Source: an optimization exercise on an open RTL-to-GDS flow (aim: small area and a short achievable clock period). Production flows keep margins and buffers that such runs may drop.
RTL that was checked went through simulation tests only; none was proved equivalent to the original.
Not every run is shown, and edits may drop behaviour that the tests do not exercise.
Function not checked in runs 2 to 11 and 13: the RTL went through the layout flow alone.
Power is estimated from default activity; no workload was simulated.

==> design.v <==
module alu(
  input   wire  [63:0]    in1       ,
  input   wire  [63:0]    in2       ,
  input   wire  [2:0]     op        ,
  input   wire            in_valid  ,
  output  wire            in_ready  ,
  output  reg   [63:0]    res       ,
  output  reg             out_valid ,
  input   wire            out_ready ,
  input   wire            clk       ,
  input   wire            rstn      
);
  wire sub   = ~op[2] & ~op[1] & op[0];
  wire addop = ~op[2] & ~op[1];
  wire [63:0] b = in2 ^ {64{sub}};
  wire [63:0] p = in1 ^ b;    
  wire [63:0] g = in1 & b;    
  wire        cin = sub;
  wire [63:0] c;              
  wire bg0_1 = g[1] | (p[1] & g[0]);
  wire bp0_1 = p[1] & p[0];
  wire bg0_2 = g[2] | (p[2] & bg0_1);
  wire bp0_2 = p[2] & bp0_1;
  wire bg0_3 = g[3] | (p[3] & bg0_2);
  wire bp0_3 = p[3] & bp0_2;
  wire bg1_1 = g[5] | (p[5] & g[4]);
  wire bp1_1 = p[5] & p[4];
  wire bg1_2 = g[6] | (p[6] & bg1_1);
  wire bp1_2 = p[6] & bp1_1;
  wire bg1_3 = g[7] | (p[7] & bg1_2);
  wire bp1_3 = p[7] & bp1_2;
  wire bg2_1 = g[9] | (p[9] & g[8]);
  wire bp2_1 = p[9] & p[8];
  wire bg2_2 = g[10] | (p[10] & bg2_1);
  wire bp2_2 = p[10] & bp2_1;
  wire bg2_3 = g[11] | (p[11] & bg2_2);
  wire bp2_3 = p[11] & bp2_2;
  wire bg3_1 = g[13] | (p[13] & g[12]);
  wire bp3_1 = p[13] & p[12];
  wire bg3_2 = g[14] | (p[14] & bg3_1);
  wire bp3_2 = p[14] & bp3_1;
  wire bg3_3 = g[15] | (p[15] & bg3_2);
  wire bp3_3 = p[15] & bp3_2;
  wire bg4_1 = g[17] | (p[17] & g[16]);
  wire bp4_1 = p[17] & p[16];
  wire bg4_2 = g[18] | (p[18] & bg4_1);
  wire bp4_2 = p[18] & bp4_1;
  wire bg4_3 = g[19] | (p[19] & bg4_2);
  wire bp4_3 = p[19] & bp4_2;
  wire bg5_1 = g[21] | (p[21] & g[20]);
  wire bp5_1 = p[21] & p[20];
  wire bg5_2 = g[22] | (p[22] & bg5_1);
  wire bp5_2 = p[22] & bp5_1;
  wire bg5_3 = g[23] | (p[23] & bg5_2);
  wire bp5_3 = p[23] & bp5_2;
  wire bg6_1 = g[25] | (p[25] & g[24]);
  wire bp6_1 = p[25] & p[24];
  wire bg6_2 = g[26] | (p[26] & bg6_1);
  wire bp6_2 = p[26] & bp6_1;
  wire bg6_3 = g[27] | (p[27] & bg6_2);
  wire bp6_3 = p[27] & bp6_2;
  wire bg7_1 = g[29] | (p[29] & g[28]);
  wire bp7_1 = p[29] & p[28];
  wire bg7_2 = g[30] | (p[30] & bg7_1);
  wire bp7_2 = p[30] & bp7_1;
  wire bg7_3 = g[31] | (p[31] & bg7_2);
  wire bp7_3 = p[31] & bp7_2;
  wire bg8_1 = g[33] | (p[33] & g[32]);
  wire bp8_1 = p[33] & p[32];
  wire bg8_2 = g[34] | (p[34] & bg8_1);
  wire bp8_2 = p[34] & bp8_1;
  wire bg8_3 = g[35] | (p[35] & bg8_2);
  wire bp8_3 = p[35] & bp8_2;
  wire bg9_1 = g[37] | (p[37] & g[36]);
  wire bp9_1 = p[37] & p[36];
  wire bg9_2 = g[38] | (p[38] & bg9_1);
  wire bp9_2 = p[38] & bp9_1;
  wire bg9_3 = g[39] | (p[39] & bg9_2);
  wire bp9_3 = p[39] & bp9_2;
  wire bg10_1 = g[41] | (p[41] & g[40]);
  wire bp10_1 = p[41] & p[40];
  wire bg10_2 = g[42] | (p[42] & bg10_1);
  wire bp10_2 = p[42] & bp10_1;
  wire bg10_3 = g[43] | (p[43] & bg10_2);
  wire bp10_3 = p[43] & bp10_2;
  wire bg11_1 = g[45] | (p[45] & g[44]);
  wire bp11_1 = p[45] & p[44];
  wire bg11_2 = g[46] | (p[46] & bg11_1);
  wire bp11_2 = p[46] & bp11_1;
  wire bg11_3 = g[47] | (p[47] & bg11_2);
  wire bp11_3 = p[47] & bp11_2;
  wire bg12_1 = g[49] | (p[49] & g[48]);
  wire bp12_1 = p[49] & p[48];
  wire bg12_2 = g[50] | (p[50] & bg12_1);
  wire bp12_2 = p[50] & bp12_1;
  wire bg12_3 = g[51] | (p[51] & bg12_2);
  wire bp12_3 = p[51] & bp12_2;
  wire bg13_1 = g[53] | (p[53] & g[52]);
  wire bp13_1 = p[53] & p[52];
  wire bg13_2 = g[54] | (p[54] & bg13_1);
  wire bp13_2 = p[54] & bp13_1;
  wire bg13_3 = g[55] | (p[55] & bg13_2);
  wire bp13_3 = p[55] & bp13_2;
  wire bg14_1 = g[57] | (p[57] & g[56]);
  wire bp14_1 = p[57] & p[56];
  wire bg14_2 = g[58] | (p[58] & bg14_1);
  wire bp14_2 = p[58] & bp14_1;
  wire bg14_3 = g[59] | (p[59] & bg14_2);
  wire bp14_3 = p[59] & bp14_2;
  wire bg15_1 = g[61] | (p[61] & g[60]);
  wire bp15_1 = p[61] & p[60];
  wire bg15_2 = g[62] | (p[62] & bg15_1);
  wire bp15_2 = p[62] & bp15_1;
  wire bg15_3 = g[63] | (p[63] & bg15_2);
  wire bp15_3 = p[63] & bp15_2;
  wire G0_1 = bg0_3 | (bp0_3 & cin);
  wire G0_3 = bg2_3 | (bp2_3 & bg1_3);
  wire P0_3 = bp2_3 & bp1_3;
  wire G0_5 = bg4_3 | (bp4_3 & bg3_3);
  wire P0_5 = bp4_3 & bp3_3;
  wire G0_7 = bg6_3 | (bp6_3 & bg5_3);
  wire P0_7 = bp6_3 & bp5_3;
  wire G0_9 = bg8_3 | (bp8_3 & bg7_3);
  wire P0_9 = bp8_3 & bp7_3;
  wire G0_11 = bg10_3 | (bp10_3 & bg9_3);
  wire P0_11 = bp10_3 & bp9_3;
  wire G0_13 = bg12_3 | (bp12_3 & bg11_3);
  wire P0_13 = bp12_3 & bp11_3;
  wire G0_15 = bg14_3 | (bp14_3 & bg13_3);
  wire P0_15 = bp14_3 & bp13_3;
  wire G1_2 = bg1_3 | (bp1_3 & G0_1);
  wire G1_3 = G0_3 | (P0_3 & G0_1);
  wire G1_6 = bg5_3 | (bp5_3 & G0_5);
  wire P1_6 = bp5_3 & P0_5;
  wire G1_7 = G0_7 | (P0_7 & G0_5);
  wire P1_7 = P0_7 & P0_5;
  wire G1_10 = bg9_3 | (bp9_3 & G0_9);
  wire P1_10 = bp9_3 & P0_9;
  wire G1_11 = G0_11 | (P0_11 & G0_9);
  wire P1_11 = P0_11 & P0_9;
  wire G1_14 = bg13_3 | (bp13_3 & G0_13);
  wire P1_14 = bp13_3 & P0_13;
  wire G1_15 = G0_15 | (P0_15 & G0_13);
  wire P1_15 = P0_15 & P0_13;
  wire G2_4 = bg3_3 | (bp3_3 & G1_3);
  wire G2_5 = G0_5 | (P0_5 & G1_3);
  wire G2_6 = G1_6 | (P1_6 & G1_3);
  wire G2_7 = G1_7 | (P1_7 & G1_3);
  wire G2_12 = bg11_3 | (bp11_3 & G1_11);
  wire P2_12 = bp11_3 & P1_11;
  wire G2_13 = G0_13 | (P0_13 & G1_11);
  wire P2_13 = P0_13 & P1_11;
  wire G2_14 = G1_14 | (P1_14 & G1_11);
  wire P2_14 = P1_14 & P1_11;
  wire G2_15 = G1_15 | (P1_15 & G1_11);
  wire P2_15 = P1_15 & P1_11;
  wire G3_8 = bg7_3 | (bp7_3 & G2_7);
  wire G3_9 = G0_9 | (P0_9 & G2_7);
  wire G3_10 = G1_10 | (P1_10 & G2_7);
  wire G3_11 = G1_11 | (P1_11 & G2_7);
  wire G3_12 = G2_12 | (P2_12 & G2_7);
  wire G3_13 = G2_13 | (P2_13 & G2_7);
  wire G3_14 = G2_14 | (P2_14 & G2_7);
  wire G3_15 = G2_15 | (P2_15 & G2_7);
  wire G4_16 = bg15_3 | (bp15_3 & G3_15);
  assign c[0] = cin;
  assign c[1] = g[0] | (p[0] & c[0]);
  assign c[2] = g[1] | (p[1] & c[1]);
  assign c[3] = g[2] | (p[2] & c[2]);
  assign c[4] = G0_1;
  assign c[5] = g[4] | (p[4] & c[4]);
  assign c[6] = g[5] | (p[5] & c[5]);
  assign c[7] = g[6] | (p[6] & c[6]);
  assign c[8] = G1_2;
  assign c[9] = g[8] | (p[8] & c[8]);
  assign c[10] = g[9] | (p[9] & c[9]);
  assign c[11] = g[10] | (p[10] & c[10]);
  assign c[12] = G1_3;
  assign c[13] = g[12] | (p[12] & c[12]);
  assign c[14] = g[13] | (p[13] & c[13]);
  assign c[15] = g[14] | (p[14] & c[14]);
  assign c[16] = G2_4;
  assign c[17] = g[16] | (p[16] & c[16]);
  assign c[18] = g[17] | (p[17] & c[17]);
  assign c[19] = g[18] | (p[18] & c[18]);
  assign c[20] = G2_5;
  assign c[21] = g[20] | (p[20] & c[20]);
  assign c[22] = g[21] | (p[21] & c[21]);
  assign c[23] = g[22] | (p[22] & c[22]);
  assign c[24] = G2_6;
  assign c[25] = g[24] | (p[24] & c[24]);
  assign c[26] = g[25] | (p[25] & c[25]);
  assign c[27] = g[26] | (p[26] & c[26]);
  assign c[28] = G2_7;
  assign c[29] = g[28] | (p[28] & c[28]);
  assign c[30] = g[29] | (p[29] & c[29]);
  assign c[31] = g[30] | (p[30] & c[30]);
  assign c[32] = G3_8;
  assign c[33] = g[32] | (p[32] & c[32]);
  assign c[34] = g[33] | (p[33] & c[33]);
  assign c[35] = g[34] | (p[34] & c[34]);
  assign c[36] = G3_9;
  assign c[37] = g[36] | (p[36] & c[36]);
  assign c[38] = g[37] | (p[37] & c[37]);
  assign c[39] = g[38] | (p[38] & c[38]);
  assign c[40] = G3_10;
  assign c[41] = g[40] | (p[40] & c[40]);
  assign c[42] = g[41] | (p[41] & c[41]);
  assign c[43] = g[42] | (p[42] & c[42]);
  assign c[44] = G3_11;
  assign c[45] = g[44] | (p[44] & c[44]);
  assign c[46] = g[45] | (p[45] & c[45]);
  assign c[47] = g[46] | (p[46] & c[46]);
  assign c[48] = G3_12;
  assign c[49] = g[48] | (p[48] & c[48]);
  assign c[50] = g[49] | (p[49] & c[49]);
  assign c[51] = g[50] | (p[50] & c[50]);
  assign c[52] = G3_13;
  assign c[53] = g[52] | (p[52] & c[52]);
  assign c[54] = g[53] | (p[53] & c[53]);
  assign c[55] = g[54] | (p[54] & c[54]);
  assign c[56] = G3_14;
  assign c[57] = g[56] | (p[56] & c[56]);
  assign c[58] = g[57] | (p[57] & c[57]);
  assign c[59] = g[58] | (p[58] & c[58]);
  assign c[60] = G3_15;
  assign c[61] = g[60] | (p[60] & c[60]);
  assign c[62] = g[61] | (p[61] & c[61]);
  assign c[63] = g[62] | (p[62] & c[62]);
  wire [63:0] result = op[2] ? ({64{op[1]}} & (g | ({64{op[0]}} & p)))
                             : (p ^ (c & {64{addop}}));
  assign in_ready = ~(out_valid & ~out_ready);
  always @(posedge clk) begin
    if (in_ready)
      res <= result;
  end
  always @(posedge clk) begin
    out_valid <= rstn & (in_valid | ~in_ready);
  end
endmodule
==> flow/run.sh <==
#!/bin/bash
# Layout flow: the standard ORFS flow (standard.sh, with the standard
# synthesis unchanged), except that the port buffers that global placement
# puts on every input and output are sky130_fd_sc_hd__buf_1 instead of the
# delay buffer buffer_ports picks by default. Every port still gets its own
# buffer. The make output goes to standard.log in the work folder; ORFS keeps
# each step's log under orfs/logs/.
set -euo pipefail
bash standard.sh "BUFFER_PORTS_ARGS=-buffer_cell sky130_fd_sc_hd__buf_1" finish > standard.log 2>&1
==> standard.sh <==
#!/bin/bash
# synth_recipe.tcl (not shown) runs the flow's synth.tcl, then flattens the netlist and writes it again
# the make line also repeats each setting of config.mk as NAME=value (left out here)
make -C /OpenROAD-flow-scripts/flow DESIGN_CONFIG=/design/flow/config.mk WORK_HOME=/design/flow/orfs CLKGATE_MAP_FILE= SYNTH_SCRIPT=/design/flow/synth_recipe.tcl "${@:-finish}"
==> config.mk <==
export PLATFORM = sky130hd
export DESIGN_NAME = alu
export DESIGN_NICKNAME = alu
export VERILOG_FILES = /design/flow/design.v
export SDC_FILE = /design/flow/constraint.sdc
export NUM_CORES = 4
export LEC_CHECK = 0
export ABC_AREA = 1
export CAP_MARGIN = 20
export CORE_MARGIN = 2
export CORE_UTILIZATION = 40
export SLEW_MARGIN = 20
==> constraint.sdc <==
create_clock -name core_clock -period 4.6 [get_ports {clk}]
set_input_delay 0.9200 -clock core_clock [delete_from_list [all_inputs] [get_ports {clk}]]
set_output_delay 0.9200 -clock core_clock [all_outputs]
set_load 0.01 [all_outputs]
==> flow_summary_export.csv, run 1 <==
group,metric,value,unit
timing,hold_violations,0,
clock_tree,clock_path_buffers,2,
synth,synth.area.mux_share,0,
synth,syn-cell-area,6430,um2
route,drcViolationCount,0,
synth,synth_edf_count,64,
placed_design,port-buffer-count,200,
global_route,antenna_found_initial,0,
global_route,track_usage,0.207,
critical_path,reg2reg_from,"out_valid$_DFF_P_",
cells_and_area,fill_cells,1622,
synth,syn_area_per_cell,7.26,um2
critical_path,crit_path_start_kind,"input port",
route,highest_layer,"met4",
synth,synth-simple-area-share,0.270,
timing,fmax,269,MHz
hold_path,hp-class,"input port to register",
global_route,grt_pass1_wl,27600,um
outcome,outcome,"finished clean",
route,drt_iter0_drc,372,
floorplan,die_y,131,um
route,vias_per_cell,4.96,
timing,hold_ws,0.802,ns
power,powerComb,790,uW
cells_and_area,num-clock-buffers,15,
global_route,overflow,0,
clock_tree,post_cts_resize_count,0,
power,p_clk,757,uW
synth,synth-main-ff-cell,"edfxtp_1",
floorplan,nWellTaps,216,
synth,synth_compound_area_frac,0.150,
placed_design,pre_cts_ws,0.531,ns
placed_design,dp.cells,1278,
cells_and_area,multiInputGateArea,4080,um2
flow_run,cap_violations,0,
cells_and_area,multi_input_area_share,0.527,
timing,worst_pin_slew,0.722,ns
cells_and_area,buffer_area_frac,0.110,
floorplan,rows,46,
critical_path,reg2reg_slack,3.00,ns
cells_and_area,clock_cell_area_share,0.0424,
cells_and_area,fin_nets,1272,
power,ir_drop,0.174,mV
cells_and_area,sh_seq_area,0.251,
cells_and_area,final-seq-area,1940,um2
floorplan,io_pins,201,
timing,finalSetupViolCount,0,
cells_and_area,layout.cells.non_filler,1294,
clock_tree,cts_tree,"done",
==> run 1: cells in the mapped netlist (2+ instances only) <==
master | count | area [um2]
nand2_1 | 277 | 1040
nand3_2 | 2 | 20.0
o32ai_1 | 3 | 26.3
xor2_1 | 65 | 569
o21bai_1 | 4 | 30.0
edfxtp_1 | 64 | 1920
nand4_1 | 14 | 87.6
nor3_1 | 5 | 25.0
o21ai_1 | 8 | 40.0
nand2_2 | 2 | 12.5
inv_2 | 2 | 7.51
clkbuf_1 | 18 | 67.6
a21oi_1 | 80 | 400
o21ai_2 | 5 | 43.8
ha_1 | 64 | 801
buf_2 | 10 | 50.1
nor2_1 | 68 | 255
buf_1 | 4 | 15.0
o22ai_1 | 45 | 282
or2_1 | 3 | 18.8
inv_1 | 67 | 251
o21ai_0 | 20 | 100
nand2_4 | 2 | 22.5
nand3_1 | 39 | 195
==> run 1: critical path, delay by kind of cell <==
kind,cells,cell delay (ns)
adder cells (fa/ha/maj),1,0.31
buffers and inverters,3,0.47
AO/OA/AOI/OAI,1,0.08
XOR/XNOR,1,0.17
AND/OR/NAND/NOR,19,1.83
==> run 1: sequential cells by signal, summed over array words and instances (netlist names) <==
signal / flops
res: 64
out_valid: 1
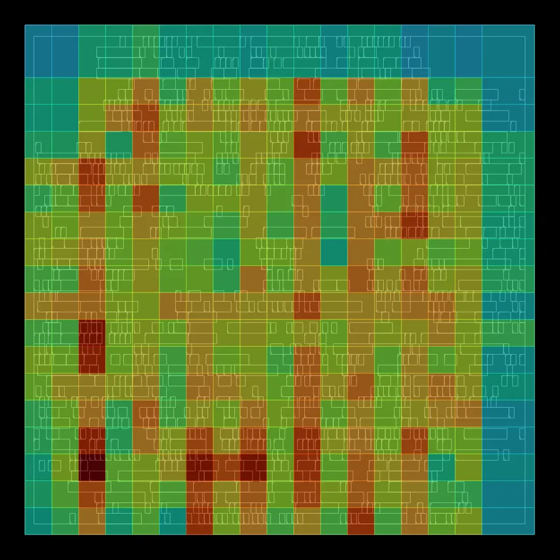
run_1/congestion.png
most used routing layer: met2
global routing usage on met2: 0.337

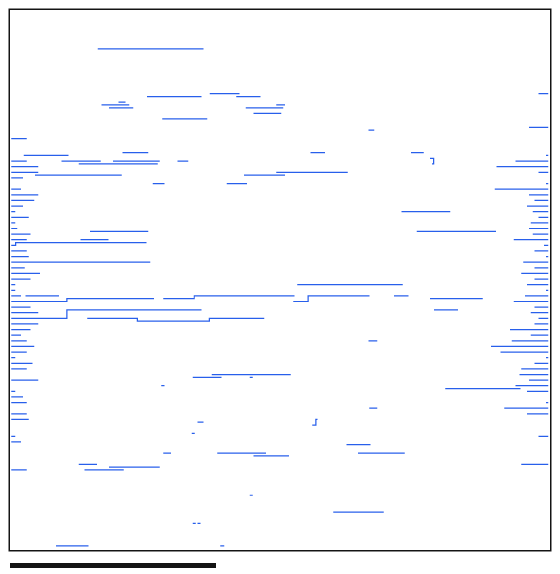
run_1/layer_met3.png
Bar = 50 um.
nets with wire on the layer: 139
share of all routed wire: 6.0%
longest straight run: 33.4 um
vias post-DR: 6423
detailed-route wire length: 18000 um
grt met3 use: 0.0309

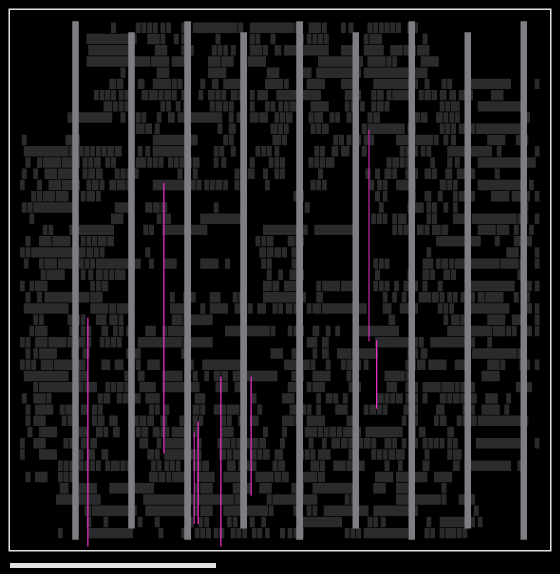
run_1/layer_met4.png
Bar = 50 um. Supply wires on this layer in gray. Cells faint in the background.
wire length on this layer: 303 um
longest straight run: 65.3 um
nets with wire on the layer: 6
main direction: vertical
share of all routed wire: 1.7%

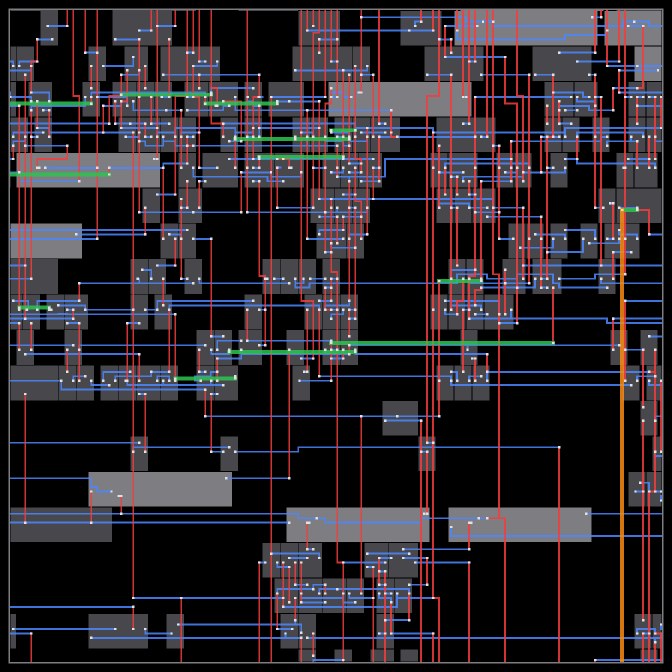
run_1/detail.png
Window x 40 to 90, y 67 to 117 um. Cells in gray, sequential cells in the stronger gray; small squares are vias.
legend:
  green:
    layer: metal 3
  blue:
    layer: metal 1
  orange:
    layer: metal 4
  red:
    layer: metal 2
netlist names of flops here include: `res` (7)
most frequent: nand2_1 (77), inv_1 (16), nor2_1 (13)
sequential cells in the window: 7
cells with their middle in the window: 162

run_1/power_grid.png
Bar = 50 um. Pins as bars on the die edge.
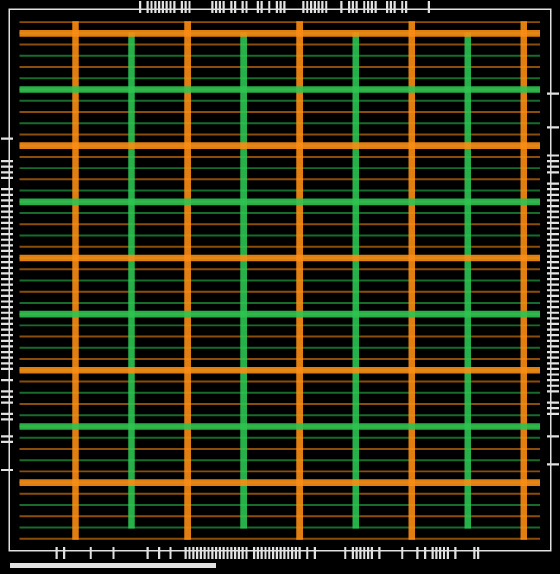

==> run 2: changes to the inputs <==
--- a/design.v
+++ b/design.v
@@ -12,6 +12,5 @@
 );
   wire sub   = ~op[2] & ~op[1] & op[0];
-  wire addop = ~op[2] & ~op[1];
-  wire [63:0] b = in2 ^ {64{sub}};
+  wire [63:0] b = in2 ^ {64{op[0]}};
   wire [63:0] p = in1 ^ b;    
   wire [63:0] g = in1 & b;    
@@ -228,6 +227,6 @@
   assign c[62] = g[61] | (p[61] & c[61]);
   assign c[63] = g[62] | (p[62] & c[62]);
-  wire [63:0] result = op[2] ? ({64{op[1]}} & (g | ({64{op[0]}} & p)))
-                             : (p ^ (c & {64{addop}}));
+  wire [63:0] result = op[2] ? ({64{op[1]}} & (op[0] ? (in1 | in2) : (in1 & in2)))
+                             : (op[1] ? (in1 ^ in2) : (p ^ c));
   assign in_ready = ~(out_valid & ~out_ready);
   always @(posedge clk) begin
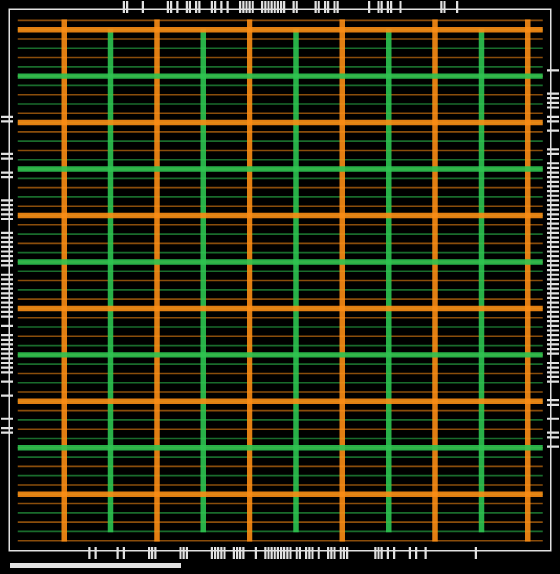
run_2/power_grid.png
Bar = 50 um. Pins as bars on the die edge.
legend:
  green:
    net: VDD
  orange:
    net: VSS
rows: 56
met1 rails: 57
signal pins: 201
met4 straps: 11
met5 straps: 11
Die Span X: 158 um
maximum vdd drop: 0.192 mV
area of the core: 23400 um2
Die H: 158 um

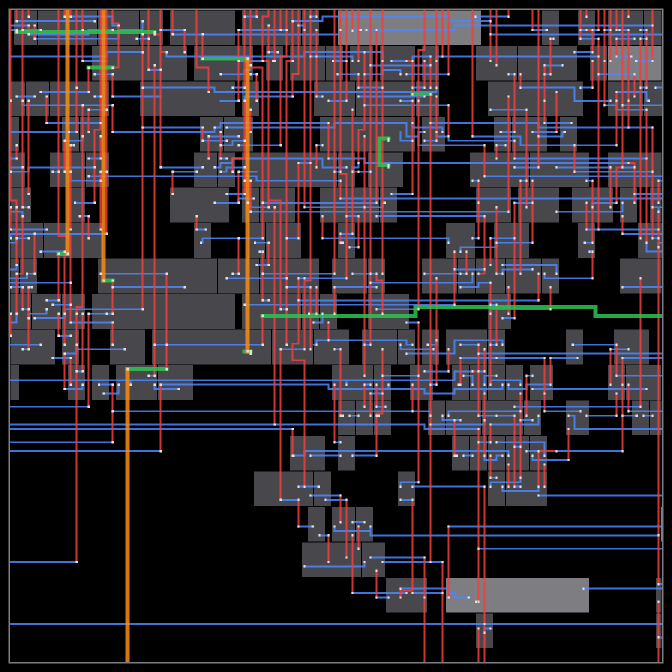
run_2/detail.png
Window x 54 to 104, y 86 to 136 um. Cells in gray, sequential cells in the stronger gray; small squares are vias.
legend:
  green:
    layer: metal 3
  orange:
    layer: metal 4
  blue:
    layer: metal 1
  red:
    layer: metal 2
netlist names of flops here include: `res` (2)
cells with their middle in the window: 152
most frequent: inv_1 (26), nand2_1 (25)
sequential cells in the window: 2

==> run 2 against run 1 <==
Compared with the run above:
- clock skew grew 0.0017 ns
- highest routed layer unchanged
- cell count grew 32%
- global-route usage is 1.3 points lower
- critical path type unchanged
- clock power is 3.2% lower
- largest power group is now combinational logic
==> flow_summary_export.csv, run 2 <==
group,metric,value,unit
route,vias_per_cell,4.89,
floorplan,io_pins,201,
timing,fmax,228,MHz
cells_and_area,sh_seq_area,0.165,
global_route,grtUsageMet3,0.0271,
synth,synth_compound_area_frac,0.155,
timing,worst_pin_slew,0.892,ns
clock_tree,post_cts_resize_count,0,
synth,syn-cell-area,9500,um2
floorplan,nWellTaps,319,
synth,synth_area_leaders,"ha_1, edfxtp_1, fa_1",
cells_and_area,clock_cell_area_share,0.0255,
critical_path,crit_family,"adder cells",
timing,hold_violations,0,
placed_design,port-buffer-count,200,
synth,synth-main-ff-cell,"edfxtp_1",
synth,synth.area.mux_share,0,
cells_and_area,fill_cells,2329,
critical_path,reg2reg_from,"out_valid$_DFF_P_",
critical_path,crit_path_start_kind,"input port",
cells_and_area,multi_input_area_share,0.568,
clock_tree,cts_tree,"done",
cells_and_area,final-seq-area,1940,um2
route,num_vias,8370,
cells_and_area,fin_nets,1760,
synth,synth_edf_count,64,
outcome,outcome,"finished clean",
route,drt_iter0_drc,350,
cells_and_area,buffer_area_frac,0.141,
==> run 2: changes by cell type after synthesis, moves of 38 or more <==
cell     change
inv_1      +137
o21ai_0     +79
xor2_1      -46
o22ai_1     -38
ha_1       +124
o31ai_1     +40
fa_1        +48
xnor2_1     +62
nand2_1    -128
==> run 2: stage by stage <==
| stage | power [mW] | hold slack, ns | std cells |
|---|---|---|---|
| 4_1_cts | 2.77 | 0.784 | 1711 |
| 3_5_place_dp | 2.02 | 0.822 | 1695 |
| 6_report | 2.75 | 0.790 | 1713 |
| 2_1_floorplan | 1.57 | 1.06 | 1125 |
| 3_3_place_gp | 2.00 | 0.810 | 1695 |
| 5_1_grt | 2.98 | 0.813 | 1713 |
==> run 2: logic make-up after synthesis <==
| logic type | Yosys count |
|---|---|
| AND/OR/NAND/NOR | 240 |
| flip-flops | 65 |
| XOR/XNOR | 81 |
| adder cells (fa/ha/maj) | 236 |
| buffers and inverters | 260 |
| AO/OA/AOI/OAI | 243 |
run_2/layer_met4.png
Bar = 50 um. Supply wires on this layer in gray. Cells faint in the background.
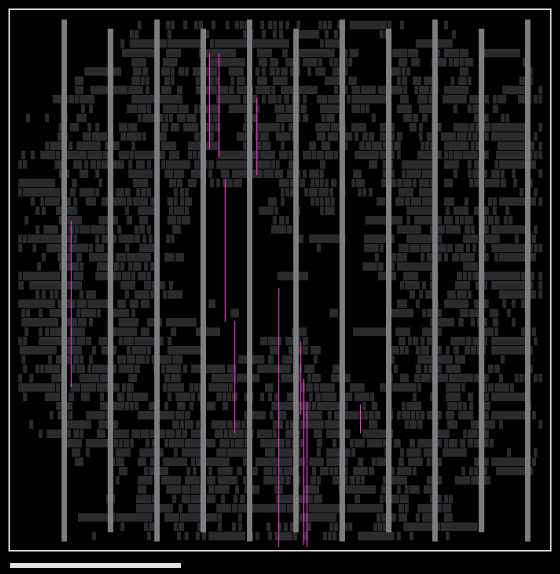

==> run 3: changes to the inputs <==
--- a/design.v
+++ b/design.v
@@ -11,6 +11,9 @@
   input   wire            rstn      
 );
-  wire sub   = ~op[2] & ~op[1] & op[0];
-  wire [63:0] b = in2 ^ {64{op[0]}};
+  wire sub   = op[0] & ~op[1];
+  wire addop = ~op[2] & ~op[1];          
+  wire andor = op[2] & op[1];            
+  wire keepp = ~op[2] | (op[1] & op[0]);  
+  wire [63:0] b = in2 ^ {64{sub}};
   wire [63:0] p = in1 ^ b;    
   wire [63:0] g = in1 & b;    
@@ -227,6 +230,5 @@
   assign c[62] = g[61] | (p[61] & c[61]);
   assign c[63] = g[62] | (p[62] & c[62]);
-  wire [63:0] result = op[2] ? ({64{op[1]}} & (op[0] ? (in1 | in2) : (in1 & in2)))
-                             : (op[1] ? (in1 ^ in2) : (p ^ c));
+  wire [63:0] result = (p & {64{keepp}}) ^ ((c & {64{addop}}) | (g & {64{andor}}));
   assign in_ready = ~(out_valid & ~out_ready);
   always @(posedge clk) begin
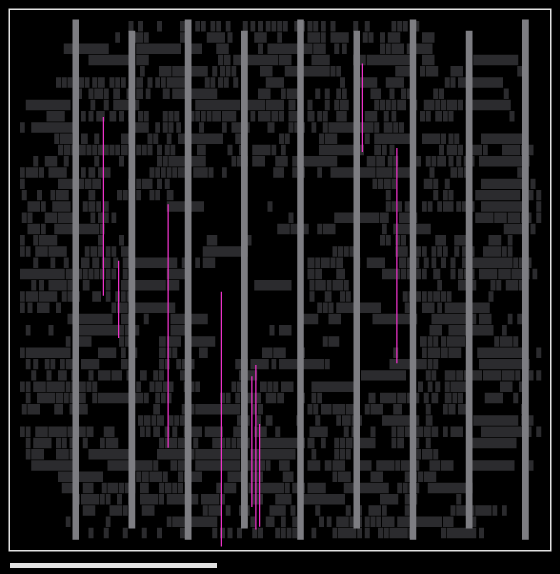
run_3/layer_met4.png
Bar = 50 um. Supply wires on this layer in gray. Cells faint in the background.
nets with wire on the layer: 8
longest straight run: 61.2 um
wire length on this layer: 349 um
main direction: vertical
vias post-DR: 6006
detailed-route wire length: 17300 um

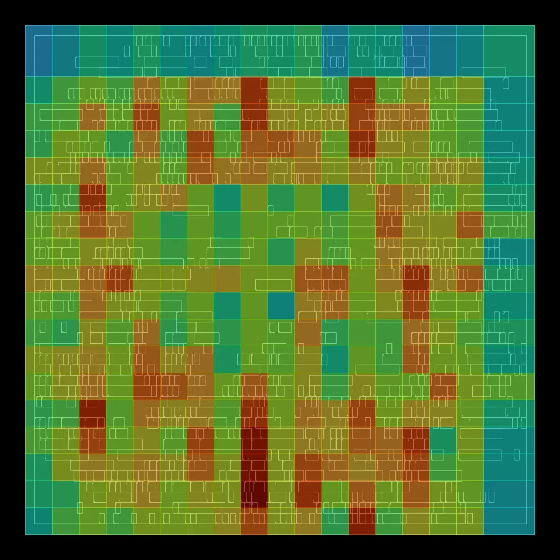
run_3/congestion.png
grt met3 use: 0.0269
global routing usage on met2: 0.347
Core Util, Final: 0.485

==> run 3 against run 2 <==
Compared with the run above:
- critical path depth fell by 1
- clock power shrank 11%
- clock skew about the same
- sequential share of layout area rose by 8.9 points
- register-to-register slack worse by 0.06 ns
- worst hold slack better by 0.025 ns
- maximum frequency rose by 25%
- cell count is 27% lower
- largest cell class unchanged
- combinational power decreased by 29%
- sequential power grew 8.0%
- critical path type unchanged
==> flow_summary_export.csv, run 3 <==
group,metric,value,unit
floorplan,die_y,130,um
power,maxPowerGroup,"combinational logic",
clock_tree,post_cts_buffers,0,
clock_tree,cts_tree,"done",
placed_design,dp.cells,1241,
floorplan,core_area,15800,um2
flow_run,cap_violations,0,
critical_path,reg2reg_from,"out_valid$_DFF_P_",
synth,synth_edf_count,64,
power,p_clk,653,uW
cells_and_area,fin_nets,1235,
global_route,overflow,0,
synth,synth-main-ff-cell,"edfxtp_1",
cells_and_area,layout_commonest_cell,"nand2_1",
clock_tree,post_cts_resize_count,0,
floorplan,die_x,130,um
power,p_switching,846,uW
critical_path,required,4.68,ns
power,power.total,2.38,mW
placed_design,place_hpwl,12600,um
clock_tree,cts-hold-fix-buffers,0,
critical_path,cp-endpoint,"res[31]$_DFFE_PN_",
timing,fmax,284,MHz
synth,synth_area_leaders,"edfxtp_1, nand2_1, xor2_1",
timing,hold_ws,0.815,ns
critical_path,crit_path_start_kind,"input port",
timing,hold_violations,0,
clock_tree,worstSkewPairLatency,0.33,ns
cells_and_area,largest_reg_flops,64,
outcome,outcome,"finished clean",
floorplan,io_pins,201,
timing,finalWorstSetupSlack,1.08,ns
cells_and_area,layout.cells.non_filler,1257,
route,first_pass_iters,5,
global_route,grt_max_degree,66,
floorplan,rows,46,
critical_path,critPathMaxFanout,27,
timing,layout_worst_path_cycle_share,0.765,
critical_path,crit_path_end_kind,"register",
route,vias_per_cell,4.78,
synth,yosysTopAreaCell,"edfxtp_1",
power,pg_seq,851,uW
hold_path,min_path_cells,2,
clock_tree,clock-sinks,65,
timing,worst_pin_slew,0.955,ns
route,final_antenna_net_count,0,
power,ir_drop,0.160,mV
placed_design,port-buffer-count,200,
synth,syn-cell-area,6390,um2
route,drt_iter0_drc,283,
critical_path,reg2reg_slack,3.05,ns
==> run 3: cell types whose count changed in the layout (fill, tap and decap cells not counted), moves of 40 or more <==
cell	previous run	this run
nand2_1	147	263
inv_1	204	98
ha_1	188	64
xor2_1	19	105
o21ai_0	99	16
xnor2_1	48	8
fa_1	46	0
o31ai_1	40	0
buf_4	99	6
==> run 3: critical path, stage by stage <==
cell and delay [ns]:
buf_1 0.16, nor2_4 0.17, buf_4 0.41, xor2_1 0.19, ha_1 0.27, a21oi_1 0.17
o21ai_0 0.09, nor2_1 0.12, nand2_1 0.11, nand2_1 0.12, nand3_4 0.14, a21oi_1 0.16
nor2_1 0.07, a21boi_1 0.20, nor2_1 0.07, o21bai_1 0.12, nand2_1 0.07
==> run 3: logic make-up after synthesis <==
family | after synthesis | share of synthesized area
buffers and inverters | 129 | 0.0785
xor gates and xnor gates | 113 | 0.155
adders and majority gates | 64 | 0.125
and+or+nand+nor | 382 | 0.250
DFF | 65 | 0.304
AOI/OAI and AO/OA | 92 | 0.0873
==> run 3: cell type report <==
type	instances	area (um2)
clock buffer	15	268
clock inverter	1	5.00
fill	1643	8120
inverter	102	383
multi-input combinational	651	3960
sequential	65	1940
tap	216	270
timing repair buffer	207	816
run_3/detail.png
Window x 40 to 90, y 66 to 116 um. Cells in gray, sequential cells in the stronger gray; small squares are vias.
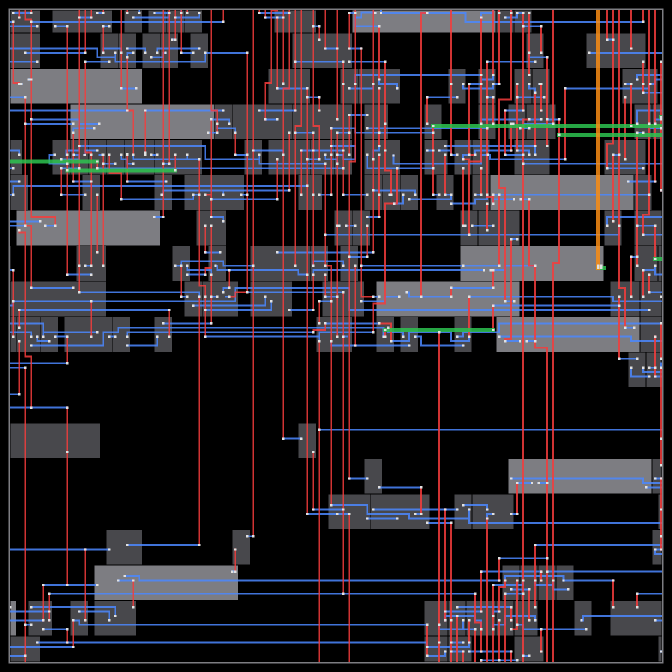

==> run 4: changes to the inputs <==
--- a/config.mk
+++ b/config.mk
@@ -10,3 +10,4 @@
 export CORE_MARGIN = 2
 export CORE_UTILIZATION = 40
+export CTS_BUF_LIST = sky130_fd_sc_hd__clkbuf_4
 export SLEW_MARGIN = 20
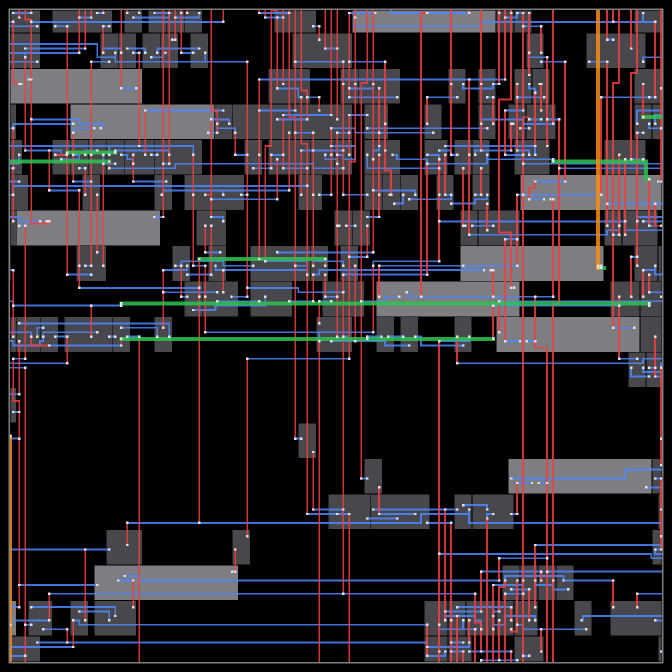
run_4/detail.png
Window x 40 to 90, y 66 to 116 um. Cells in gray, sequential cells in the stronger gray; small squares are vias.
legend:
  blue:
    layer: metal 1
  red:
    layer: metal 2
  green:
    layer: metal 3
  orange:
    layer: metal 4
most frequent: nand2_1 (49), xor2_1 (12), inv_1 (12)
cells with their middle in the window: 132
sequential cells in the window: 10
netlist names of flops here include: `res` (10)

==> run 4 against run 3 <==
Compared with the run above:
- still clean
- sequential power about the same
- sequential share of layout area increased by 0.54 points
- clock skew increased by 0.0042 ns
- clock power decreased by 45%
- via count decreased by 0.15%
- worst hold slack got worse by 0.11 ns
- setup slack improved by 0.11 ns
- die area unchanged
- largest cell class unchanged
- largest power group unchanged
- highest routed layer unchanged
==> flow_summary_export.csv, run 4 <==
group,metric,value,unit
critical_path,reg2reg_from,"out_valid$_DFF_P_",
route,drt-total-wl,17300,um
outcome,outcome,"finished clean",
synth,synth_compound_area_frac,0.0873,
timing,worst_pin_slew,0.984,ns
global_route,grt_max_degree,66,
placed_design,port-buffer-count,200,
floorplan,die_y,130,um
critical_path,crit_path_start_kind,"input port",
critical_path,crit_family,"simple AND/OR/NAND/NOR gates",
power,maxPowerGroup,"combinational logic",
critical_path,reg2reg_slack,3.05,ns
cells_and_area,final-seq-area,1940,um2
route,drt_iter0_drc,274,
clock_tree,cts_tree,"done",
critical_path,cpMostUsedCell,"nand2_1",
clock_tree,worstSkewPairLatency,0.43,ns
route,num_vias,5997,
route,final_antenna_net_count,0,
cells_and_area,multiInputGateArea,3960,um2
global_route,overflow,0,
critical_path,crit_path_end_kind,"register",
timing,finalWorstSetupSlack,1.19,ns
critical_path,worst_path_largest_cell_delay,0.41,ns
critical_path,cp_slowest_cell,"buf_4",
cells_and_area,fill_cells,1655,
synth,syn-cell-area,6390,um2
synth,synth.area.mux_share,0,
power,ir_drop,0.136,mV
placed_design,place_hpwl,12600,um
cells_and_area,fin_nets,1235,
synth,synth_fa_ha_area_frac,0.125,
route,vias_per_cell,4.77,
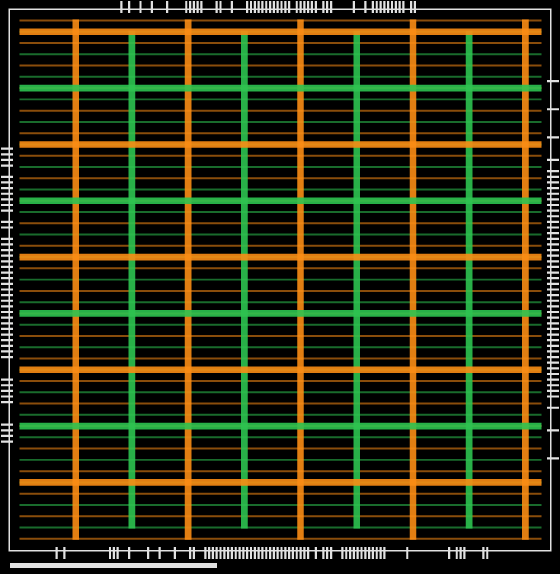
run_4/power_grid.png
Bar = 50 um. Pins as bars on the die edge.
legend:
  orange:
    net: VSS
  green:
    net: VDD
signal pins: 201
met1 rails: 47
met5 straps: 9
rows: 46
met4 straps: 9

## run 4: path summary, 6_finish.rpt
check                           depth (start not counted)           endpoint
worst max-delay path                                   19  res[31]$_DFFE_PN_
worst min-delay path                                    2  out_valid$_DFF_P_
worst max register to register                          2  res[52]$_DFFE_PN_
worst min register to register                          2  res[11]$_DFFE_PN_
## run 4: metal layers
metal,wire length (um),up-vias,share of wire,GRT usage
met4,340,0,0.020,0.0751
met3,900,23,0.052,0.0273
met5,0,-,0,0
met1,7940,2681,0.46,0.266
met2,8090,164,0.47,0.349
li1,-,3129,-,-
## run 4: metrics by stage
stage | cells | hold WS (ns)
after detailed placement | 1241 | 1.16
final | 1258 | 0.707
after global placement | 1241 | 1.14
after global routing | 1258 | 0.675
after floorplan | 845 | 1.06
after CTS | 1257 | 0.660
## run 4: area by class of cell
type                    instances  area share
well taps                     216      0.0361
diodes                          1    0.000334
inverters                     102      0.0511
flip-flops and latches         65       0.259
clock inverters                 3     0.00167
clock buffers                  13      0.0130
multi-input cells             651       0.529
repair buffers                207       0.109
run_4/layer_met4.png
Bar = 50 um. Supply wires on this layer in gray. Cells faint in the background.
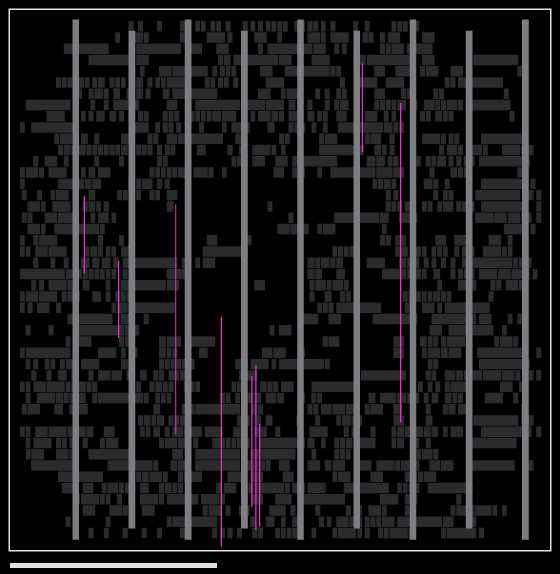

==> run 5: changes to the inputs <==
--- a/config.mk
+++ b/config.mk
@@ -11,3 +11,4 @@
 export CORE_UTILIZATION = 40
 export CTS_BUF_LIST = sky130_fd_sc_hd__clkbuf_4
+export SETUP_SLACK_MARGIN = 1.0
 export SLEW_MARGIN = 20
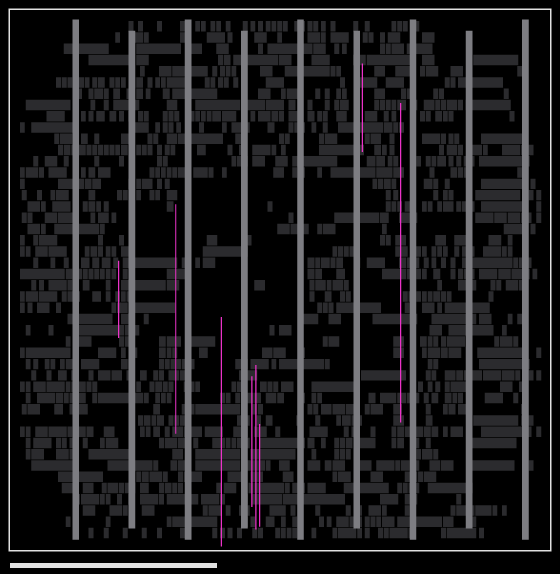
run_5/layer_met4.png
Bar = 50 um. Supply wires on this layer in gray. Cells faint in the background.
nets with wire on the layer: 7
wire length on this layer: 322 um
main direction: vertical
share of all routed wire: 1.9%

==> run 5 against run 4 <==
Compared with the run above:
- register-to-register slack barely moved
- combinational power barely moved
- via count rose by 0.15%
- clock skew rose by 0.0012 ns
- critical path depth fell by 2
- setup slack improved by 0.025 ns
- synthesized area did not move
- first-iteration DRC count rose by 12%
- design area rose by 0.17%
- critical path type unchanged
- largest power group unchanged
==> flow_summary_export.csv, run 5 <==
group,metric,value,unit
global_route,gr-usage-met1,0.266,
global_route,met2_usage,0.349,
global_route,busiest_layer,"met2",
cells_and_area,final-seq-area,1940,um2
cells_and_area,layout.cells.non_filler,1258,
floorplan,die_y,130,um
cells_and_area,fill_cells,1652,
cells_and_area,buffers,207,
timing,finalWorstSetupSlack,1.22,ns
cells_and_area,clock_cell_area_share,0.0147,
floorplan,core_area,15800,um2
route,met2WireLength,8110,um
route,drt_iter0_drc,307,
outcome,outcome,"finished clean",
route,final_antenna_net_count,0,
cells_and_area,sh_seq_area,0.259,
cells_and_area,multiInputGateArea,3960,um2
timing,hold_ws,0.707,ns
placed_design,dp.cells,1241,
cells_and_area,num-clock-buffers,13,
synth,syn-cell-area,6390,um2
clock_tree,worstSkewPairLatency,0.43,ns
cells_and_area,multi_input_area_share,0.528,
timing,rsz0062_at_grt,"no",
route,num_vias,6006,
clock_tree,cts_tree,"done",
placed_design,port-buffer-count,200,
cells_and_area,post-route-util,0.475,
cells_and_area,dominant-cell-class,"multi-input gates",
critical_path,worst_path_largest_cell_delay,0.28,ns
global_route,grt_max_degree,66,
global_route,overflow,0,
placed_design,place_hpwl,12600,um
route,wl_met3,874,um
route,highest_layer,"met4",
power,ir_drop,0.136,mV
critical_path,crit_path_end_kind,"register",
timing,layout_worst_path_cycle_share,0.735,
cells_and_area,buffer_area_frac,0.110,
critical_path,cp_slowest_cell,"buf_12",
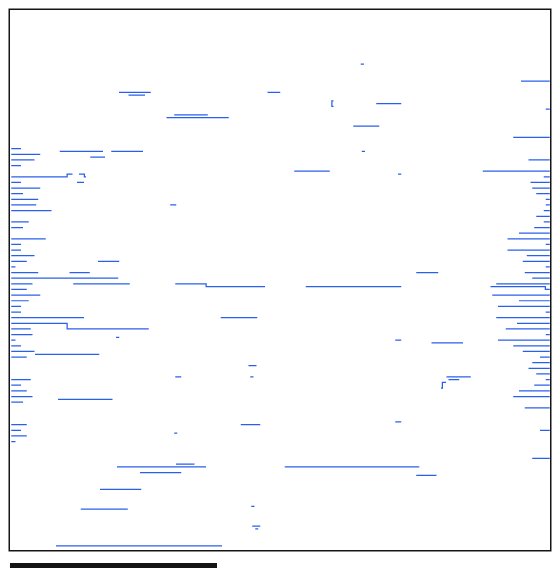
run_5/layer_met3.png
Bar = 50 um.
main direction: horizontal
share of all routed wire: 5.1%
nets with wire on the layer: 120
longest straight run: 39.8 um
detailed-route wire length: 17300 um
grt met3 use: 0.0273

[run 5: cell counts after synthesis]
No cell type changed its count.
[run 5: where the power goes]
part / internal (mW) / switching [mW] / total [mW] / leakage, nW
registers: 0.809 / 0.0396 / 0.849 / 0.700
logic: 0.324 / 0.549 / 0.873 / 2.78
clock network: 0.132 / 0.227 / 0.359 / 0.0669
[run 5: worst max-delay path, delay by kind of cell]
family	cells	cell delay, ns
AOI/OAI and AO/OA	5	0.82
and+or+nand+nor	8	0.86
adders and majority gates	1	0.28
buffers and inverters	2	0.44
xor gates and xnor gates	1	0.20
[run 5: cells by family after synthesis]
family | after synthesis | share of synthesized area
compound gates | 92 | 0.0873
xor+xnor | 113 | 0.155
fa+ha+maj | 64 | 0.125
simple gates | 382 | 0.250
flops | 65 | 0.304
buf+inv | 129 | 0.0785
[run 5: worst paths after layout]
path | start | end | slack (ns) | cells after the start
worst max register to register | out_valid$_DFF_P_ | res[52]$_DFFE_PN_ | 3.04 | 2
worst min-delay path | rstn | out_valid$_DFF_P_ | 0.71 | 2
worst min register to register | out_valid$_DFF_P_ | res[12]$_DFFE_PN_ | 1.15 | 2
worst max-delay path | op[1] | res[31]$_DFFE_PN_ | 1.22 | 17
run_5/detail.png
Window x 40 to 90, y 66 to 116 um. Cells in gray, sequential cells in the stronger gray; small squares are vias.
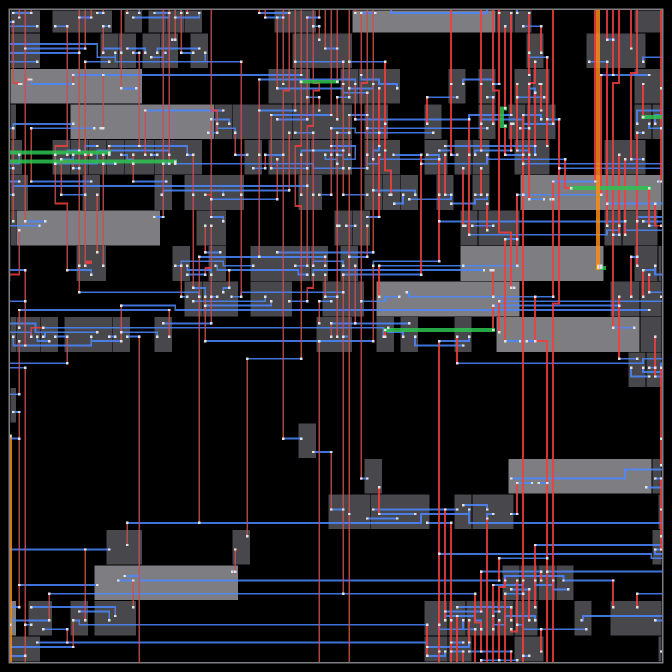

==> run 6: changes to the inputs <==
--- a/config.mk
+++ b/config.mk
@@ -11,4 +11,4 @@
 export CORE_UTILIZATION = 40
 export CTS_BUF_LIST = sky130_fd_sc_hd__clkbuf_4
-export SETUP_SLACK_MARGIN = 1.0
+export SETUP_SLACK_MARGIN = 1.4
 export SLEW_MARGIN = 20
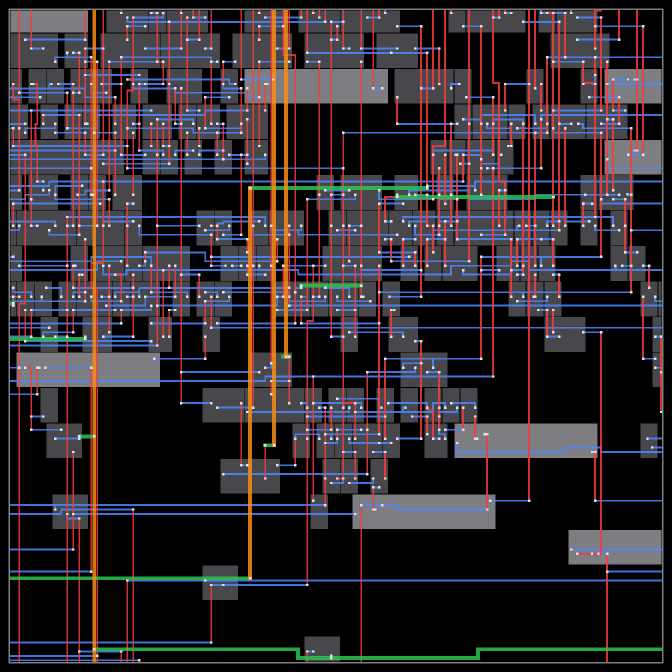
run_6/detail.png
Window x 40 to 90, y 66 to 116 um. Cells in gray, sequential cells in the stronger gray; small squares are vias.
legend:
  blue:
    layer: metal 1
  red:
    layer: metal 2
  green:
    layer: metal 3
  orange:
    layer: metal 4
most frequent: nand2_1 (60), inv_1 (22), xor2_1 (14)
cells with their middle in the window: 162
netlist names of flops here include: `res` (6)
sequential cells in the window: 6

==> run 6 against run 5 <==
Compared with the run above:
- routed wire length rose by 11%
- global-route usage is 0.71 points higher
- still clean on timing, DRC and antenna
- critical path type unchanged
- die area is the same
- highest routed layer unchanged
- largest cell class unchanged
- combinational power increased by 16%
- worst hold slack worse by 0.036 ns
==> flow_summary_export.csv, run 6 <==
group,metric,value,unit
critical_path,crit_family,"simple AND/OR/NAND/NOR gates",
floorplan,core_area,15800,um2
timing,worst_pin_slew,0.713,ns
cells_and_area,buffers,242,
cells_and_area,dominant-cell-class,"multi-input gates",
clock_tree,worstSkewPairLatency,0.46,ns
clock_tree,clock_path_buffers,2,
placed_design,place_hpwl,12500,um
route,drt_iter0_drc,384,
route,final_antenna_net_count,0,
global_route,met2_usage,0.335,
critical_path,reg2reg_slack,2.97,ns
cells_and_area,fill_cells,1598,
outcome,outcome,"finished clean",
timing,rsz0062_at_grt,"yes",
critical_path,worst_path_largest_cell_delay,0.30,ns
placed_design,dp.cells,1242,
cells_and_area,sh_seq_area,0.235,
power,ir_drop,0.114,mV
cells_and_area,post-route-util,0.525,
cells_and_area,multi_input_area_share,0.516,
route,met2WireLength,8880,um
critical_path,crit_path_start_kind,"input port",
global_route,grt_pass1_wl,27500,um
cells_and_area,layout.cells.non_filler,1291,
synth,ys_types,37,
cells_and_area,num-clock-buffers,12,
clock_tree,cts_tree,"done",
global_route,overflow,0,
global_route,antenna_found_initial,1,
cells_and_area,buffer_area_frac,0.157,
global_route,gr-usage-met1,0.291,
route,wl_met3,1250,um
timing,layout_worst_path_cycle_share,0.720,
synth,syn-cell-area,6390,um2
global_route,grtUsageMet3,0.0305,
global_route,grt_pass1_vias,5579,
floorplan,die_y,130,um
route,highest_layer,"met4",
timing,hold_violations,0,
critical_path,critPathBufInv,4,
placed_design,port-buffer-count,200,
global_route,grt_max_degree,57,
critical_path,crit_path_end_kind,"register",
timing,hold_ws,0.671,ns
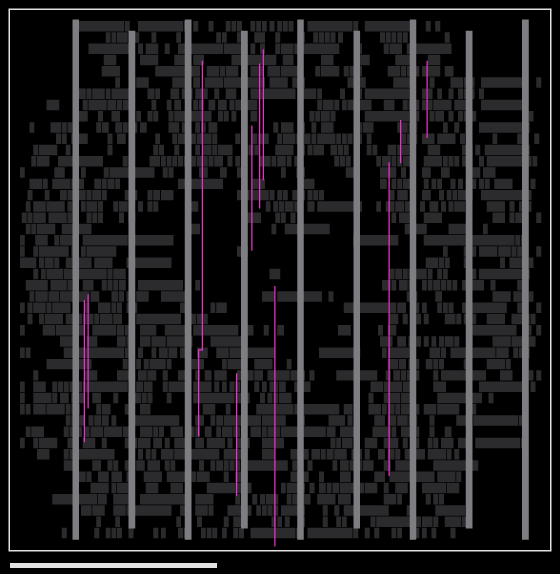
run_6/layer_met4.png
Bar = 50 um. Supply wires on this layer in gray. Cells faint in the background.
longest straight run: 75.5 um
share of all routed wire: 2.3%
wire length on this layer: 444 um
nets with wire on the layer: 8
detailed-route wire length: 19300 um
vias post-DR: 6319

## run 6: changes by cell type in the layout (fill, tap and decap cells not counted), moves of 7 or more
cell     change
a21oi_1     -12
a21oi_2     +11
buf_4       +19
buf_6        +7
o21ai_0      -7
nor2_2      +10
nand2_2     +29
nor2_1      -12
nand2_1     -30
## run 6: cell families after synthesis
logic type	share of synthesized area
AND/OR/NAND/NOR	0.250
buffers and inverters	0.0785
XOR/XNOR	0.155
AO/OA/AOI/OAI	0.0873
flip-flops	0.304
adder cells (fa/ha/maj)	0.125
## run 6: path summary, 6_finish.rpt
kind,startpoint,depth (start not counted),end
min,rstn,2,out_valid$_DFF_P_
max reg2reg,out_valid$_DFF_P_,2,res[49]$_DFFE_PN_
min reg2reg,out_valid$_DFF_P_,1,res[9]$_DFFE_PN_
max,op[1],23,res[23]$_DFFE_PN_
## run 6: power by group
part           total [mW]  switching [mW]  internal (mW)
clock               0.349           0.228          0.120
combinational        1.01           0.607          0.400
sequential          0.850          0.0408          0.809
total                2.21           0.876           1.33
## run 6: repair_timing
action / in CTS / in global routing
pin swaps: 4 / 86
cloned: 3 / 4
endpoints found under the setup margin: 18 / 46
resized for setup: 8 / 108
buffers inserted: 6 / 21
run_6/power_grid.png
Bar = 50 um. Pins as bars on the die edge.
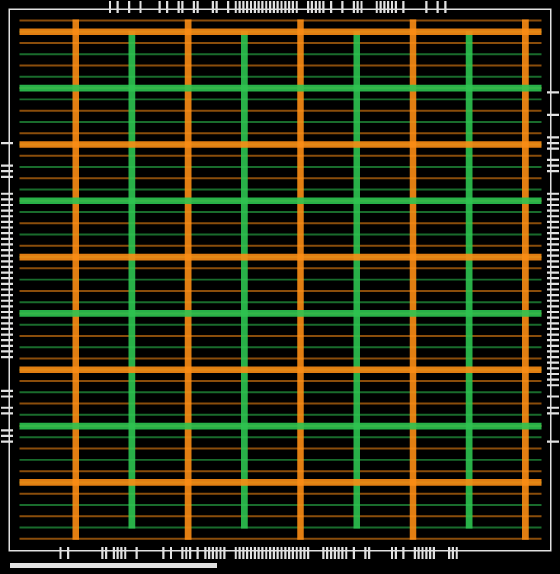

==> run 7: changes to the inputs <==
--- a/config.mk
+++ b/config.mk
@@ -9,6 +9,4 @@
 export CAP_MARGIN = 20
 export CORE_MARGIN = 2
-export CORE_UTILIZATION = 40
-export CTS_BUF_LIST = sky130_fd_sc_hd__clkbuf_4
-export SETUP_SLACK_MARGIN = 1.4
+export CORE_UTILIZATION = 60
 export SLEW_MARGIN = 20
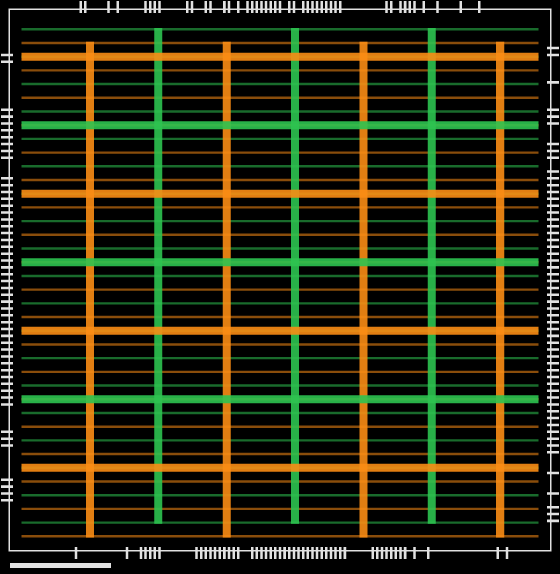
run_7/power_grid.png
Bar = 20 um. Pins as bars on the die edge.
legend:
  orange:
    net: VSS
  green:
    net: VDD
met5 straps: 7
rows: 37
Die Span X: 107 um
area of the core: 10300 um2
Die H: 107 um
maximum vdd drop: 0.154 mV

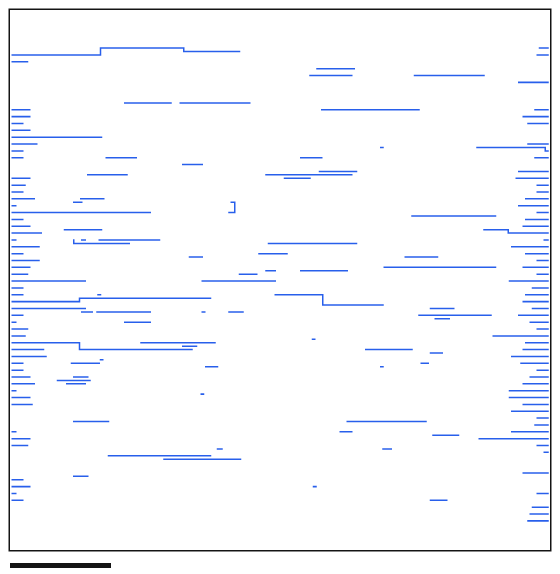
run_7/layer_met3.png
Bar = 20 um.
share of all routed wire: 6.7%
nets with wire on the layer: 143
longest straight run: 27.4 um
wire length on this layer: 1050 um

==> run 7 against run 6 <==
Compared with the run above:
- still clean
- critical path depth shrank 3
- register-to-register slack is essentially flat
- synthesized area is the same
- non-clock buffer count shrank 36
- first-iteration DRC count shrank 17%
- worst hold slack gained 0.12 ns
- global-route usage grew 6.6 points
- power shrank 4.1%
- critical endpoint is now res[34]$_DFFE_PN_
- sequential power is essentially flat
- setup slack lost 0.20 ns
- design area shrank 10%
==> flow_summary_export.csv, run 7 <==
group,metric,value,unit
power,intPower,1.32,mW
cells_and_area,layout.cells.non_filler,1174,
global_route,overflow,0,
outcome,outcome,"finished clean",
route,drt-total-wl,15600,um
clock_tree,clock_path_buffers,2,
clock_tree,post_cts_resize_count,0,
power,p_switching,797,uW
timing,hold_violations,0,
critical_path,r2r_end,"res[6]$_DFFE_PN_",
global_route,gr-usage-met1,0.364,
critical_path,reg2reg_slack,2.97,ns
clock_tree,cts_tree,"done",
hold_path,holdPathEnd,"out_valid$_DFF_P_",
power,p_clk,407,uW
route,wl_met3,1050,um
timing,rsz0062_at_grt,"no",
clock_tree,worstSkewPairLatency,0.35,ns
critical_path,crit_path_start_kind,"input port",
placed_design,dp.cells,1160,
synth,syn-cell-area,6390,um2
route,drt_iter0_drc,317,
power,powerComb,859,uW
cells_and_area,post-route-util,0.718,
power,p_sw_frac,0.376,
## run 7: cell counts after synthesis
Identical to the previous run, type by type.
## run 7: worst max-delay path, stage by stage
cell and delay, ns:
buf_1 0.16, nor2_4 0.16, buf_12 0.38, xor2_1 0.21, ha_1 0.28, a21oi_1 0.18
o21ai_0 0.09, nor2_1 0.13, nand2_1 0.12, nand2_1 0.12, nand3_4 0.13, nand2_1 0.09
nand2_1 0.08, nand2_1 0.07, nand2_1 0.06, nand2_1 0.06, nand2_1 0.07, nand2_1 0.07
nand2_1 0.06, xor2_1 0.13
## run 7: layout make-up
type                            instances  area, um2  area share
Sequential cell                        65       1940       0.262
Inverter                              102        383      0.0517
Clock buffer                           12        135      0.0182
Multi-Input combinational cell        651       3960       0.535
Tap cell                              136        170      0.0230
Clock inverter                          2       7.51     0.00101
Timing Repair Buffer                  206        808       0.109
## run 7: kinds of logic (layout without fill, tap and decap cells)
family                   Yosys count  count (layout)  synth area share
AO/OA/AOI/OAI                     92              92            0.0873
AND/OR/NAND/NOR                  382             382             0.250
adder cells (fa/ha/maj)           64              64             0.125
flip-flops                        65              65             0.304
buffers and inverters            129             322            0.0785
XOR/XNOR                         113             113             0.155
run_7/congestion.png
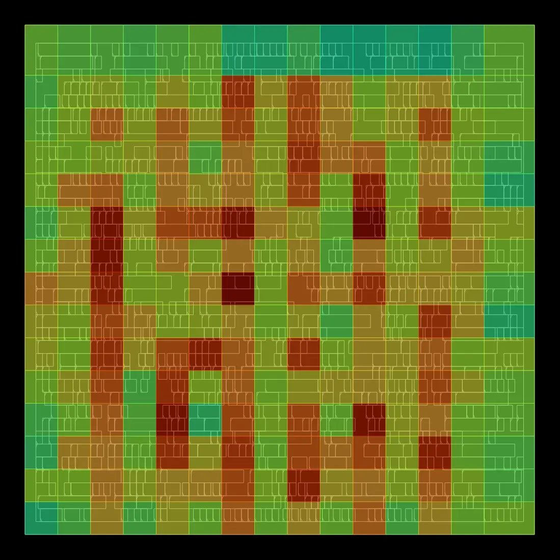

==> run 8: changes to the inputs <==
--- a/design.v
+++ b/design.v
@@ -131,39 +131,29 @@
   wire G0_15 = bg14_3 | (bp14_3 & bg13_3);
   wire P0_15 = bp14_3 & bp13_3;
-  wire G1_2 = bg1_3 | (bp1_3 & G0_1);
   wire G1_3 = G0_3 | (P0_3 & G0_1);
-  wire G1_6 = bg5_3 | (bp5_3 & G0_5);
-  wire P1_6 = bp5_3 & P0_5;
   wire G1_7 = G0_7 | (P0_7 & G0_5);
   wire P1_7 = P0_7 & P0_5;
-  wire G1_10 = bg9_3 | (bp9_3 & G0_9);
-  wire P1_10 = bp9_3 & P0_9;
   wire G1_11 = G0_11 | (P0_11 & G0_9);
   wire P1_11 = P0_11 & P0_9;
-  wire G1_14 = bg13_3 | (bp13_3 & G0_13);
-  wire P1_14 = bp13_3 & P0_13;
   wire G1_15 = G0_15 | (P0_15 & G0_13);
   wire P1_15 = P0_15 & P0_13;
-  wire G2_4 = bg3_3 | (bp3_3 & G1_3);
   wire G2_5 = G0_5 | (P0_5 & G1_3);
-  wire G2_6 = G1_6 | (P1_6 & G1_3);
   wire G2_7 = G1_7 | (P1_7 & G1_3);
-  wire G2_12 = bg11_3 | (bp11_3 & G1_11);
-  wire P2_12 = bp11_3 & P1_11;
   wire G2_13 = G0_13 | (P0_13 & G1_11);
   wire P2_13 = P0_13 & P1_11;
-  wire G2_14 = G1_14 | (P1_14 & G1_11);
-  wire P2_14 = P1_14 & P1_11;
   wire G2_15 = G1_15 | (P1_15 & G1_11);
   wire P2_15 = P1_15 & P1_11;
-  wire G3_8 = bg7_3 | (bp7_3 & G2_7);
   wire G3_9 = G0_9 | (P0_9 & G2_7);
-  wire G3_10 = G1_10 | (P1_10 & G2_7);
   wire G3_11 = G1_11 | (P1_11 & G2_7);
-  wire G3_12 = G2_12 | (P2_12 & G2_7);
   wire G3_13 = G2_13 | (P2_13 & G2_7);
-  wire G3_14 = G2_14 | (P2_14 & G2_7);
   wire G3_15 = G2_15 | (P2_15 & G2_7);
-  wire G4_16 = bg15_3 | (bp15_3 & G3_15);
+  wire G5_2 = bg1_3 | (bp1_3 & G0_1);
+  wire G5_4 = bg3_3 | (bp3_3 & G1_3);
+  wire G5_6 = bg5_3 | (bp5_3 & G2_5);
+  wire G5_8 = bg7_3 | (bp7_3 & G2_7);
+  wire G5_10 = bg9_3 | (bp9_3 & G3_9);
+  wire G5_12 = bg11_3 | (bp11_3 & G3_11);
+  wire G5_14 = bg13_3 | (bp13_3 & G3_13);
+  wire G5_16 = bg15_3 | (bp15_3 & G3_15);
   assign c[0] = cin;
   assign c[1] = g[0] | (p[0] & c[0]);
@@ -174,5 +164,5 @@
   assign c[6] = g[5] | (p[5] & c[5]);
   assign c[7] = g[6] | (p[6] & c[6]);
-  assign c[8] = G1_2;
+  assign c[8] = G5_2;
   assign c[9] = g[8] | (p[8] & c[8]);
   assign c[10] = g[9] | (p[9] & c[9]);
@@ -182,5 +172,5 @@
   assign c[14] = g[13] | (p[13] & c[13]);
   assign c[15] = g[14] | (p[14] & c[14]);
-  assign c[16] = G2_4;
+  assign c[16] = G5_4;
   assign c[17] = g[16] | (p[16] & c[16]);
   assign c[18] = g[17] | (p[17] & c[17]);
@@ -190,5 +180,5 @@
   assign c[22] = g[21] | (p[21] & c[21]);
   assign c[23] = g[22] | (p[22] & c[22]);
-  assign c[24] = G2_6;
+  assign c[24] = G5_6;
   assign c[25] = g[24] | (p[24] & c[24]);
   assign c[26] = g[25] | (p[25] & c[25]);
@@ -198,5 +188,5 @@
   assign c[30] = g[29] | (p[29] & c[29]);
   assign c[31] = g[30] | (p[30] & c[30]);
-  assign c[32] = G3_8;
+  assign c[32] = G5_8;
   assign c[33] = g[32] | (p[32] & c[32]);
   assign c[34] = g[33] | (p[33] & c[33]);
@@ -206,5 +196,5 @@
   assign c[38] = g[37] | (p[37] & c[37]);
   assign c[39] = g[38] | (p[38] & c[38]);
-  assign c[40] = G3_10;
+  assign c[40] = G5_10;
   assign c[41] = g[40] | (p[40] & c[40]);
   assign c[42] = g[41] | (p[41] & c[41]);
@@ -214,5 +204,5 @@
   assign c[46] = g[45] | (p[45] & c[45]);
   assign c[47] = g[46] | (p[46] & c[46]);
-  assign c[48] = G3_12;
+  assign c[48] = G5_12;
   assign c[49] = g[48] | (p[48] & c[48]);
   assign c[50] = g[49] | (p[49] & c[49]);
@@ -222,5 +212,5 @@
   assign c[54] = g[53] | (p[53] & c[53]);
   assign c[55] = g[54] | (p[54] & c[54]);
-  assign c[56] = G3_14;
+  assign c[56] = G5_14;
   assign c[57] = g[56] | (p[56] & c[56]);
   assign c[58] = g[57] | (p[57] & c[57]);
--- a/config.mk
+++ b/config.mk
@@ -9,4 +9,4 @@
 export CAP_MARGIN = 20
 export CORE_MARGIN = 2
-export CORE_UTILIZATION = 60
+export CORE_UTILIZATION = 40
 export SLEW_MARGIN = 20
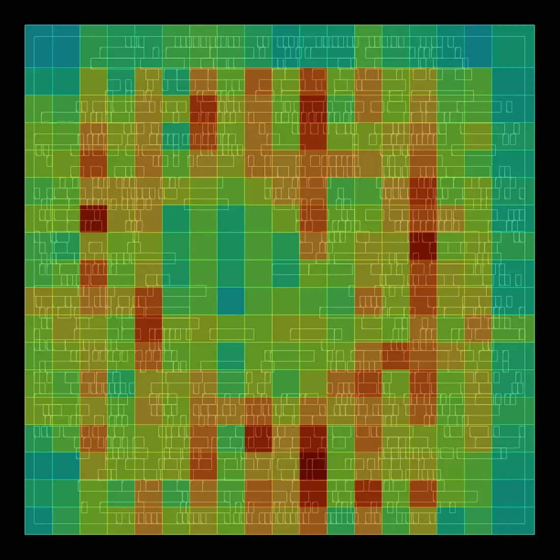
run_8/congestion.png
GRT Util Overall: 0.199
Core Util, Final: 0.490

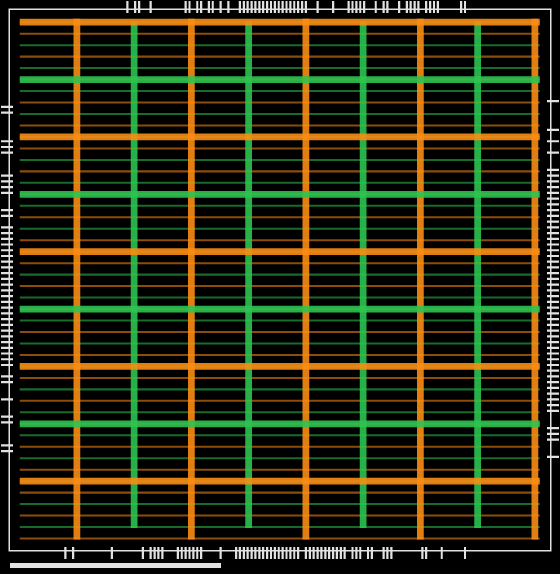
run_8/power_grid.png
Bar = 50 um. Pins as bars on the die edge.
legend:
  orange:
    net: VSS
  green:
    net: VDD
met4 straps: 9
met1 rails: 46

==> run 8 against run 7 <==
Compared with the run above:
- still clean
- cell count fell by 1.1%
- design area fell by 0.17%
- largest cell class unchanged
- clock power rose by 57%
- core utilization fell by 23 points
==> flow_summary_export.csv, run 8 <==
group,metric,value,unit
power,p_sw_frac,0.352,
timing,hold_violations,0,
synth,syn-cell-area,6150,um2
route,wl_met3,1050,um
critical_path,critPathBufInv,2,
cells_and_area,buffer_area_frac,0.113,
route,drt-total-wl,16200,um
cells_and_area,clock_cell_area_share,0.0355,
critical_path,reg2reg_from,"out_valid$_DFF_P_",
critical_path,reg2reg_slack,2.95,ns
timing,fin_skew,0.0102,ns
critical_path,worst_path_largest_cell_delay,0.45,ns
clock_tree,worstSkewPairLatency,0.34,ns
global_route,overflow,0,
placed_design,dp.cells,1145,
clock_tree,cts_tree,"done",
clock_tree,clock_path_buffers,2,
global_route,grt_max_degree,56,
power,p_switching,823,uW
floorplan,nWellTaps,188,
cells_and_area,buffers,208,
floorplan,die_y,128,um
cells_and_area,dominant-cell-class,"multi-input gates",
critical_path,crit_path_start_kind,"input port",
power,ir_drop,0.176,mV
cells_and_area,num-clock-buffers,15,
power,p_clk,638,uW
critical_path,cp_cell_sequence,"buf_1, nor2_4, buf_4, xor2_1, ha_1, nand3_1, nand3_1, a21oi_1, nor2_1, nor2_1, nand2_1, a21oi_1, nand2_2, nand2_1, nand2_1, nand2_1, nand2_1, nand2_1, nand2_1, nand2_1, nand2_1, nand2_1, nand2_1",
cells_and_area,layout.cells.non_filler,1161,
synth,syn_area_per_cell,7.93,um2
critical_path,crit_family,"simple AND/OR/NAND/NOR gates",
hold_path,holdPathEnd,"out_valid$_DFF_P_",
cells_and_area,largest_reg_flops,64,
power,intPower,1.52,mW
floorplan,die_x,128,um
cells_and_area,multiInputGateArea,3790,um2
cells_and_area,seq_cell_count,65,
outcome,outcome,"finished clean",
timing,rsz0062_at_grt,"no",
cells_and_area,final-seq-area,1940,um2
critical_path,cp_slowest_cell,"buf_4",
clock_tree,post_cts_resize_count,0,
cells_and_area,multi_input_area_share,0.513,
synth,ys_warn_count,1,
critical_path,r2r_end,"res[56]$_DFFE_PN_",
critical_path,path_depth,23,
cells_and_area,nNonClkInverters,87,
timing,finalSetupViolCount,0,
floorplan,core_area,15100,um2
critical_path,cpMostUsedCell,"nand2_1",
cells_and_area,sh_seq_area,0.263,
route,drt_iter0_drc,372,
power,powerComb,846,uW
==> run 8: cell count changes after synthesis, moves of 7 or more <==
cell,before,now
nand2_1,265,211
nor2_1,53,36
a21oi_1,29,41
inv_1,98,87
nand3_1,32,22
o21ai_0,16,23
xor2_1,105,112
==> run 8: logic make-up (layout without fill, tap and decap cells) <==
logic type	Yosys count	count (layout)	synth area share
flops	65	65	0.316
compound gates	109	109	0.105
simple gates	304	304	0.207
buf+inv	114	311	0.0714
xor+xnor	120	120	0.171
fa+ha+maj	64	64	0.130
==> run 8: routing by layer <==
metal | GRT usage | vias to the layer above
met3 | 0.0355 | 23
met4 | 0.0705 | 0
met2 | 0.311 | 196
met5 | 0 | -
li1 | - | 2949
met1 | 0.277 | 2574
==> run 8: how the worst max path moves through the flow <==
| stage | startpoint | endpoint |
|---|---|---|
| 6_report | op[1] | res[59]$_DFFE_PN_ |
| 5_1_grt | op[1] | res[59]$_DFFE_PN_ |
| 4_1_cts | op[1] | res[59]$_DFFE_PN_ |
| 3_5_place_dp | op[1] | res[59]$_DFFE_PN_ |
| 3_3_place_gp | op[1] | res[59]$_DFFE_PN_ |
| 2_1_floorplan | op[0] | res[62]$_DFFE_PN_ |
run_8/layer_met3.png
Bar = 50 um.
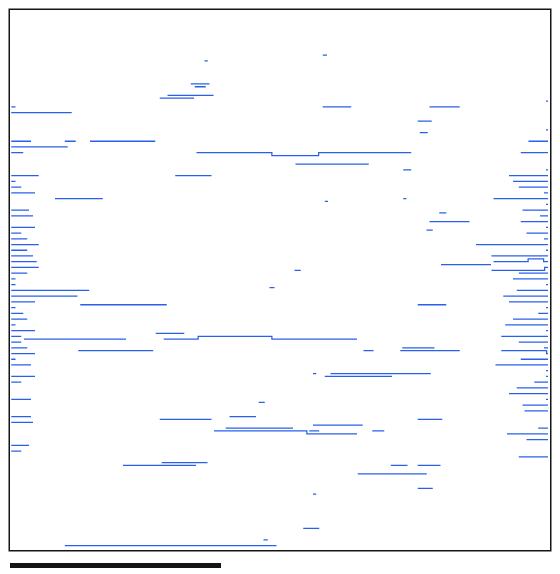

==> run 9: changes to the inputs <==
==> design.v (replaced) <==
module carry4(
  input   wire    [3:0]   p   ,
  input   wire    [3:0]   g   ,
  input   wire            cin ,
  output  wire    [3:1]   c   ,
  output  wire            P   ,
  output  wire            G   
);
  assign  {c[1]} = (cin & p[0]) | g[0] ;
  assign  {c[2]} = (cin & p[0] & p[1]) | (g[0] & p[1]) | g[1] ;
  assign  {c[3]} = (cin & p[0] & p[1] & p[2]) | (g[0] & p[1] & p[2]) | (g[1] & p[2]) | g[2] ;
  assign  P =  p[0] & p[1] & p[2] & p[3] ;
  assign  G = (g[0] & p[1] & p[2] & p[3]) | (g[1] & p[2] & p[3]) | (g[2] & p[3]) | g[3] ;
endmodule
module single_adder(
  input   wire  a   ,
  input   wire  b   ,
  input   wire  cin ,
  output  wire  s
);
  assign s = (a & b & cin) | (a & ~b & ~cin) | (~a & b & ~cin) | (~a & ~b & cin) ;
endmodule
module carry64(
  input   wire    [63:0]  p   ,
  input   wire    [63:0]  g   ,
  input   wire            cin ,
  output  wire    [63:0]  c   ,
  output  wire            P   ,
  output  wire            G   
);
  assign  c[0] = cin ;
  wire  [15:0]  P_1 ;
  wire  [15:0]  G_1 ;
  wire  [3:0]   P_2 ;
  wire  [3:0]   G_2 ;
  genvar i;
  generate
    for(i=0; i<16; i=i+1) begin
      carry4 carry4_inst(
        .p  (p[i*4+3:i*4]) ,
        .g  (g[i*4+3:i*4]) ,
        .cin(c[i*4]) ,
        .c  (c[i*4+3:i*4+1]) ,
        .P  (P_1[i]) ,
        .G  (G_1[i]) 
      );
    end
  endgenerate
  generate
    for(i=0; i<4; i=i+1) begin
      carry4 carry4_inst(
        .p  (P_1[i*4+3:i*4]) ,
        .g  (G_1[i*4+3:i*4]) ,
        .cin(c[i*16] ) ,
        .c  ({c[i*16+12],c[i*16+8],c[i*16+4]}) ,
        .P  (P_2[i]  ) ,
        .G  (G_2[i]  ) 
      );
    end
  endgenerate
  carry4 carry4_inst(
    .p  (P_2)  ,
    .g  (G_2)  ,
    .cin(c[0]) ,
    .c  ({c[48],c[32],c[16]})  ,
    .P  (P  )  ,
    .G  (G  )  
  );
endmodule
module alu(
  input   wire  [63:0]    in1       ,
  input   wire  [63:0]    in2       ,
  input   wire  [2:0]     op        ,
  input   wire            in_valid  ,
  output  wire            in_ready  ,
  output  reg   [63:0]    res       ,
  output  reg             out_valid ,
  input   wire            out_ready ,
  input   wire            clk       ,
  input   wire            rstn      
);
  parameter  OP_ADD = 3'b000;
  parameter  OP_SUB = 3'b001;
  parameter  OP_XOR = 3'b010;
  parameter  OP_AND = 3'b110;
  parameter  OP_OR  = 3'b111;
  wire  [63:0]  adder_in1 = in1;
  wire  [63:0]  adder_in2 = ( op==OP_SUB ) ? (~in2) : in2;
  wire          cin = (op==OP_SUB);
  wire  [63:0]  p  =  adder_in1 | adder_in2 ;
  wire  [63:0]  g  =  adder_in1 & adder_in2 ;
  wire  [63:0]  c;
  wire  [63:0]  sum;
  carry64 carry64_inst(
    .p  (p),
    .g  (g),
    .cin(cin),
    .c  (c),
    .P  ( ),
    .G  ( )
  );
  wire  [63:0]  carry_in =  (op[2:1]==2'b01) ? 64'b0 : c ;
  genvar i;
  generate
    for(i=0; i<64; i=i+1) begin
      single_adder single_adder_inst(
        .a  (adder_in1[i]),
        .b  (adder_in2[i]),
        .cin(carry_in[i] ),
        .s  (sum[i]      )
      );
    end
  endgenerate
  wire  [63:0]  result = ( {64{(op[2]==1'b0)}} & sum )  |
                         ( {64{(op==OP_AND )}} & g   )  |
                         ( {64{(op==OP_OR  )}} & p   )  ;
  always@(posedge clk) begin
    if(!rstn)
      res <= 64'b0;
    else if(in_valid && in_ready)
      res <= result;
  end
  always@(posedge clk) begin
    if(!rstn)
      out_valid <= 1'b0;
    else if(in_valid && in_ready)
      out_valid <= 1'b1;
    else if(out_valid && out_ready)
      out_valid <= 1'b0;
  end
  assign in_ready = ~(out_valid & !out_ready) ;
endmodule
==> run.sh (new file) <==
#!/bin/bash
# synth_recipe.tcl (not shown) runs the flow's synth.tcl, then flattens the netlist and writes it again
# the make line also repeats each setting of config.mk as NAME=value (left out here)
make -C /OpenROAD-flow-scripts/flow DESIGN_CONFIG=/design/flow/config.mk WORK_HOME=/design/flow/orfs CLKGATE_MAP_FILE= SYNTH_SCRIPT=/design/flow/synth_recipe.tcl finish
--- a/config.mk
+++ b/config.mk
@@ -6,5 +6,4 @@
 export NUM_CORES = 4
 export LEC_CHECK = 0
-export ABC_AREA = 1
 export CAP_MARGIN = 20
 export CORE_MARGIN = 2
removed: flow/run.sh
removed: standard.sh
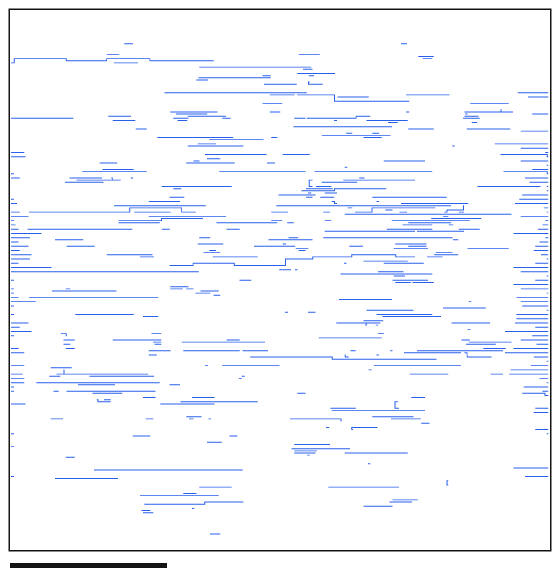
run_9/layer_met3.png
Bar = 50 um.
wire length on this layer: 3700 um
longest straight run: 59.6 um

==> run 9 against run 8 <==
Compared with the run above:
- clock-buffer cell count down 5
- largest cell class unchanged
- die area up 81%
- highest routed layer unchanged
- design area up 110%
==> flow_summary_export.csv, run 9 <==
group,metric,value,unit
outcome,outcome,"finished clean",
global_route,busiest_layer,"met2",
global_route,met2_usage,0.491,
critical_path,crit_path_end_kind,"register",
timing,layout_min_cycle_time,4.52,ns
timing,rsz0062_at_grt,"yes",
global_route,track_usage,0.300,
route,highest_layer,"met4",
critical_path,reg2reg_from,"out_valid$_SDFFE_PN0P_",
cells_and_area,post-route-util,0.559,
synth,syn-num-nets,1901,
critical_path,reg2reg_slack,2.28,ns
synth,synth_top_family_by_area,"compound AO/OA/AOI/OAI gates",
synth,synth_fa_ha_area_frac,0.0310,
clock_tree,post_cts_resize_count,1,
clock_tree,clock_path_buffers,2,
critical_path,critPathBufInv,5,
clock_tree,cts_tree,"done",
cells_and_area,final-seq-area,1300,um2
placed_design,pre_cts_ws,-0.394,ns
floorplan,die_x,172,um
route,wl_met3,3700,um
global_route,grt_max_degree,79,
critical_path,crit_path_start_kind,"input port",
critical_path,cp_cell_sequence,"buf_2, or3b_4, buf_6, o21ai_0, o21ai_0, o211ai_1, buf_4, o21ai_1, a21o_1, o21a_1, nor4_1, nor3_2, buf_4, buf_4, xnor2_1, nand2_1, a221o_1, a22o_1",
synth,synthXorXnorAreaFrac,0.110,
synth,syn_area_per_cell,6.41,um2
route,drt_iter0_drc,1335,
floorplan,core_area,27900,um2
timing,hold_violations,0,
synth,syn-cell-area,11300,um2
placed_design,dp.cells,2425,
timing,finalSetupViolCount,0,
cells_and_area,layout.cells.non_filler,2445,
synth,synth_compound_area_frac,0.390,
synth,ys_warn_count,1,
critical_path,cp_slowest_cell,"or3b_4",
critical_path,worst_path_largest_cell_delay,0.49,ns
floorplan,die_y,172,um
route,routedWlPerCell,18.5,um
synth,synth.area.mux_share,0.0400,
critical_path,crit_family,"compound AO/OA/AOI/OAI gates",
timing,fin_skew,0.00953,ns
critical_path,crit_path_start,"op[2]",
critical_path,cpMostUsedCell,"buf_4",
clock_tree,worstSkewPairLatency,0.36,ns
global_route,gr-usage-met1,0.405,
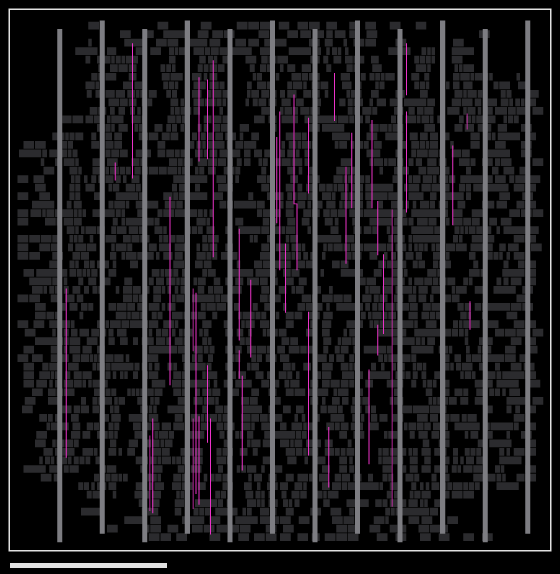
run_9/layer_met4.png
Bar = 50 um. Supply wires on this layer in gray. Cells faint in the background.
wire length on this layer: 1230 um
longest straight run: 94.5 um
nets with wire on the layer: 35
main direction: vertical
vias post-DR: 14569
detailed-route wire length: 45300 um

-- run 9: cell types whose count changed after synthesis, moves of 93 or more --
| cell | change |
|---|---|
| a21oi_1 | +112 |
| xnor2_1 | +111 |
| o21ai_0 | +168 |
| xor2_1 | -93 |
| clkbuf_1 | +126 |
| nor2_1 | +156 |
-- run 9: path summary, 6_finish.rpt --
path | endpoint | cells after the start
setup / recovery | res[11]$_SDFFE_PN0P_ | 18
hold / removal | res[0]$_SDFFE_PN0P_ | 2
setup reg to reg | res[46]$_SDFFE_PN0P_ | 8
hold reg to reg | res[0]$_SDFFE_PN0P_ | 2
-- run 9: cell type report --
class / count / area share
timing repair buffer: 463 / 0.259
inverter: 58 / 0.0140
multi-input combinational: 1464 / 0.591
clock buffer: 10 / 0.0154
sequential: 65 / 0.0836
antenna: 1 / 0.000161
clock inverter: 6 / 0.00732
tap: 378 / 0.0304
-- run 9: where the power goes --
part           leakage [nW]  internal, mW  switching, mW  total (mW)
clock                 0.165         0.548          0.325       0.872
combinational          5.30         0.909           1.02        1.92
sequential            0.535         0.612         0.0323       0.644
total                  6.00          2.07           1.37        3.44
run_9/power_grid.png
Bar = 50 um. Pins as bars on the die edge.
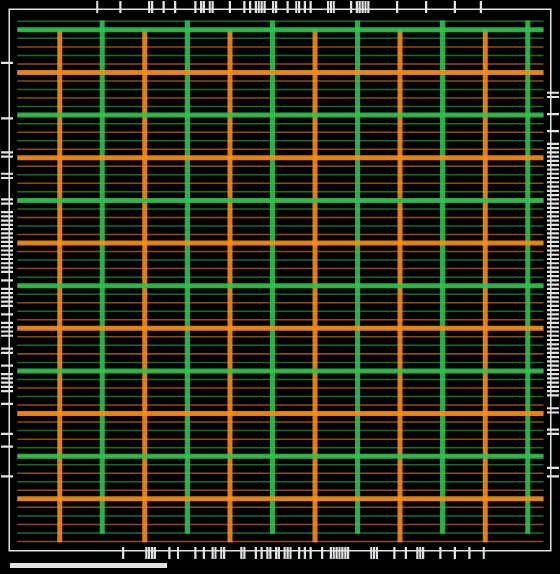

==> run 10: a larger rewrite; changed files in full <==
removed: run.sh
==> design.v <==
module alu(
  input   wire  [63:0]    in1       ,
  input   wire  [63:0]    in2       ,
  input   wire  [2:0]     op        ,
  input   wire            in_valid  ,
  output  wire            in_ready  ,
  output  reg   [63:0]    res       ,
  output  reg             out_valid ,
  input   wire            out_ready ,
  input   wire            clk       ,
  input   wire            rstn      
);
  wire sub   = ~op[2] & ~op[1] & op[0];
  wire [63:0] b = in2 ^ {64{op[0]}};
  wire [63:0] p = in1 ^ b;    
  wire [63:0] g = in1 & b;    
  wire        cin = sub;
  wire [63:0] c;              
  wire bg0_1 = g[1] | (p[1] & g[0]);
  wire bp0_1 = p[1] & p[0];
  wire bg0_2 = g[2] | (p[2] & bg0_1);
  wire bp0_2 = p[2] & bp0_1;
  wire bg0_3 = g[3] | (p[3] & bg0_2);
  wire bp0_3 = p[3] & bp0_2;
  wire bg1_1 = g[5] | (p[5] & g[4]);
  wire bp1_1 = p[5] & p[4];
  wire bg1_2 = g[6] | (p[6] & bg1_1);
  wire bp1_2 = p[6] & bp1_1;
  wire bg1_3 = g[7] | (p[7] & bg1_2);
  wire bp1_3 = p[7] & bp1_2;
  wire bg2_1 = g[9] | (p[9] & g[8]);
  wire bp2_1 = p[9] & p[8];
  wire bg2_2 = g[10] | (p[10] & bg2_1);
  wire bp2_2 = p[10] & bp2_1;
  wire bg2_3 = g[11] | (p[11] & bg2_2);
  wire bp2_3 = p[11] & bp2_2;
  wire bg3_1 = g[13] | (p[13] & g[12]);
  wire bp3_1 = p[13] & p[12];
  wire bg3_2 = g[14] | (p[14] & bg3_1);
  wire bp3_2 = p[14] & bp3_1;
  wire bg3_3 = g[15] | (p[15] & bg3_2);
  wire bp3_3 = p[15] & bp3_2;
  wire bg4_1 = g[17] | (p[17] & g[16]);
  wire bp4_1 = p[17] & p[16];
  wire bg4_2 = g[18] | (p[18] & bg4_1);
  wire bp4_2 = p[18] & bp4_1;
  wire bg4_3 = g[19] | (p[19] & bg4_2);
  wire bp4_3 = p[19] & bp4_2;
  wire bg5_1 = g[21] | (p[21] & g[20]);
  wire bp5_1 = p[21] & p[20];
  wire bg5_2 = g[22] | (p[22] & bg5_1);
  wire bp5_2 = p[22] & bp5_1;
  wire bg5_3 = g[23] | (p[23] & bg5_2);
  wire bp5_3 = p[23] & bp5_2;
  wire bg6_1 = g[25] | (p[25] & g[24]);
  wire bp6_1 = p[25] & p[24];
  wire bg6_2 = g[26] | (p[26] & bg6_1);
  wire bp6_2 = p[26] & bp6_1;
  wire bg6_3 = g[27] | (p[27] & bg6_2);
  wire bp6_3 = p[27] & bp6_2;
  wire bg7_1 = g[29] | (p[29] & g[28]);
  wire bp7_1 = p[29] & p[28];
  wire bg7_2 = g[30] | (p[30] & bg7_1);
  wire bp7_2 = p[30] & bp7_1;
  wire bg7_3 = g[31] | (p[31] & bg7_2);
  wire bp7_3 = p[31] & bp7_2;
  wire bg8_1 = g[33] | (p[33] & g[32]);
  wire bp8_1 = p[33] & p[32];
  wire bg8_2 = g[34] | (p[34] & bg8_1);
  wire bp8_2 = p[34] & bp8_1;
  wire bg8_3 = g[35] | (p[35] & bg8_2);
  wire bp8_3 = p[35] & bp8_2;
  wire bg9_1 = g[37] | (p[37] & g[36]);
  wire bp9_1 = p[37] & p[36];
  wire bg9_2 = g[38] | (p[38] & bg9_1);
  wire bp9_2 = p[38] & bp9_1;
  wire bg9_3 = g[39] | (p[39] & bg9_2);
  wire bp9_3 = p[39] & bp9_2;
  wire bg10_1 = g[41] | (p[41] & g[40]);
  wire bp10_1 = p[41] & p[40];
  wire bg10_2 = g[42] | (p[42] & bg10_1);
  wire bp10_2 = p[42] & bp10_1;
  wire bg10_3 = g[43] | (p[43] & bg10_2);
  wire bp10_3 = p[43] & bp10_2;
  wire bg11_1 = g[45] | (p[45] & g[44]);
  wire bp11_1 = p[45] & p[44];
  wire bg11_2 = g[46] | (p[46] & bg11_1);
  wire bp11_2 = p[46] & bp11_1;
  wire bg11_3 = g[47] | (p[47] & bg11_2);
  wire bp11_3 = p[47] & bp11_2;
  wire bg12_1 = g[49] | (p[49] & g[48]);
  wire bp12_1 = p[49] & p[48];
  wire bg12_2 = g[50] | (p[50] & bg12_1);
  wire bp12_2 = p[50] & bp12_1;
  wire bg12_3 = g[51] | (p[51] & bg12_2);
  wire bp12_3 = p[51] & bp12_2;
  wire bg13_1 = g[53] | (p[53] & g[52]);
  wire bp13_1 = p[53] & p[52];
  wire bg13_2 = g[54] | (p[54] & bg13_1);
  wire bp13_2 = p[54] & bp13_1;
  wire bg13_3 = g[55] | (p[55] & bg13_2);
  wire bp13_3 = p[55] & bp13_2;
  wire bg14_1 = g[57] | (p[57] & g[56]);
  wire bp14_1 = p[57] & p[56];
  wire bg14_2 = g[58] | (p[58] & bg14_1);
  wire bp14_2 = p[58] & bp14_1;
  wire bg14_3 = g[59] | (p[59] & bg14_2);
  wire bp14_3 = p[59] & bp14_2;
  wire bg15_1 = g[61] | (p[61] & g[60]);
  wire bp15_1 = p[61] & p[60];
  wire bg15_2 = g[62] | (p[62] & bg15_1);
  wire bp15_2 = p[62] & bp15_1;
  wire bg15_3 = g[63] | (p[63] & bg15_2);
  wire bp15_3 = p[63] & bp15_2;
  wire G0_1 = bg0_3 | (bp0_3 & cin);
  wire G0_3 = bg2_3 | (bp2_3 & bg1_3);
  wire P0_3 = bp2_3 & bp1_3;
  wire G0_5 = bg4_3 | (bp4_3 & bg3_3);
  wire P0_5 = bp4_3 & bp3_3;
  wire G0_7 = bg6_3 | (bp6_3 & bg5_3);
  wire P0_7 = bp6_3 & bp5_3;
  wire G0_9 = bg8_3 | (bp8_3 & bg7_3);
  wire P0_9 = bp8_3 & bp7_3;
  wire G0_11 = bg10_3 | (bp10_3 & bg9_3);
  wire P0_11 = bp10_3 & bp9_3;
  wire G0_13 = bg12_3 | (bp12_3 & bg11_3);
  wire P0_13 = bp12_3 & bp11_3;
  wire G0_15 = bg14_3 | (bp14_3 & bg13_3);
  wire P0_15 = bp14_3 & bp13_3;
  wire G1_2 = bg1_3 | (bp1_3 & G0_1);
  wire G1_3 = G0_3 | (P0_3 & G0_1);
  wire G1_6 = bg5_3 | (bp5_3 & G0_5);
  wire P1_6 = bp5_3 & P0_5;
  wire G1_7 = G0_7 | (P0_7 & G0_5);
  wire P1_7 = P0_7 & P0_5;
  wire G1_10 = bg9_3 | (bp9_3 & G0_9);
  wire P1_10 = bp9_3 & P0_9;
  wire G1_11 = G0_11 | (P0_11 & G0_9);
  wire P1_11 = P0_11 & P0_9;
  wire G1_14 = bg13_3 | (bp13_3 & G0_13);
  wire P1_14 = bp13_3 & P0_13;
  wire G1_15 = G0_15 | (P0_15 & G0_13);
  wire P1_15 = P0_15 & P0_13;
  wire G2_4 = bg3_3 | (bp3_3 & G1_3);
  wire G2_5 = G0_5 | (P0_5 & G1_3);
  wire G2_6 = G1_6 | (P1_6 & G1_3);
  wire G2_7 = G1_7 | (P1_7 & G1_3);
  wire G2_12 = bg11_3 | (bp11_3 & G1_11);
  wire P2_12 = bp11_3 & P1_11;
  wire G2_13 = G0_13 | (P0_13 & G1_11);
  wire P2_13 = P0_13 & P1_11;
  wire G2_14 = G1_14 | (P1_14 & G1_11);
  wire P2_14 = P1_14 & P1_11;
  wire G2_15 = G1_15 | (P1_15 & G1_11);
  wire P2_15 = P1_15 & P1_11;
  wire G3_8 = bg7_3 | (bp7_3 & G2_7);
  wire G3_9 = G0_9 | (P0_9 & G2_7);
  wire G3_10 = G1_10 | (P1_10 & G2_7);
  wire G3_11 = G1_11 | (P1_11 & G2_7);
  wire G3_12 = G2_12 | (P2_12 & G2_7);
  wire G3_13 = G2_13 | (P2_13 & G2_7);
  wire G3_14 = G2_14 | (P2_14 & G2_7);
  wire G3_15 = G2_15 | (P2_15 & G2_7);
  wire G4_16 = bg15_3 | (bp15_3 & G3_15);
  assign c[0] = cin;
  assign c[1] = g[0] | (p[0] & c[0]);
  wire ig0_1 = g[1] | (p[1] & g[0]);
  wire ip0_1 = p[1] & p[0];
  assign c[2] = ig0_1 | (ip0_1 & c[0]);
  wire ig0_2 = g[2] | (p[2] & ig0_1);
  wire ip0_2 = p[2] & ip0_1;
  assign c[3] = ig0_2 | (ip0_2 & c[0]);
  assign c[4] = G0_1;
  assign c[5] = g[4] | (p[4] & c[4]);
  wire ig1_1 = g[5] | (p[5] & g[4]);
  wire ip1_1 = p[5] & p[4];
  assign c[6] = ig1_1 | (ip1_1 & c[4]);
  wire ig1_2 = g[6] | (p[6] & ig1_1);
  wire ip1_2 = p[6] & ip1_1;
  assign c[7] = ig1_2 | (ip1_2 & c[4]);
  assign c[8] = G1_2;
  assign c[9] = g[8] | (p[8] & c[8]);
  wire ig2_1 = g[9] | (p[9] & g[8]);
  wire ip2_1 = p[9] & p[8];
  assign c[10] = ig2_1 | (ip2_1 & c[8]);
  wire ig2_2 = g[10] | (p[10] & ig2_1);
  wire ip2_2 = p[10] & ip2_1;
  assign c[11] = ig2_2 | (ip2_2 & c[8]);
  assign c[12] = G1_3;
  assign c[13] = g[12] | (p[12] & c[12]);
  wire ig3_1 = g[13] | (p[13] & g[12]);
  wire ip3_1 = p[13] & p[12];
  assign c[14] = ig3_1 | (ip3_1 & c[12]);
  wire ig3_2 = g[14] | (p[14] & ig3_1);
  wire ip3_2 = p[14] & ip3_1;
  assign c[15] = ig3_2 | (ip3_2 & c[12]);
  assign c[16] = G2_4;
  assign c[17] = g[16] | (p[16] & c[16]);
  wire ig4_1 = g[17] | (p[17] & g[16]);
  wire ip4_1 = p[17] & p[16];
  assign c[18] = ig4_1 | (ip4_1 & c[16]);
  wire ig4_2 = g[18] | (p[18] & ig4_1);
  wire ip4_2 = p[18] & ip4_1;
  assign c[19] = ig4_2 | (ip4_2 & c[16]);
  assign c[20] = G2_5;
  assign c[21] = g[20] | (p[20] & c[20]);
  wire ig5_1 = g[21] | (p[21] & g[20]);
  wire ip5_1 = p[21] & p[20];
  assign c[22] = ig5_1 | (ip5_1 & c[20]);
  wire ig5_2 = g[22] | (p[22] & ig5_1);
  wire ip5_2 = p[22] & ip5_1;
  assign c[23] = ig5_2 | (ip5_2 & c[20]);
  assign c[24] = G2_6;
  assign c[25] = g[24] | (p[24] & c[24]);
  wire ig6_1 = g[25] | (p[25] & g[24]);
  wire ip6_1 = p[25] & p[24];
  assign c[26] = ig6_1 | (ip6_1 & c[24]);
  wire ig6_2 = g[26] | (p[26] & ig6_1);
  wire ip6_2 = p[26] & ip6_1;
  assign c[27] = ig6_2 | (ip6_2 & c[24]);
  assign c[28] = G2_7;
  assign c[29] = g[28] | (p[28] & c[28]);
  wire ig7_1 = g[29] | (p[29] & g[28]);
  wire ip7_1 = p[29] & p[28];
  assign c[30] = ig7_1 | (ip7_1 & c[28]);
  wire ig7_2 = g[30] | (p[30] & ig7_1);
  wire ip7_2 = p[30] & ip7_1;
  assign c[31] = ig7_2 | (ip7_2 & c[28]);
  assign c[32] = G3_8;
  assign c[33] = g[32] | (p[32] & c[32]);
  wire ig8_1 = g[33] | (p[33] & g[32]);
  wire ip8_1 = p[33] & p[32];
  assign c[34] = ig8_1 | (ip8_1 & c[32]);
  wire ig8_2 = g[34] | (p[34] & ig8_1);
  wire ip8_2 = p[34] & ip8_1;
  assign c[35] = ig8_2 | (ip8_2 & c[32]);
  assign c[36] = G3_9;
  assign c[37] = g[36] | (p[36] & c[36]);
  wire ig9_1 = g[37] | (p[37] & g[36]);
  wire ip9_1 = p[37] & p[36];
  assign c[38] = ig9_1 | (ip9_1 & c[36]);
  wire ig9_2 = g[38] | (p[38] & ig9_1);
  wire ip9_2 = p[38] & ip9_1;
  assign c[39] = ig9_2 | (ip9_2 & c[36]);
  assign c[40] = G3_10;
  assign c[41] = g[40] | (p[40] & c[40]);
  wire ig10_1 = g[41] | (p[41] & g[40]);
  wire ip10_1 = p[41] & p[40];
  assign c[42] = ig10_1 | (ip10_1 & c[40]);
  wire ig10_2 = g[42] | (p[42] & ig10_1);
  wire ip10_2 = p[42] & ip10_1;
  assign c[43] = ig10_2 | (ip10_2 & c[40]);
  assign c[44] = G3_11;
  assign c[45] = g[44] | (p[44] & c[44]);
  wire ig11_1 = g[45] | (p[45] & g[44]);
  wire ip11_1 = p[45] & p[44];
  assign c[46] = ig11_1 | (ip11_1 & c[44]);
  wire ig11_2 = g[46] | (p[46] & ig11_1);
  wire ip11_2 = p[46] & ip11_1;
  assign c[47] = ig11_2 | (ip11_2 & c[44]);
  assign c[48] = G3_12;
  assign c[49] = g[48] | (p[48] & c[48]);
  wire ig12_1 = g[49] | (p[49] & g[48]);
  wire ip12_1 = p[49] & p[48];
  assign c[50] = ig12_1 | (ip12_1 & c[48]);
  wire ig12_2 = g[50] | (p[50] & ig12_1);
  wire ip12_2 = p[50] & ip12_1;
  assign c[51] = ig12_2 | (ip12_2 & c[48]);
  assign c[52] = G3_13;
  assign c[53] = g[52] | (p[52] & c[52]);
  wire ig13_1 = g[53] | (p[53] & g[52]);
  wire ip13_1 = p[53] & p[52];
  assign c[54] = ig13_1 | (ip13_1 & c[52]);
  wire ig13_2 = g[54] | (p[54] & ig13_1);
  wire ip13_2 = p[54] & ip13_1;
  assign c[55] = ig13_2 | (ip13_2 & c[52]);
  assign c[56] = G3_14;
  assign c[57] = g[56] | (p[56] & c[56]);
  wire ig14_1 = g[57] | (p[57] & g[56]);
  wire ip14_1 = p[57] & p[56];
  assign c[58] = ig14_1 | (ip14_1 & c[56]);
  wire ig14_2 = g[58] | (p[58] & ig14_1);
  wire ip14_2 = p[58] & ip14_1;
  assign c[59] = ig14_2 | (ip14_2 & c[56]);
  assign c[60] = G3_15;
  assign c[61] = g[60] | (p[60] & c[60]);
  wire ig15_1 = g[61] | (p[61] & g[60]);
  wire ip15_1 = p[61] & p[60];
  assign c[62] = ig15_1 | (ip15_1 & c[60]);
  wire ig15_2 = g[62] | (p[62] & ig15_1);
  wire ip15_2 = p[62] & ip15_1;
  assign c[63] = ig15_2 | (ip15_2 & c[60]);
  wire [63:0] result = op[2] ? ({64{op[1]}} & (op[0] ? (in1 | in2) : (in1 & in2)))
                             : (op[1] ? (in1 ^ in2) : (p ^ c));
  assign in_ready = ~(out_valid & ~out_ready);
  always @(posedge clk) begin
    if (in_ready)
      res <= result;
  end
  always @(posedge clk) begin
    out_valid <= rstn & (in_valid | ~in_ready);
  end
endmodule
==> flow/run.sh <==
#!/bin/bash
# Layout flow: the standard ORFS flow (standard.sh, with the standard
# synthesis unchanged), except that the port buffers that global placement
# puts on every input and output are sky130_fd_sc_hd__buf_1 instead of the
# delay buffer buffer_ports picks by default. Every port still gets its own
# buffer. The make output goes to standard.log in the work folder; ORFS keeps
# each step's log under orfs/logs/.
set -euo pipefail
bash standard.sh "BUFFER_PORTS_ARGS=-buffer_cell sky130_fd_sc_hd__buf_1" finish > standard.log 2>&1
==> standard.sh <==
#!/bin/bash
# synth_recipe.tcl (not shown) runs the flow's synth.tcl, then flattens the netlist and writes it again
# the make line also repeats each setting of config.mk as NAME=value (left out here)
make -C /OpenROAD-flow-scripts/flow DESIGN_CONFIG=/design/flow/config.mk WORK_HOME=/design/flow/orfs CLKGATE_MAP_FILE= SYNTH_SCRIPT=/design/flow/synth_recipe.tcl "${@:-finish}"
==> config.mk <==
export PLATFORM = sky130hd
export DESIGN_NAME = alu
export DESIGN_NICKNAME = alu
export VERILOG_FILES = /design/flow/design.v
export SDC_FILE = /design/flow/constraint.sdc
export NUM_CORES = 4
export LEC_CHECK = 0
export ABC_AREA = 1
export CAP_MARGIN = 20
export CORE_MARGIN = 2
export CORE_UTILIZATION = 40
export SLEW_MARGIN = 20
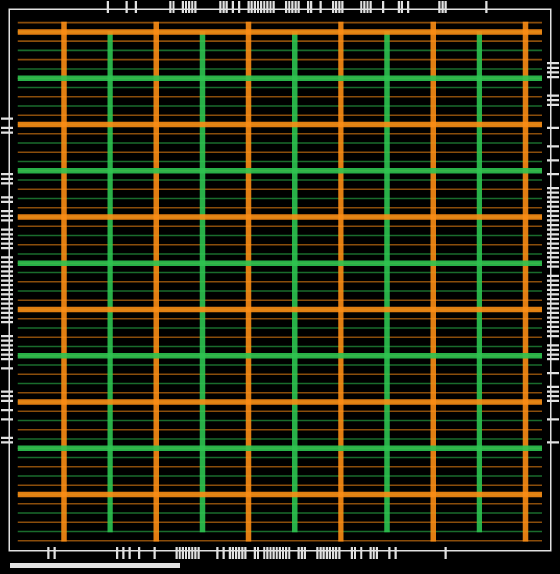
run_10/power_grid.png
Bar = 50 um. Pins as bars on the die edge.
legend:
  green:
    net: VDD
  orange:
    net: VSS
met4 straps: 11
signal pins: 201
met5 straps: 11
rows: 56
Die H: 159 um
Die Span X: 159 um

==> run 10 against run 9 <==
Compared with the run above:
- still clean
- clock power decreased by 25%
- worst hold slack improved by 0.34 ns
- maximum frequency increased by 18%
- cell count decreased by 26%
- register-to-register slack better by 0.88 ns
- setup slack better by 0.67 ns
- global-route usage fell by 10 points
- core utilization is 9.3 points lower
- highest routed layer unchanged
==> flow_summary_export.csv, run 10 <==
group,metric,value,unit
hold_path,holdPathEnd,"out_valid$_DFF_P_",
global_route,grt_max_degree,70,
synth,syn_area_per_cell,7.26,um2
timing,hold_violations,0,
cells_and_area,dominant-cell-class,"multi-input gates",
critical_path,cpMostUsedCell,"nand2_1",
synth,ys_warn_count,1,
cells_and_area,comb.multi_input.count,963,
cells_and_area,diodes,0,
cells_and_area,num-clock-buffers,15,
power,intPower,1.54,mW
route,highest_layer,"met4",
timing,rsz0062_at_grt,"no",
power,seq_power_share,0.309,
critical_path,crit_path_end_kind,"register",
global_route,track_usage,0.198,
cells_and_area,buffer_area_frac,0.0811,
power,powerComb,1.11,mW
cells_and_area,buffers,214,
route,drt_iter0_drc,424,
route,wl_met3,947,um
global_route,busiest_layer,"met2",
critical_path,worstRegToRegCells,2,
route,num_vias,8664,
critical_path,crit_path_start,"op[0]",
placed_design,pre_cts_ws,0.406,ns
clock_tree,cts_buffers,9,
power,maxPowerGroup,"combinational logic",
clock_tree,cts_tree,"done",
critical_path,reg2reg_from,"out_valid$_DFF_P_",
cells_and_area,multi_input_area_share,0.598,
critical_path,worst_path_largest_cell_delay,0.50,ns
clock_tree,post_cts_resize_count,0,
critical_path,path_depth,17,
cells_and_area,nNonClkInverters,243,
floorplan,core_area,23500,um2
synth,syn-num-nets,1661,
route,drt-total-wl,24800,um
timing,layout_min_cycle_time,3.84,ns
outcome,outcome,"finished clean",
timing,finalSetupViolCount,0,
power,p_sw_frac,0.396,
route,routedWlPerCell,13.6,um
power,pg_seq,788,uW
global_route,met2_usage,0.335,
power,power_frac_comb,0.435,
critical_path,r2r_end,"res[55]$_DFFE_PN_",
clock_tree,worstSkewPairLatency,0.34,ns
cells_and_area,layout.cells.non_filler,1820,
critical_path,reg2reg_slack,3.16,ns
critical_path,cp_cell_sequence,"clkbuf_4, buf_12, xor2_1, ha_1, nand2_1, nor2_1, nand2_1, nor3_2, inv_1, nor4_1, nand2_1, nand2_2, inv_1, fa_1, nor2_1, a21oi_1, o22ai_1",
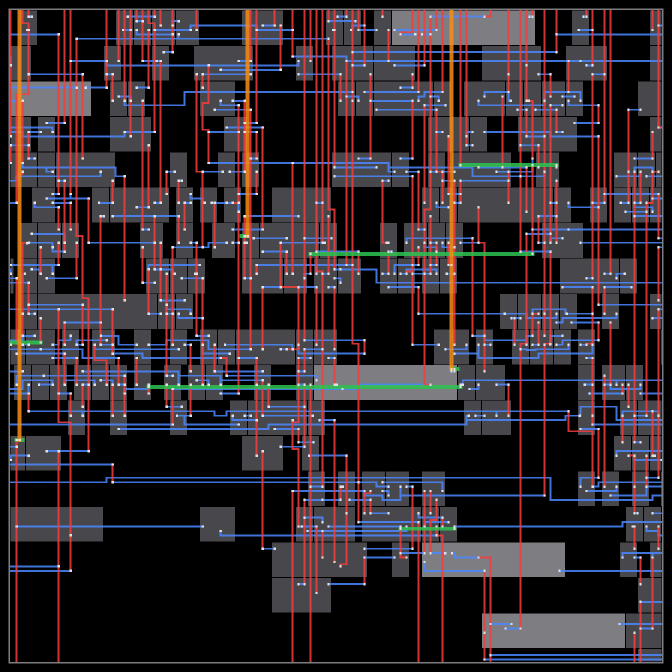
run_10/detail.png
Window x 54 to 104, y 86 to 136 um. Cells in gray, sequential cells in the stronger gray; small squares are vias.
legend:
  red:
    layer: metal 2
  orange:
    layer: metal 4
  green:
    layer: metal 3
  blue:
    layer: metal 1
cells with their middle in the window: 187
netlist names of flops here include: `res` (5)
most frequent: nand2_1 (54), inv_1 (38), nor2_1 (19)
sequential cells in the window: 5

-- run 10: changes by cell type in the layout (fill, tap and decap cells not counted), moves of 69 or more --
cell	before	now
buf_4	258	12
buf_1	0	197
clkdlybuf4s50_1	197	0
o21ai_0	189	101
inv_1	57	240
ha_1	0	191
xnor2_1	117	13
nand2_1	170	266
a21oi_1	150	51
nor2_1	190	121
-- run 10: kinds of logic (layout without fill, tap and decap cells) --
kind of cell / Yosys count / count (layout) / synth area share
and+or+nand+nor: 464 / 464 / 0.198
buffers and inverters: 291 / 473 / 0.116
adders and majority gates: 207 / 207 / 0.283
AOI/OAI and AO/OA: 203 / 203 / 0.119
xor gates and xnor gates: 89 / 89 / 0.0814
DFF: 65 / 65 / 0.203
-- run 10: stage by stage --
| step | utilization | hold WS [ns] |
|---|---|---|
| global route | 0.466 | 0.797 |
| global placement | 0.455 | 0.842 |
| CTS | 0.466 | 0.788 |
| finish | 0.466 | 0.801 |
| detailed placement | 0.455 | 0.839 |
| floorplan | - | 1.06 |
run_10/layer_met3.png
Bar = 50 um.
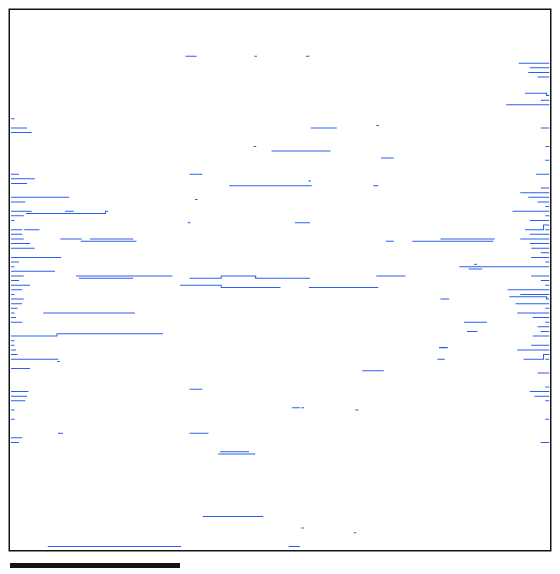

==> run 11: changes to the inputs <==
--- a/design.v
+++ b/design.v
@@ -12,5 +12,6 @@
 );
   wire sub   = ~op[2] & ~op[1] & op[0];
-  wire [63:0] b = in2 ^ {64{op[0]}};
+  wire addop = ~op[2] & ~op[1];
+  wire [63:0] b = in2 ^ {64{sub}};
   wire [63:0] p = in1 ^ b;    
   wire [63:0] g = in1 & b;    
@@ -291,6 +292,6 @@
   wire ip15_2 = p[62] & ip15_1;
   assign c[63] = ig15_2 | (ip15_2 & c[60]);
-  wire [63:0] result = op[2] ? ({64{op[1]}} & (op[0] ? (in1 | in2) : (in1 & in2)))
-                             : (op[1] ? (in1 ^ in2) : (p ^ c));
+  wire [63:0] result = op[2] ? ({64{op[1]}} & (g | ({64{op[0]}} & p)))
+                             : (p ^ (c & {64{addop}}));
   assign in_ready = ~(out_valid & ~out_ready);
   always @(posedge clk) begin
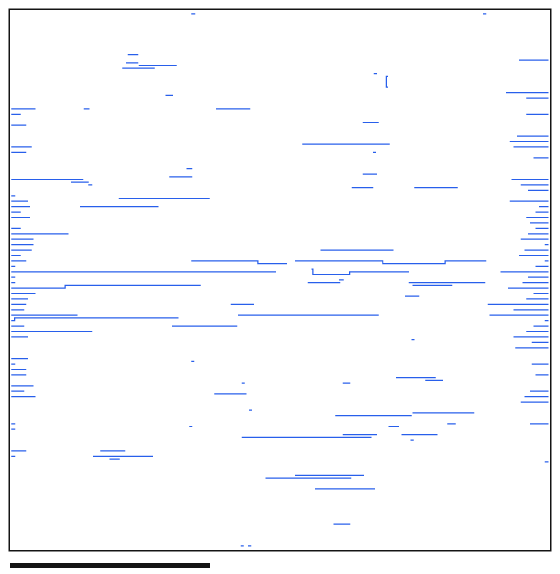
run_11/layer_met3.png
Bar = 50 um.
main direction: horizontal
share of all routed wire: 5.8%
nets with wire on the layer: 128
grt met3 use: 0.0352
detailed-route wire length: 20000 um
vias post-DR: 7032

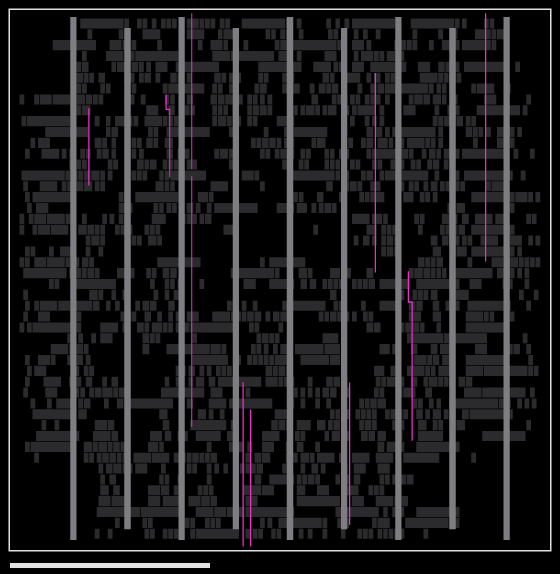
run_11/layer_met4.png
Bar = 50 um. Supply wires on this layer in gray. Cells faint in the background.
nets with wire on the layer: 7
main direction: vertical
wire length on this layer: 406 um
share of all routed wire: 2.0%

==> run 11 against run 10 <==
Compared with the run above:
- core utilization rose by 1.4 points
- synthesized cell count fell by 23%
- critical path depth up 5
- combinational power fell by 23%
- clock power increased by 6.3%
- design area shrank 25%
- setup slack improved by 0.072 ns
- critical path type unchanged
- via count decreased by 19%
- register-to-register slack got worse by 0.09 ns
==> flow_summary_export.csv, run 11 <==
group,metric,value,unit
critical_path,reg2reg_slack,3.07,ns
global_route,grt_max_degree,66,
route,wl_met3,1150,um
critical_path,reg2reg_from,"out_valid$_DFF_P_",
route,routedWlPerCell,14.0,um
synth,synthXorXnorAreaFrac,0.0838,
timing,hold_violations,0,
global_route,busiest_layer,"met2",
floorplan,die_x,135,um
cells_and_area,layout.cells.non_filler,1430,
synth,synth-simple-area-share,0.311,
critical_path,worstRegToRegCells,2,
timing,finalSetupViolCount,0,
synth,synth.area.mux_share,0,
global_route,met2_usage,0.359,
clock_tree,worstSkewPairLatency,0.35,ns
synth,syn_area_per_cell,6.83,um2
route,drt_iter0_drc,403,
synth,synth_compound_area_frac,0.126,
floorplan,core_area,17100,um2
clock_tree,cts_buffers,9,
cells_and_area,post-route-util,0.480,
hold_path,holdPathEnd,"out_valid$_DFF_P_",
critical_path,crit_path_end_kind,"register",
clock_tree,post_cts_resize_count,0,
critical_path,r2r_end,"res[4]$_DFFE_PN_",
floorplan,die_y,135,um
clock_tree,cts_tree,"done",
outcome,outcome,"finished clean",
==> run 11: changes by cell type after synthesis, moves of 25 or more <==
cell     delta
nor2_1     -72
ha_1      -127
o21ai_0    -58
nand3_1    +25
nand2_1    +81
inv_1     -134
==> run 11: area by class of cell <==
cell class              instances  area [um2]
flip-flops and latches         65        1940
well taps                     225         282
repair buffers                210         852
diodes                          1        2.50
multi-input cells             799        4410
clock buffers                  11         233
inverters                     114         428
clock inverters                 5        46.3
fillers                      1803        8860
==> run 11: worst max-delay path, cell delays in order <==
cell and delay [ns]:
buf_1 0.09, inv_1 0.20, nand2_4 0.08, nor2_4 0.15
buf_12 0.30, xor2_1 0.11, ha_1 0.37, inv_1 0.07
nor3_1 0.25, nand2_1 0.11, nor2_1 0.14, nand2_2 0.09
nand3_4 0.11, nand3_2 0.09, nand2_2 0.21, nand2_1 0.10
nand2_2 0.12, nand2_1 0.08, nand2_1 0.07, nand2_1 0.06
nand3_1 0.07, nand2_1 0.06
==> run 11: report_power, final <==
| group | internal [mW] | switching [mW] | leakage (nW) |
|---|---|---|---|
| registers | 0.764 | 0.0254 | 0.705 |
| clock network | 0.414 | 0.280 | 0.136 |
| logic | 0.311 | 0.539 | 3.20 |
run_11/detail.png
Window x 43 to 93, y 70 to 120 um. Cells in gray, sequential cells in the stronger gray; small squares are vias.
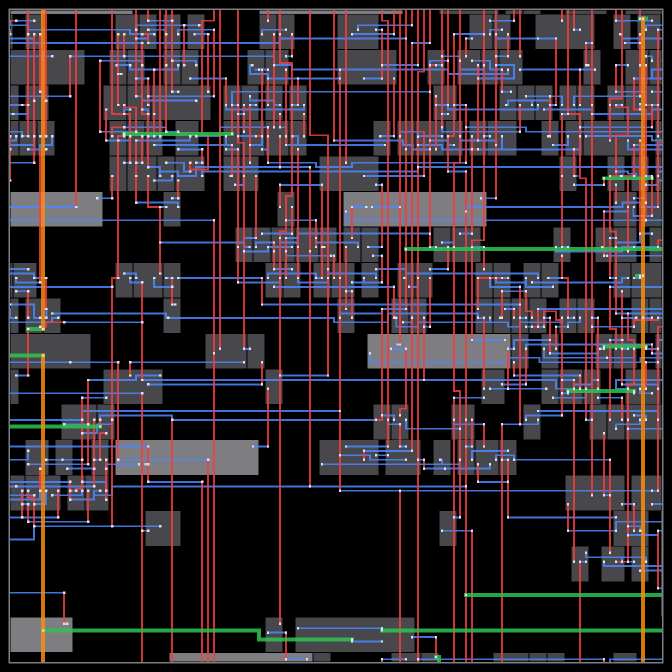

==> run 12: too many edits to list; what changed since run 11 <==
design.v: 304 -> 263 lines; modules unchanged: 0
  alu: edited, 304 -> 263 lines
--- a/config.mk
+++ b/config.mk
@@ -10,3 +10,5 @@
 export CORE_MARGIN = 2
 export CORE_UTILIZATION = 40
+export CTS_BUF_LIST = sky130_fd_sc_hd__clkbuf_8
+export SETUP_SLACK_MARGIN = 1.8
 export SLEW_MARGIN = 20
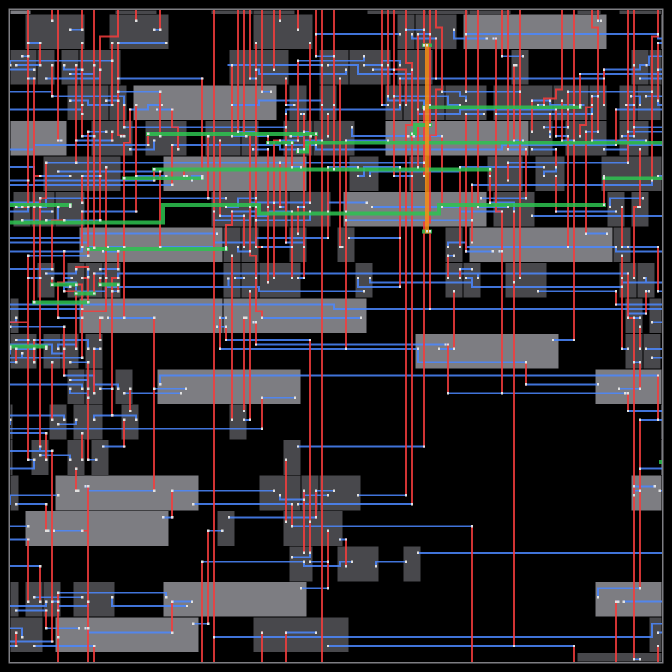
run_12/detail.png
Window x 43 to 93, y 70 to 120 um. Cells in gray, sequential cells in the stronger gray; small squares are vias.
legend:
  green:
    layer: metal 3
  blue:
    layer: metal 1
  orange:
    layer: metal 4
  red:
    layer: metal 2
sequential cells in the window: 15
netlist names of flops here include: `part_q` (9), `cb_q` (6)
cells with their middle in the window: 116
most frequent: nand2_1 (36), edfxtp_1 (15), inv_1 (10)

==> run 12 against run 11 <==
Compared with the run above:
- clock-buffer cell count shrank 2
- flip-flop and latch count grew 15
- global-route usage shrank 2.2 points
- critical path depth shrank 5
==> flow_summary_export.csv, run 12 <==
group,metric,value,unit
timing,hold_violations,0,
floorplan,die_y,135,um
critical_path,critPathBufInv,2,
global_route,grt_max_degree,65,
power,seq_power_share,0.398,
power,pg_seq,1.03,mW
critical_path,reg2reg_slack,2.87,ns
cells_and_area,layout.cells.non_filler,1205,
power,power_frac_comb,0.376,
synth,synth_compound_area_frac,0.0899,
critical_path,cp_cell_sequence,"buf_6, inv_16, nand2_8, xnor2_2, ha_1, nand2_1, nand2_2, a21oi_4, nor2_2, a22oi_1, nand2_2, nand2_2, nand2_4, nand2_4, nand2_8, nand2_1, nand2_1",
cells_and_area,post-route-util,0.509,
critical_path,worst_path_largest_cell_delay,0.29,ns
hold_path,holdPathEnd,"out_valid$_DFF_P_",
route,routedWlPerCell,15.2,um
synth,synth-simple-area-share,0.140,
outcome,outcome,"finished clean",
synth,synth.area.mux_share,0,
clock_tree,cts_tree,"done",
synth,synthXorXnorAreaFrac,0.219,
critical_path,r2r_end,"cb_q[12]$_DFFE_PN_",
clock_tree,worstSkewPairLatency,0.38,ns
power,p_clk,583,uW
critical_path,reg2reg_from,"out_valid$_DFF_P_",
clock_tree,cts_buffers,9,
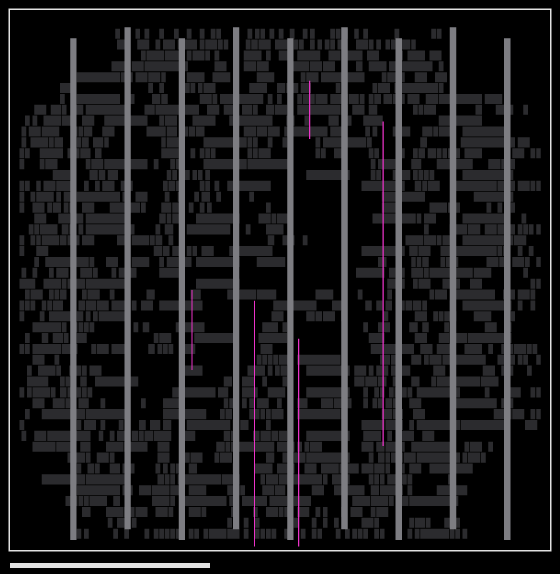
run_12/layer_met4.png
Bar = 50 um. Supply wires on this layer in gray. Cells faint in the background.
detailed-route wire length: 18300 um
vias post-DR: 5881

run 12: routing by layer:
metal / wire [um] / GRT usage
met1: 8470 / 0.268
met2: 8560 / 0.318
met5: 0 / 0
met4: 227 / 0.0538
met3: 1030 / 0.0397
run 12: cell type report:
type / count / area, um2
inverter: 74 / 297
multi-input combinational: 592 / 4370
clock buffer: 9 / 124
timing repair buffer: 223 / 958
clock inverter: 7 / 86.3
sequential: 80 / 2390
tap: 220 / 275
fill: 1628 / 8190
run 12: how the worst max path moves through the flow:
stage                     slack [ns]            endpoint
after floorplan                 1.79  cb_q[14]$_DFFE_PN_
after global placement          0.98  cb_q[13]$_DFFE_PN_
after detailed placement        0.92  cb_q[15]$_DFFE_PN_
after CTS                       1.80  cb_q[11]$_DFFE_PN_
after global routing            1.80  cb_q[11]$_DFFE_PN_
final                           1.90  cb_q[12]$_DFFE_PN_
run 12: repair_timing:
item / 4_1_cts / 5_1_grt
hold buffers: 0 / 0
setup endpoints to repair: 18 / 10
setup buffers: 0 / 17
cloned: 3 / 1
pin swaps: 2 / 31
resized for setup: 6 / 51
run 12: worst reg2reg max path, cell delays in order (launching register included):
cell	delay, ns
dfxtp_1	0.34
nand2_4	0.40
buf_4	0.61
run_12/layer_met3.png
Bar = 50 um.
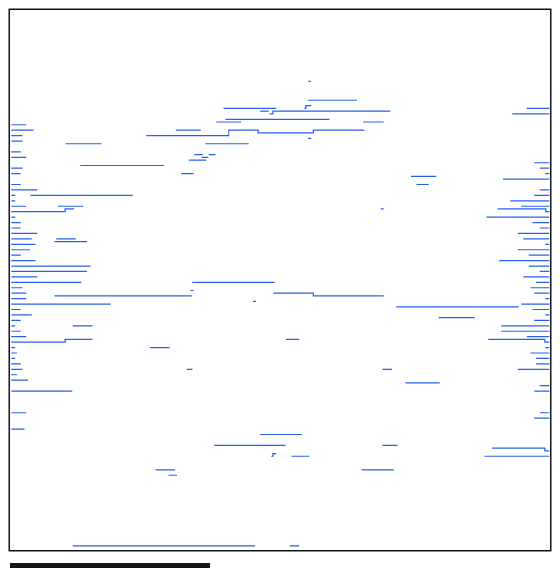

==> run 13: changes to the inputs <==
--- a/design.v
+++ b/design.v
@@ -184,8 +184,9 @@
   wire [63:0] part = (p & {64{keepp}}) ^ ((ci & {64{addop}}) | (g & {64{andor}}));
   assign in_ready = ~(out_valid & ~out_ready);
+  wire load = in_valid & in_ready;
   reg [63:0] part_q;           
   reg [15:1] cb_q;           
   always @(posedge clk) begin
-    if (in_ready) begin
+    if (load) begin
       part_q <= part;
       cb_q   <= cb & {15{addop}};
--- a/config.mk
+++ b/config.mk
@@ -11,4 +11,4 @@
 export CORE_UTILIZATION = 40
 export CTS_BUF_LIST = sky130_fd_sc_hd__clkbuf_8
-export SETUP_SLACK_MARGIN = 1.8
+export SETUP_SLACK_MARGIN = 2.0
 export SLEW_MARGIN = 20
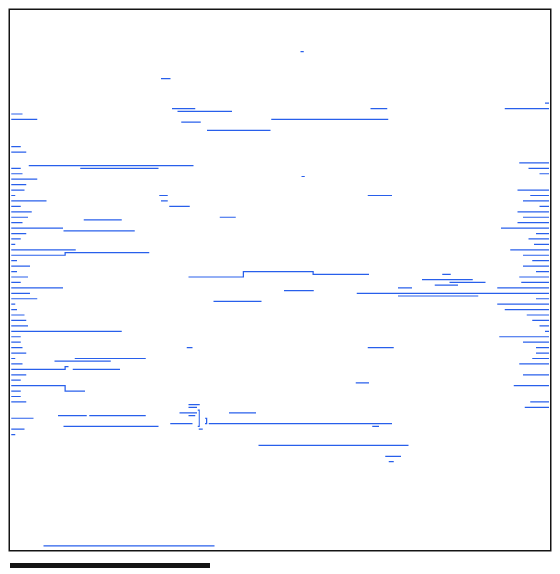
run_13/layer_met3.png
Bar = 50 um.
wire length on this layer: 1110 um
share of all routed wire: 6.1%
nets with wire on the layer: 123

==> run 13 against run 12 <==
Compared with the run above:
- register-to-register slack gained 0.35 ns
- design area shrank 1.0%
- non-clock buffer count shrank 6
- clock skew shrank 0.0050 ns
- synthesized area is essentially flat
- sequential share of layout area grew 0.29 points
- first-iteration DRC count shrank 4.6%
- power shrank 11%
- critical path type unchanged
- largest cell class unchanged
- largest power group unchanged
==> flow_summary_export.csv, run 13 <==
group,metric,value,unit
outcome,outcome,"finished clean",
synth,synthXorXnorAreaFrac,0.219,
global_route,grt_max_degree,65,
clock_tree,cts-hold-fix-buffers,0,
synth,synth-simple-area-share,0.140,
floorplan,die_y,135,um
synth,synth_fa_ha_area_frac,0.144,
critical_path,reg2reg_from,"out_valid$_DFF_P_",
cells_and_area,post-route-util,0.504,
synth,synth_compound_area_frac,0.0905,
critical_path,critPathBufInv,2,
clock_tree,cts_tree,"done",
timing,fin_skew,0.00615,ns
cells_and_area,final-seq-area,2390,um2
route,drt-total-wl,18300,um
critical_path,required,4.74,ns
cells_and_area,fill_cells,1626,
clock_tree,post_cts_resize_count,23,
timing,hold_violations,0,
floorplan,die_x,135,um
route,routedWlPerCell,15.2,um
clock_tree,cts_buffers,9,
route,num_vias,5922,
synth,synth_top_family_by_area,"XOR/XNOR gates",
cells_and_area,multiInputGateArea,4360,um2
floorplan,rows,47,
critical_path,worst_path_largest_cell_delay,0.34,ns
floorplan,core_area,16700,um2
clock_tree,worstSkewPairLatency,0.37,ns
clock_tree,post_cts_buffers,4,
critical_path,r2r_end,"part_q[1]$_DFFE_PP_",
critical_path,cp-endpoint,"cb_q[9]$_DFFE_PP_",
synth,synth.area.mux_share,0,
hold_path,min_path_cells,2,
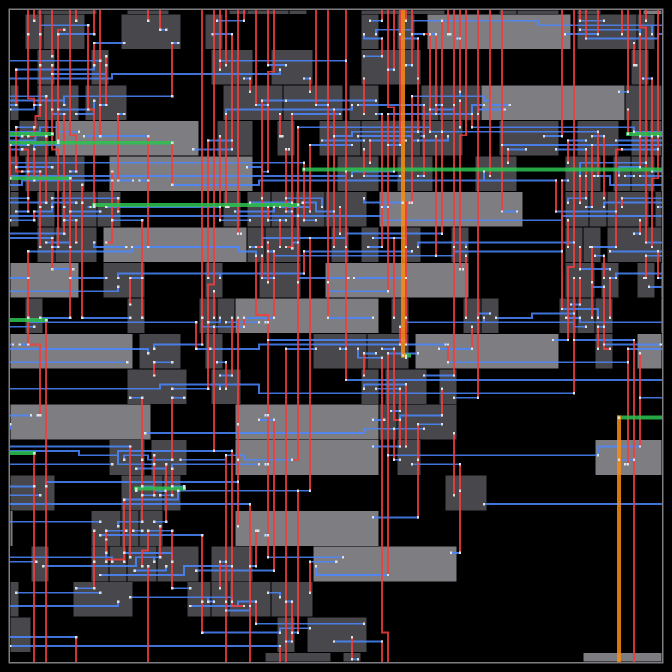
run_13/detail.png
Window x 43 to 93, y 70 to 120 um. Cells in gray, sequential cells in the stronger gray; small squares are vias.
legend:
  green:
    layer: metal 3
  orange:
    layer: metal 4
  red:
    layer: metal 2
  blue:
    layer: metal 1
cells with their middle in the window: 126
netlist names of flops here include: `part_q` (11), `cb_q` (4)
sequential cells in the window: 15
most frequent: nand2_1 (29), edfxtp_1 (15)

-- run 13: power by group --
part,total [mW],switching (mW),leakage [nW],internal [mW]
Clock,0.456,0.270,0.0865,0.186
Sequential,0.963,0.0420,0.791,0.921
Combinational,0.888,0.519,2.58,0.369
Total,2.31,0.831,3.46,1.48
-- run 13: cell type report --
class / count / share of cell area
clock inverter: 7 / 0.00357
multi-input combinational: 594 / 0.518
timing repair buffer: 217 / 0.109
clock buffer: 9 / 0.0147
inverter: 74 / 0.0382
sequential: 80 / 0.284
tap: 220 / 0.0327
-- run 13: metrics by stage --
step	total power [mW]	cells
finish	2.31	1201
global route	2.45	1201
CTS	2.30	1194
detailed placement	1.81	1169
global placement	1.80	1169
floorplan	1.57	770
-- run 13: metal layers --
layer | up-vias | wire length [um] | track usage
met5 | - | 11 | 0
met4 | 2 | 221 | 0.0613
met3 | 18 | 1110 | 0.0329
met2 | 186 | 8740 | 0.320
met1 | 2716 | 8160 | 0.272
li1 | 3000 | - | -
-- run 13: worst register-to-register path: stages (launching register included) --
cell and delay (ns):
dfxtp_1 0.35, a21oi_4 0.13, buf_4 0.49

[what the ideal ports hide]
The flow's constraints put no driver on any port. The routed layouts listed below were extracted and timed again, unchanged, in two steps. Step 1 sets driving cells, clkbuf_16 on the clock port and buf_2 on the other inputs (assumed; they add their load-dependent delay and slew). Step 2 times the ports against the registers' clock, not the clock port: input delays grow and output delays shrink by t, the midpoint of the rising clock arrivals with the driver on. Slacks: ideal / step 1 / step 2; pairs: ideal / step 1.
run | t, ns | setup WS [ns] | worst hold slack (ns) | pins driven straight from the clock port
run 1 | 0.375 | 0.877 / 0.886 / 0.511 | 0.802 / 0.779 / 0.851 | 1
run 2 | 0.384 | 0.215 / 0.213 / -0.171 | 0.790 / 0.775 / 0.790 | 1
run 3 | 0.367 | 1.080 / 1.098 / 0.730 | 0.815 / 0.799 / 1.137 | 1
run 4 | 0.459 | 1.192 / 1.204 / 0.745 | 0.707 / 0.697 / 1.149 | 1
run 5 | 0.459 | 1.217 / 1.229 / 0.770 | 0.707 / 0.697 / 1.146 | 1
run 6 | 0.492 | 1.290 / 1.287 / 0.795 | 0.671 / 0.654 / 0.760 | 1
run 7 | 0.377 | 1.085 / 1.101 / 0.725 | 0.795 / 0.784 / 0.816 | 1
run 8 | 0.373 | 0.939 / 0.958 / 0.584 | 0.804 / 0.784 / 0.922 | 1
run 9 | 0.401 | 0.081 / 0.074 / -0.327 | 0.458 / 0.458 / 0.458 | 1
run 10 | 0.384 | 0.755 / 0.768 / 0.384 | 0.801 / 0.777 / 0.842 | 1
run 11 | 0.383 | 0.827 / 0.836 / 0.453 | 0.796 / 0.775 / 1.113 | 1
run 12 | 0.408 | 1.904 / 1.905 / 1.497 | 0.766 / 0.749 / 0.943 | 1
run 13 | 0.405 | 1.924 / 1.903 / 1.498 | 0.549 / 0.549 / 0.549 | 1
Met with ideal ports but missed after step 2: setup timing in run 2 and run 9. The setup slack of run 6, which loses most, moves by -0.003 ns with the drivers and by -0.495 ns with both steps.
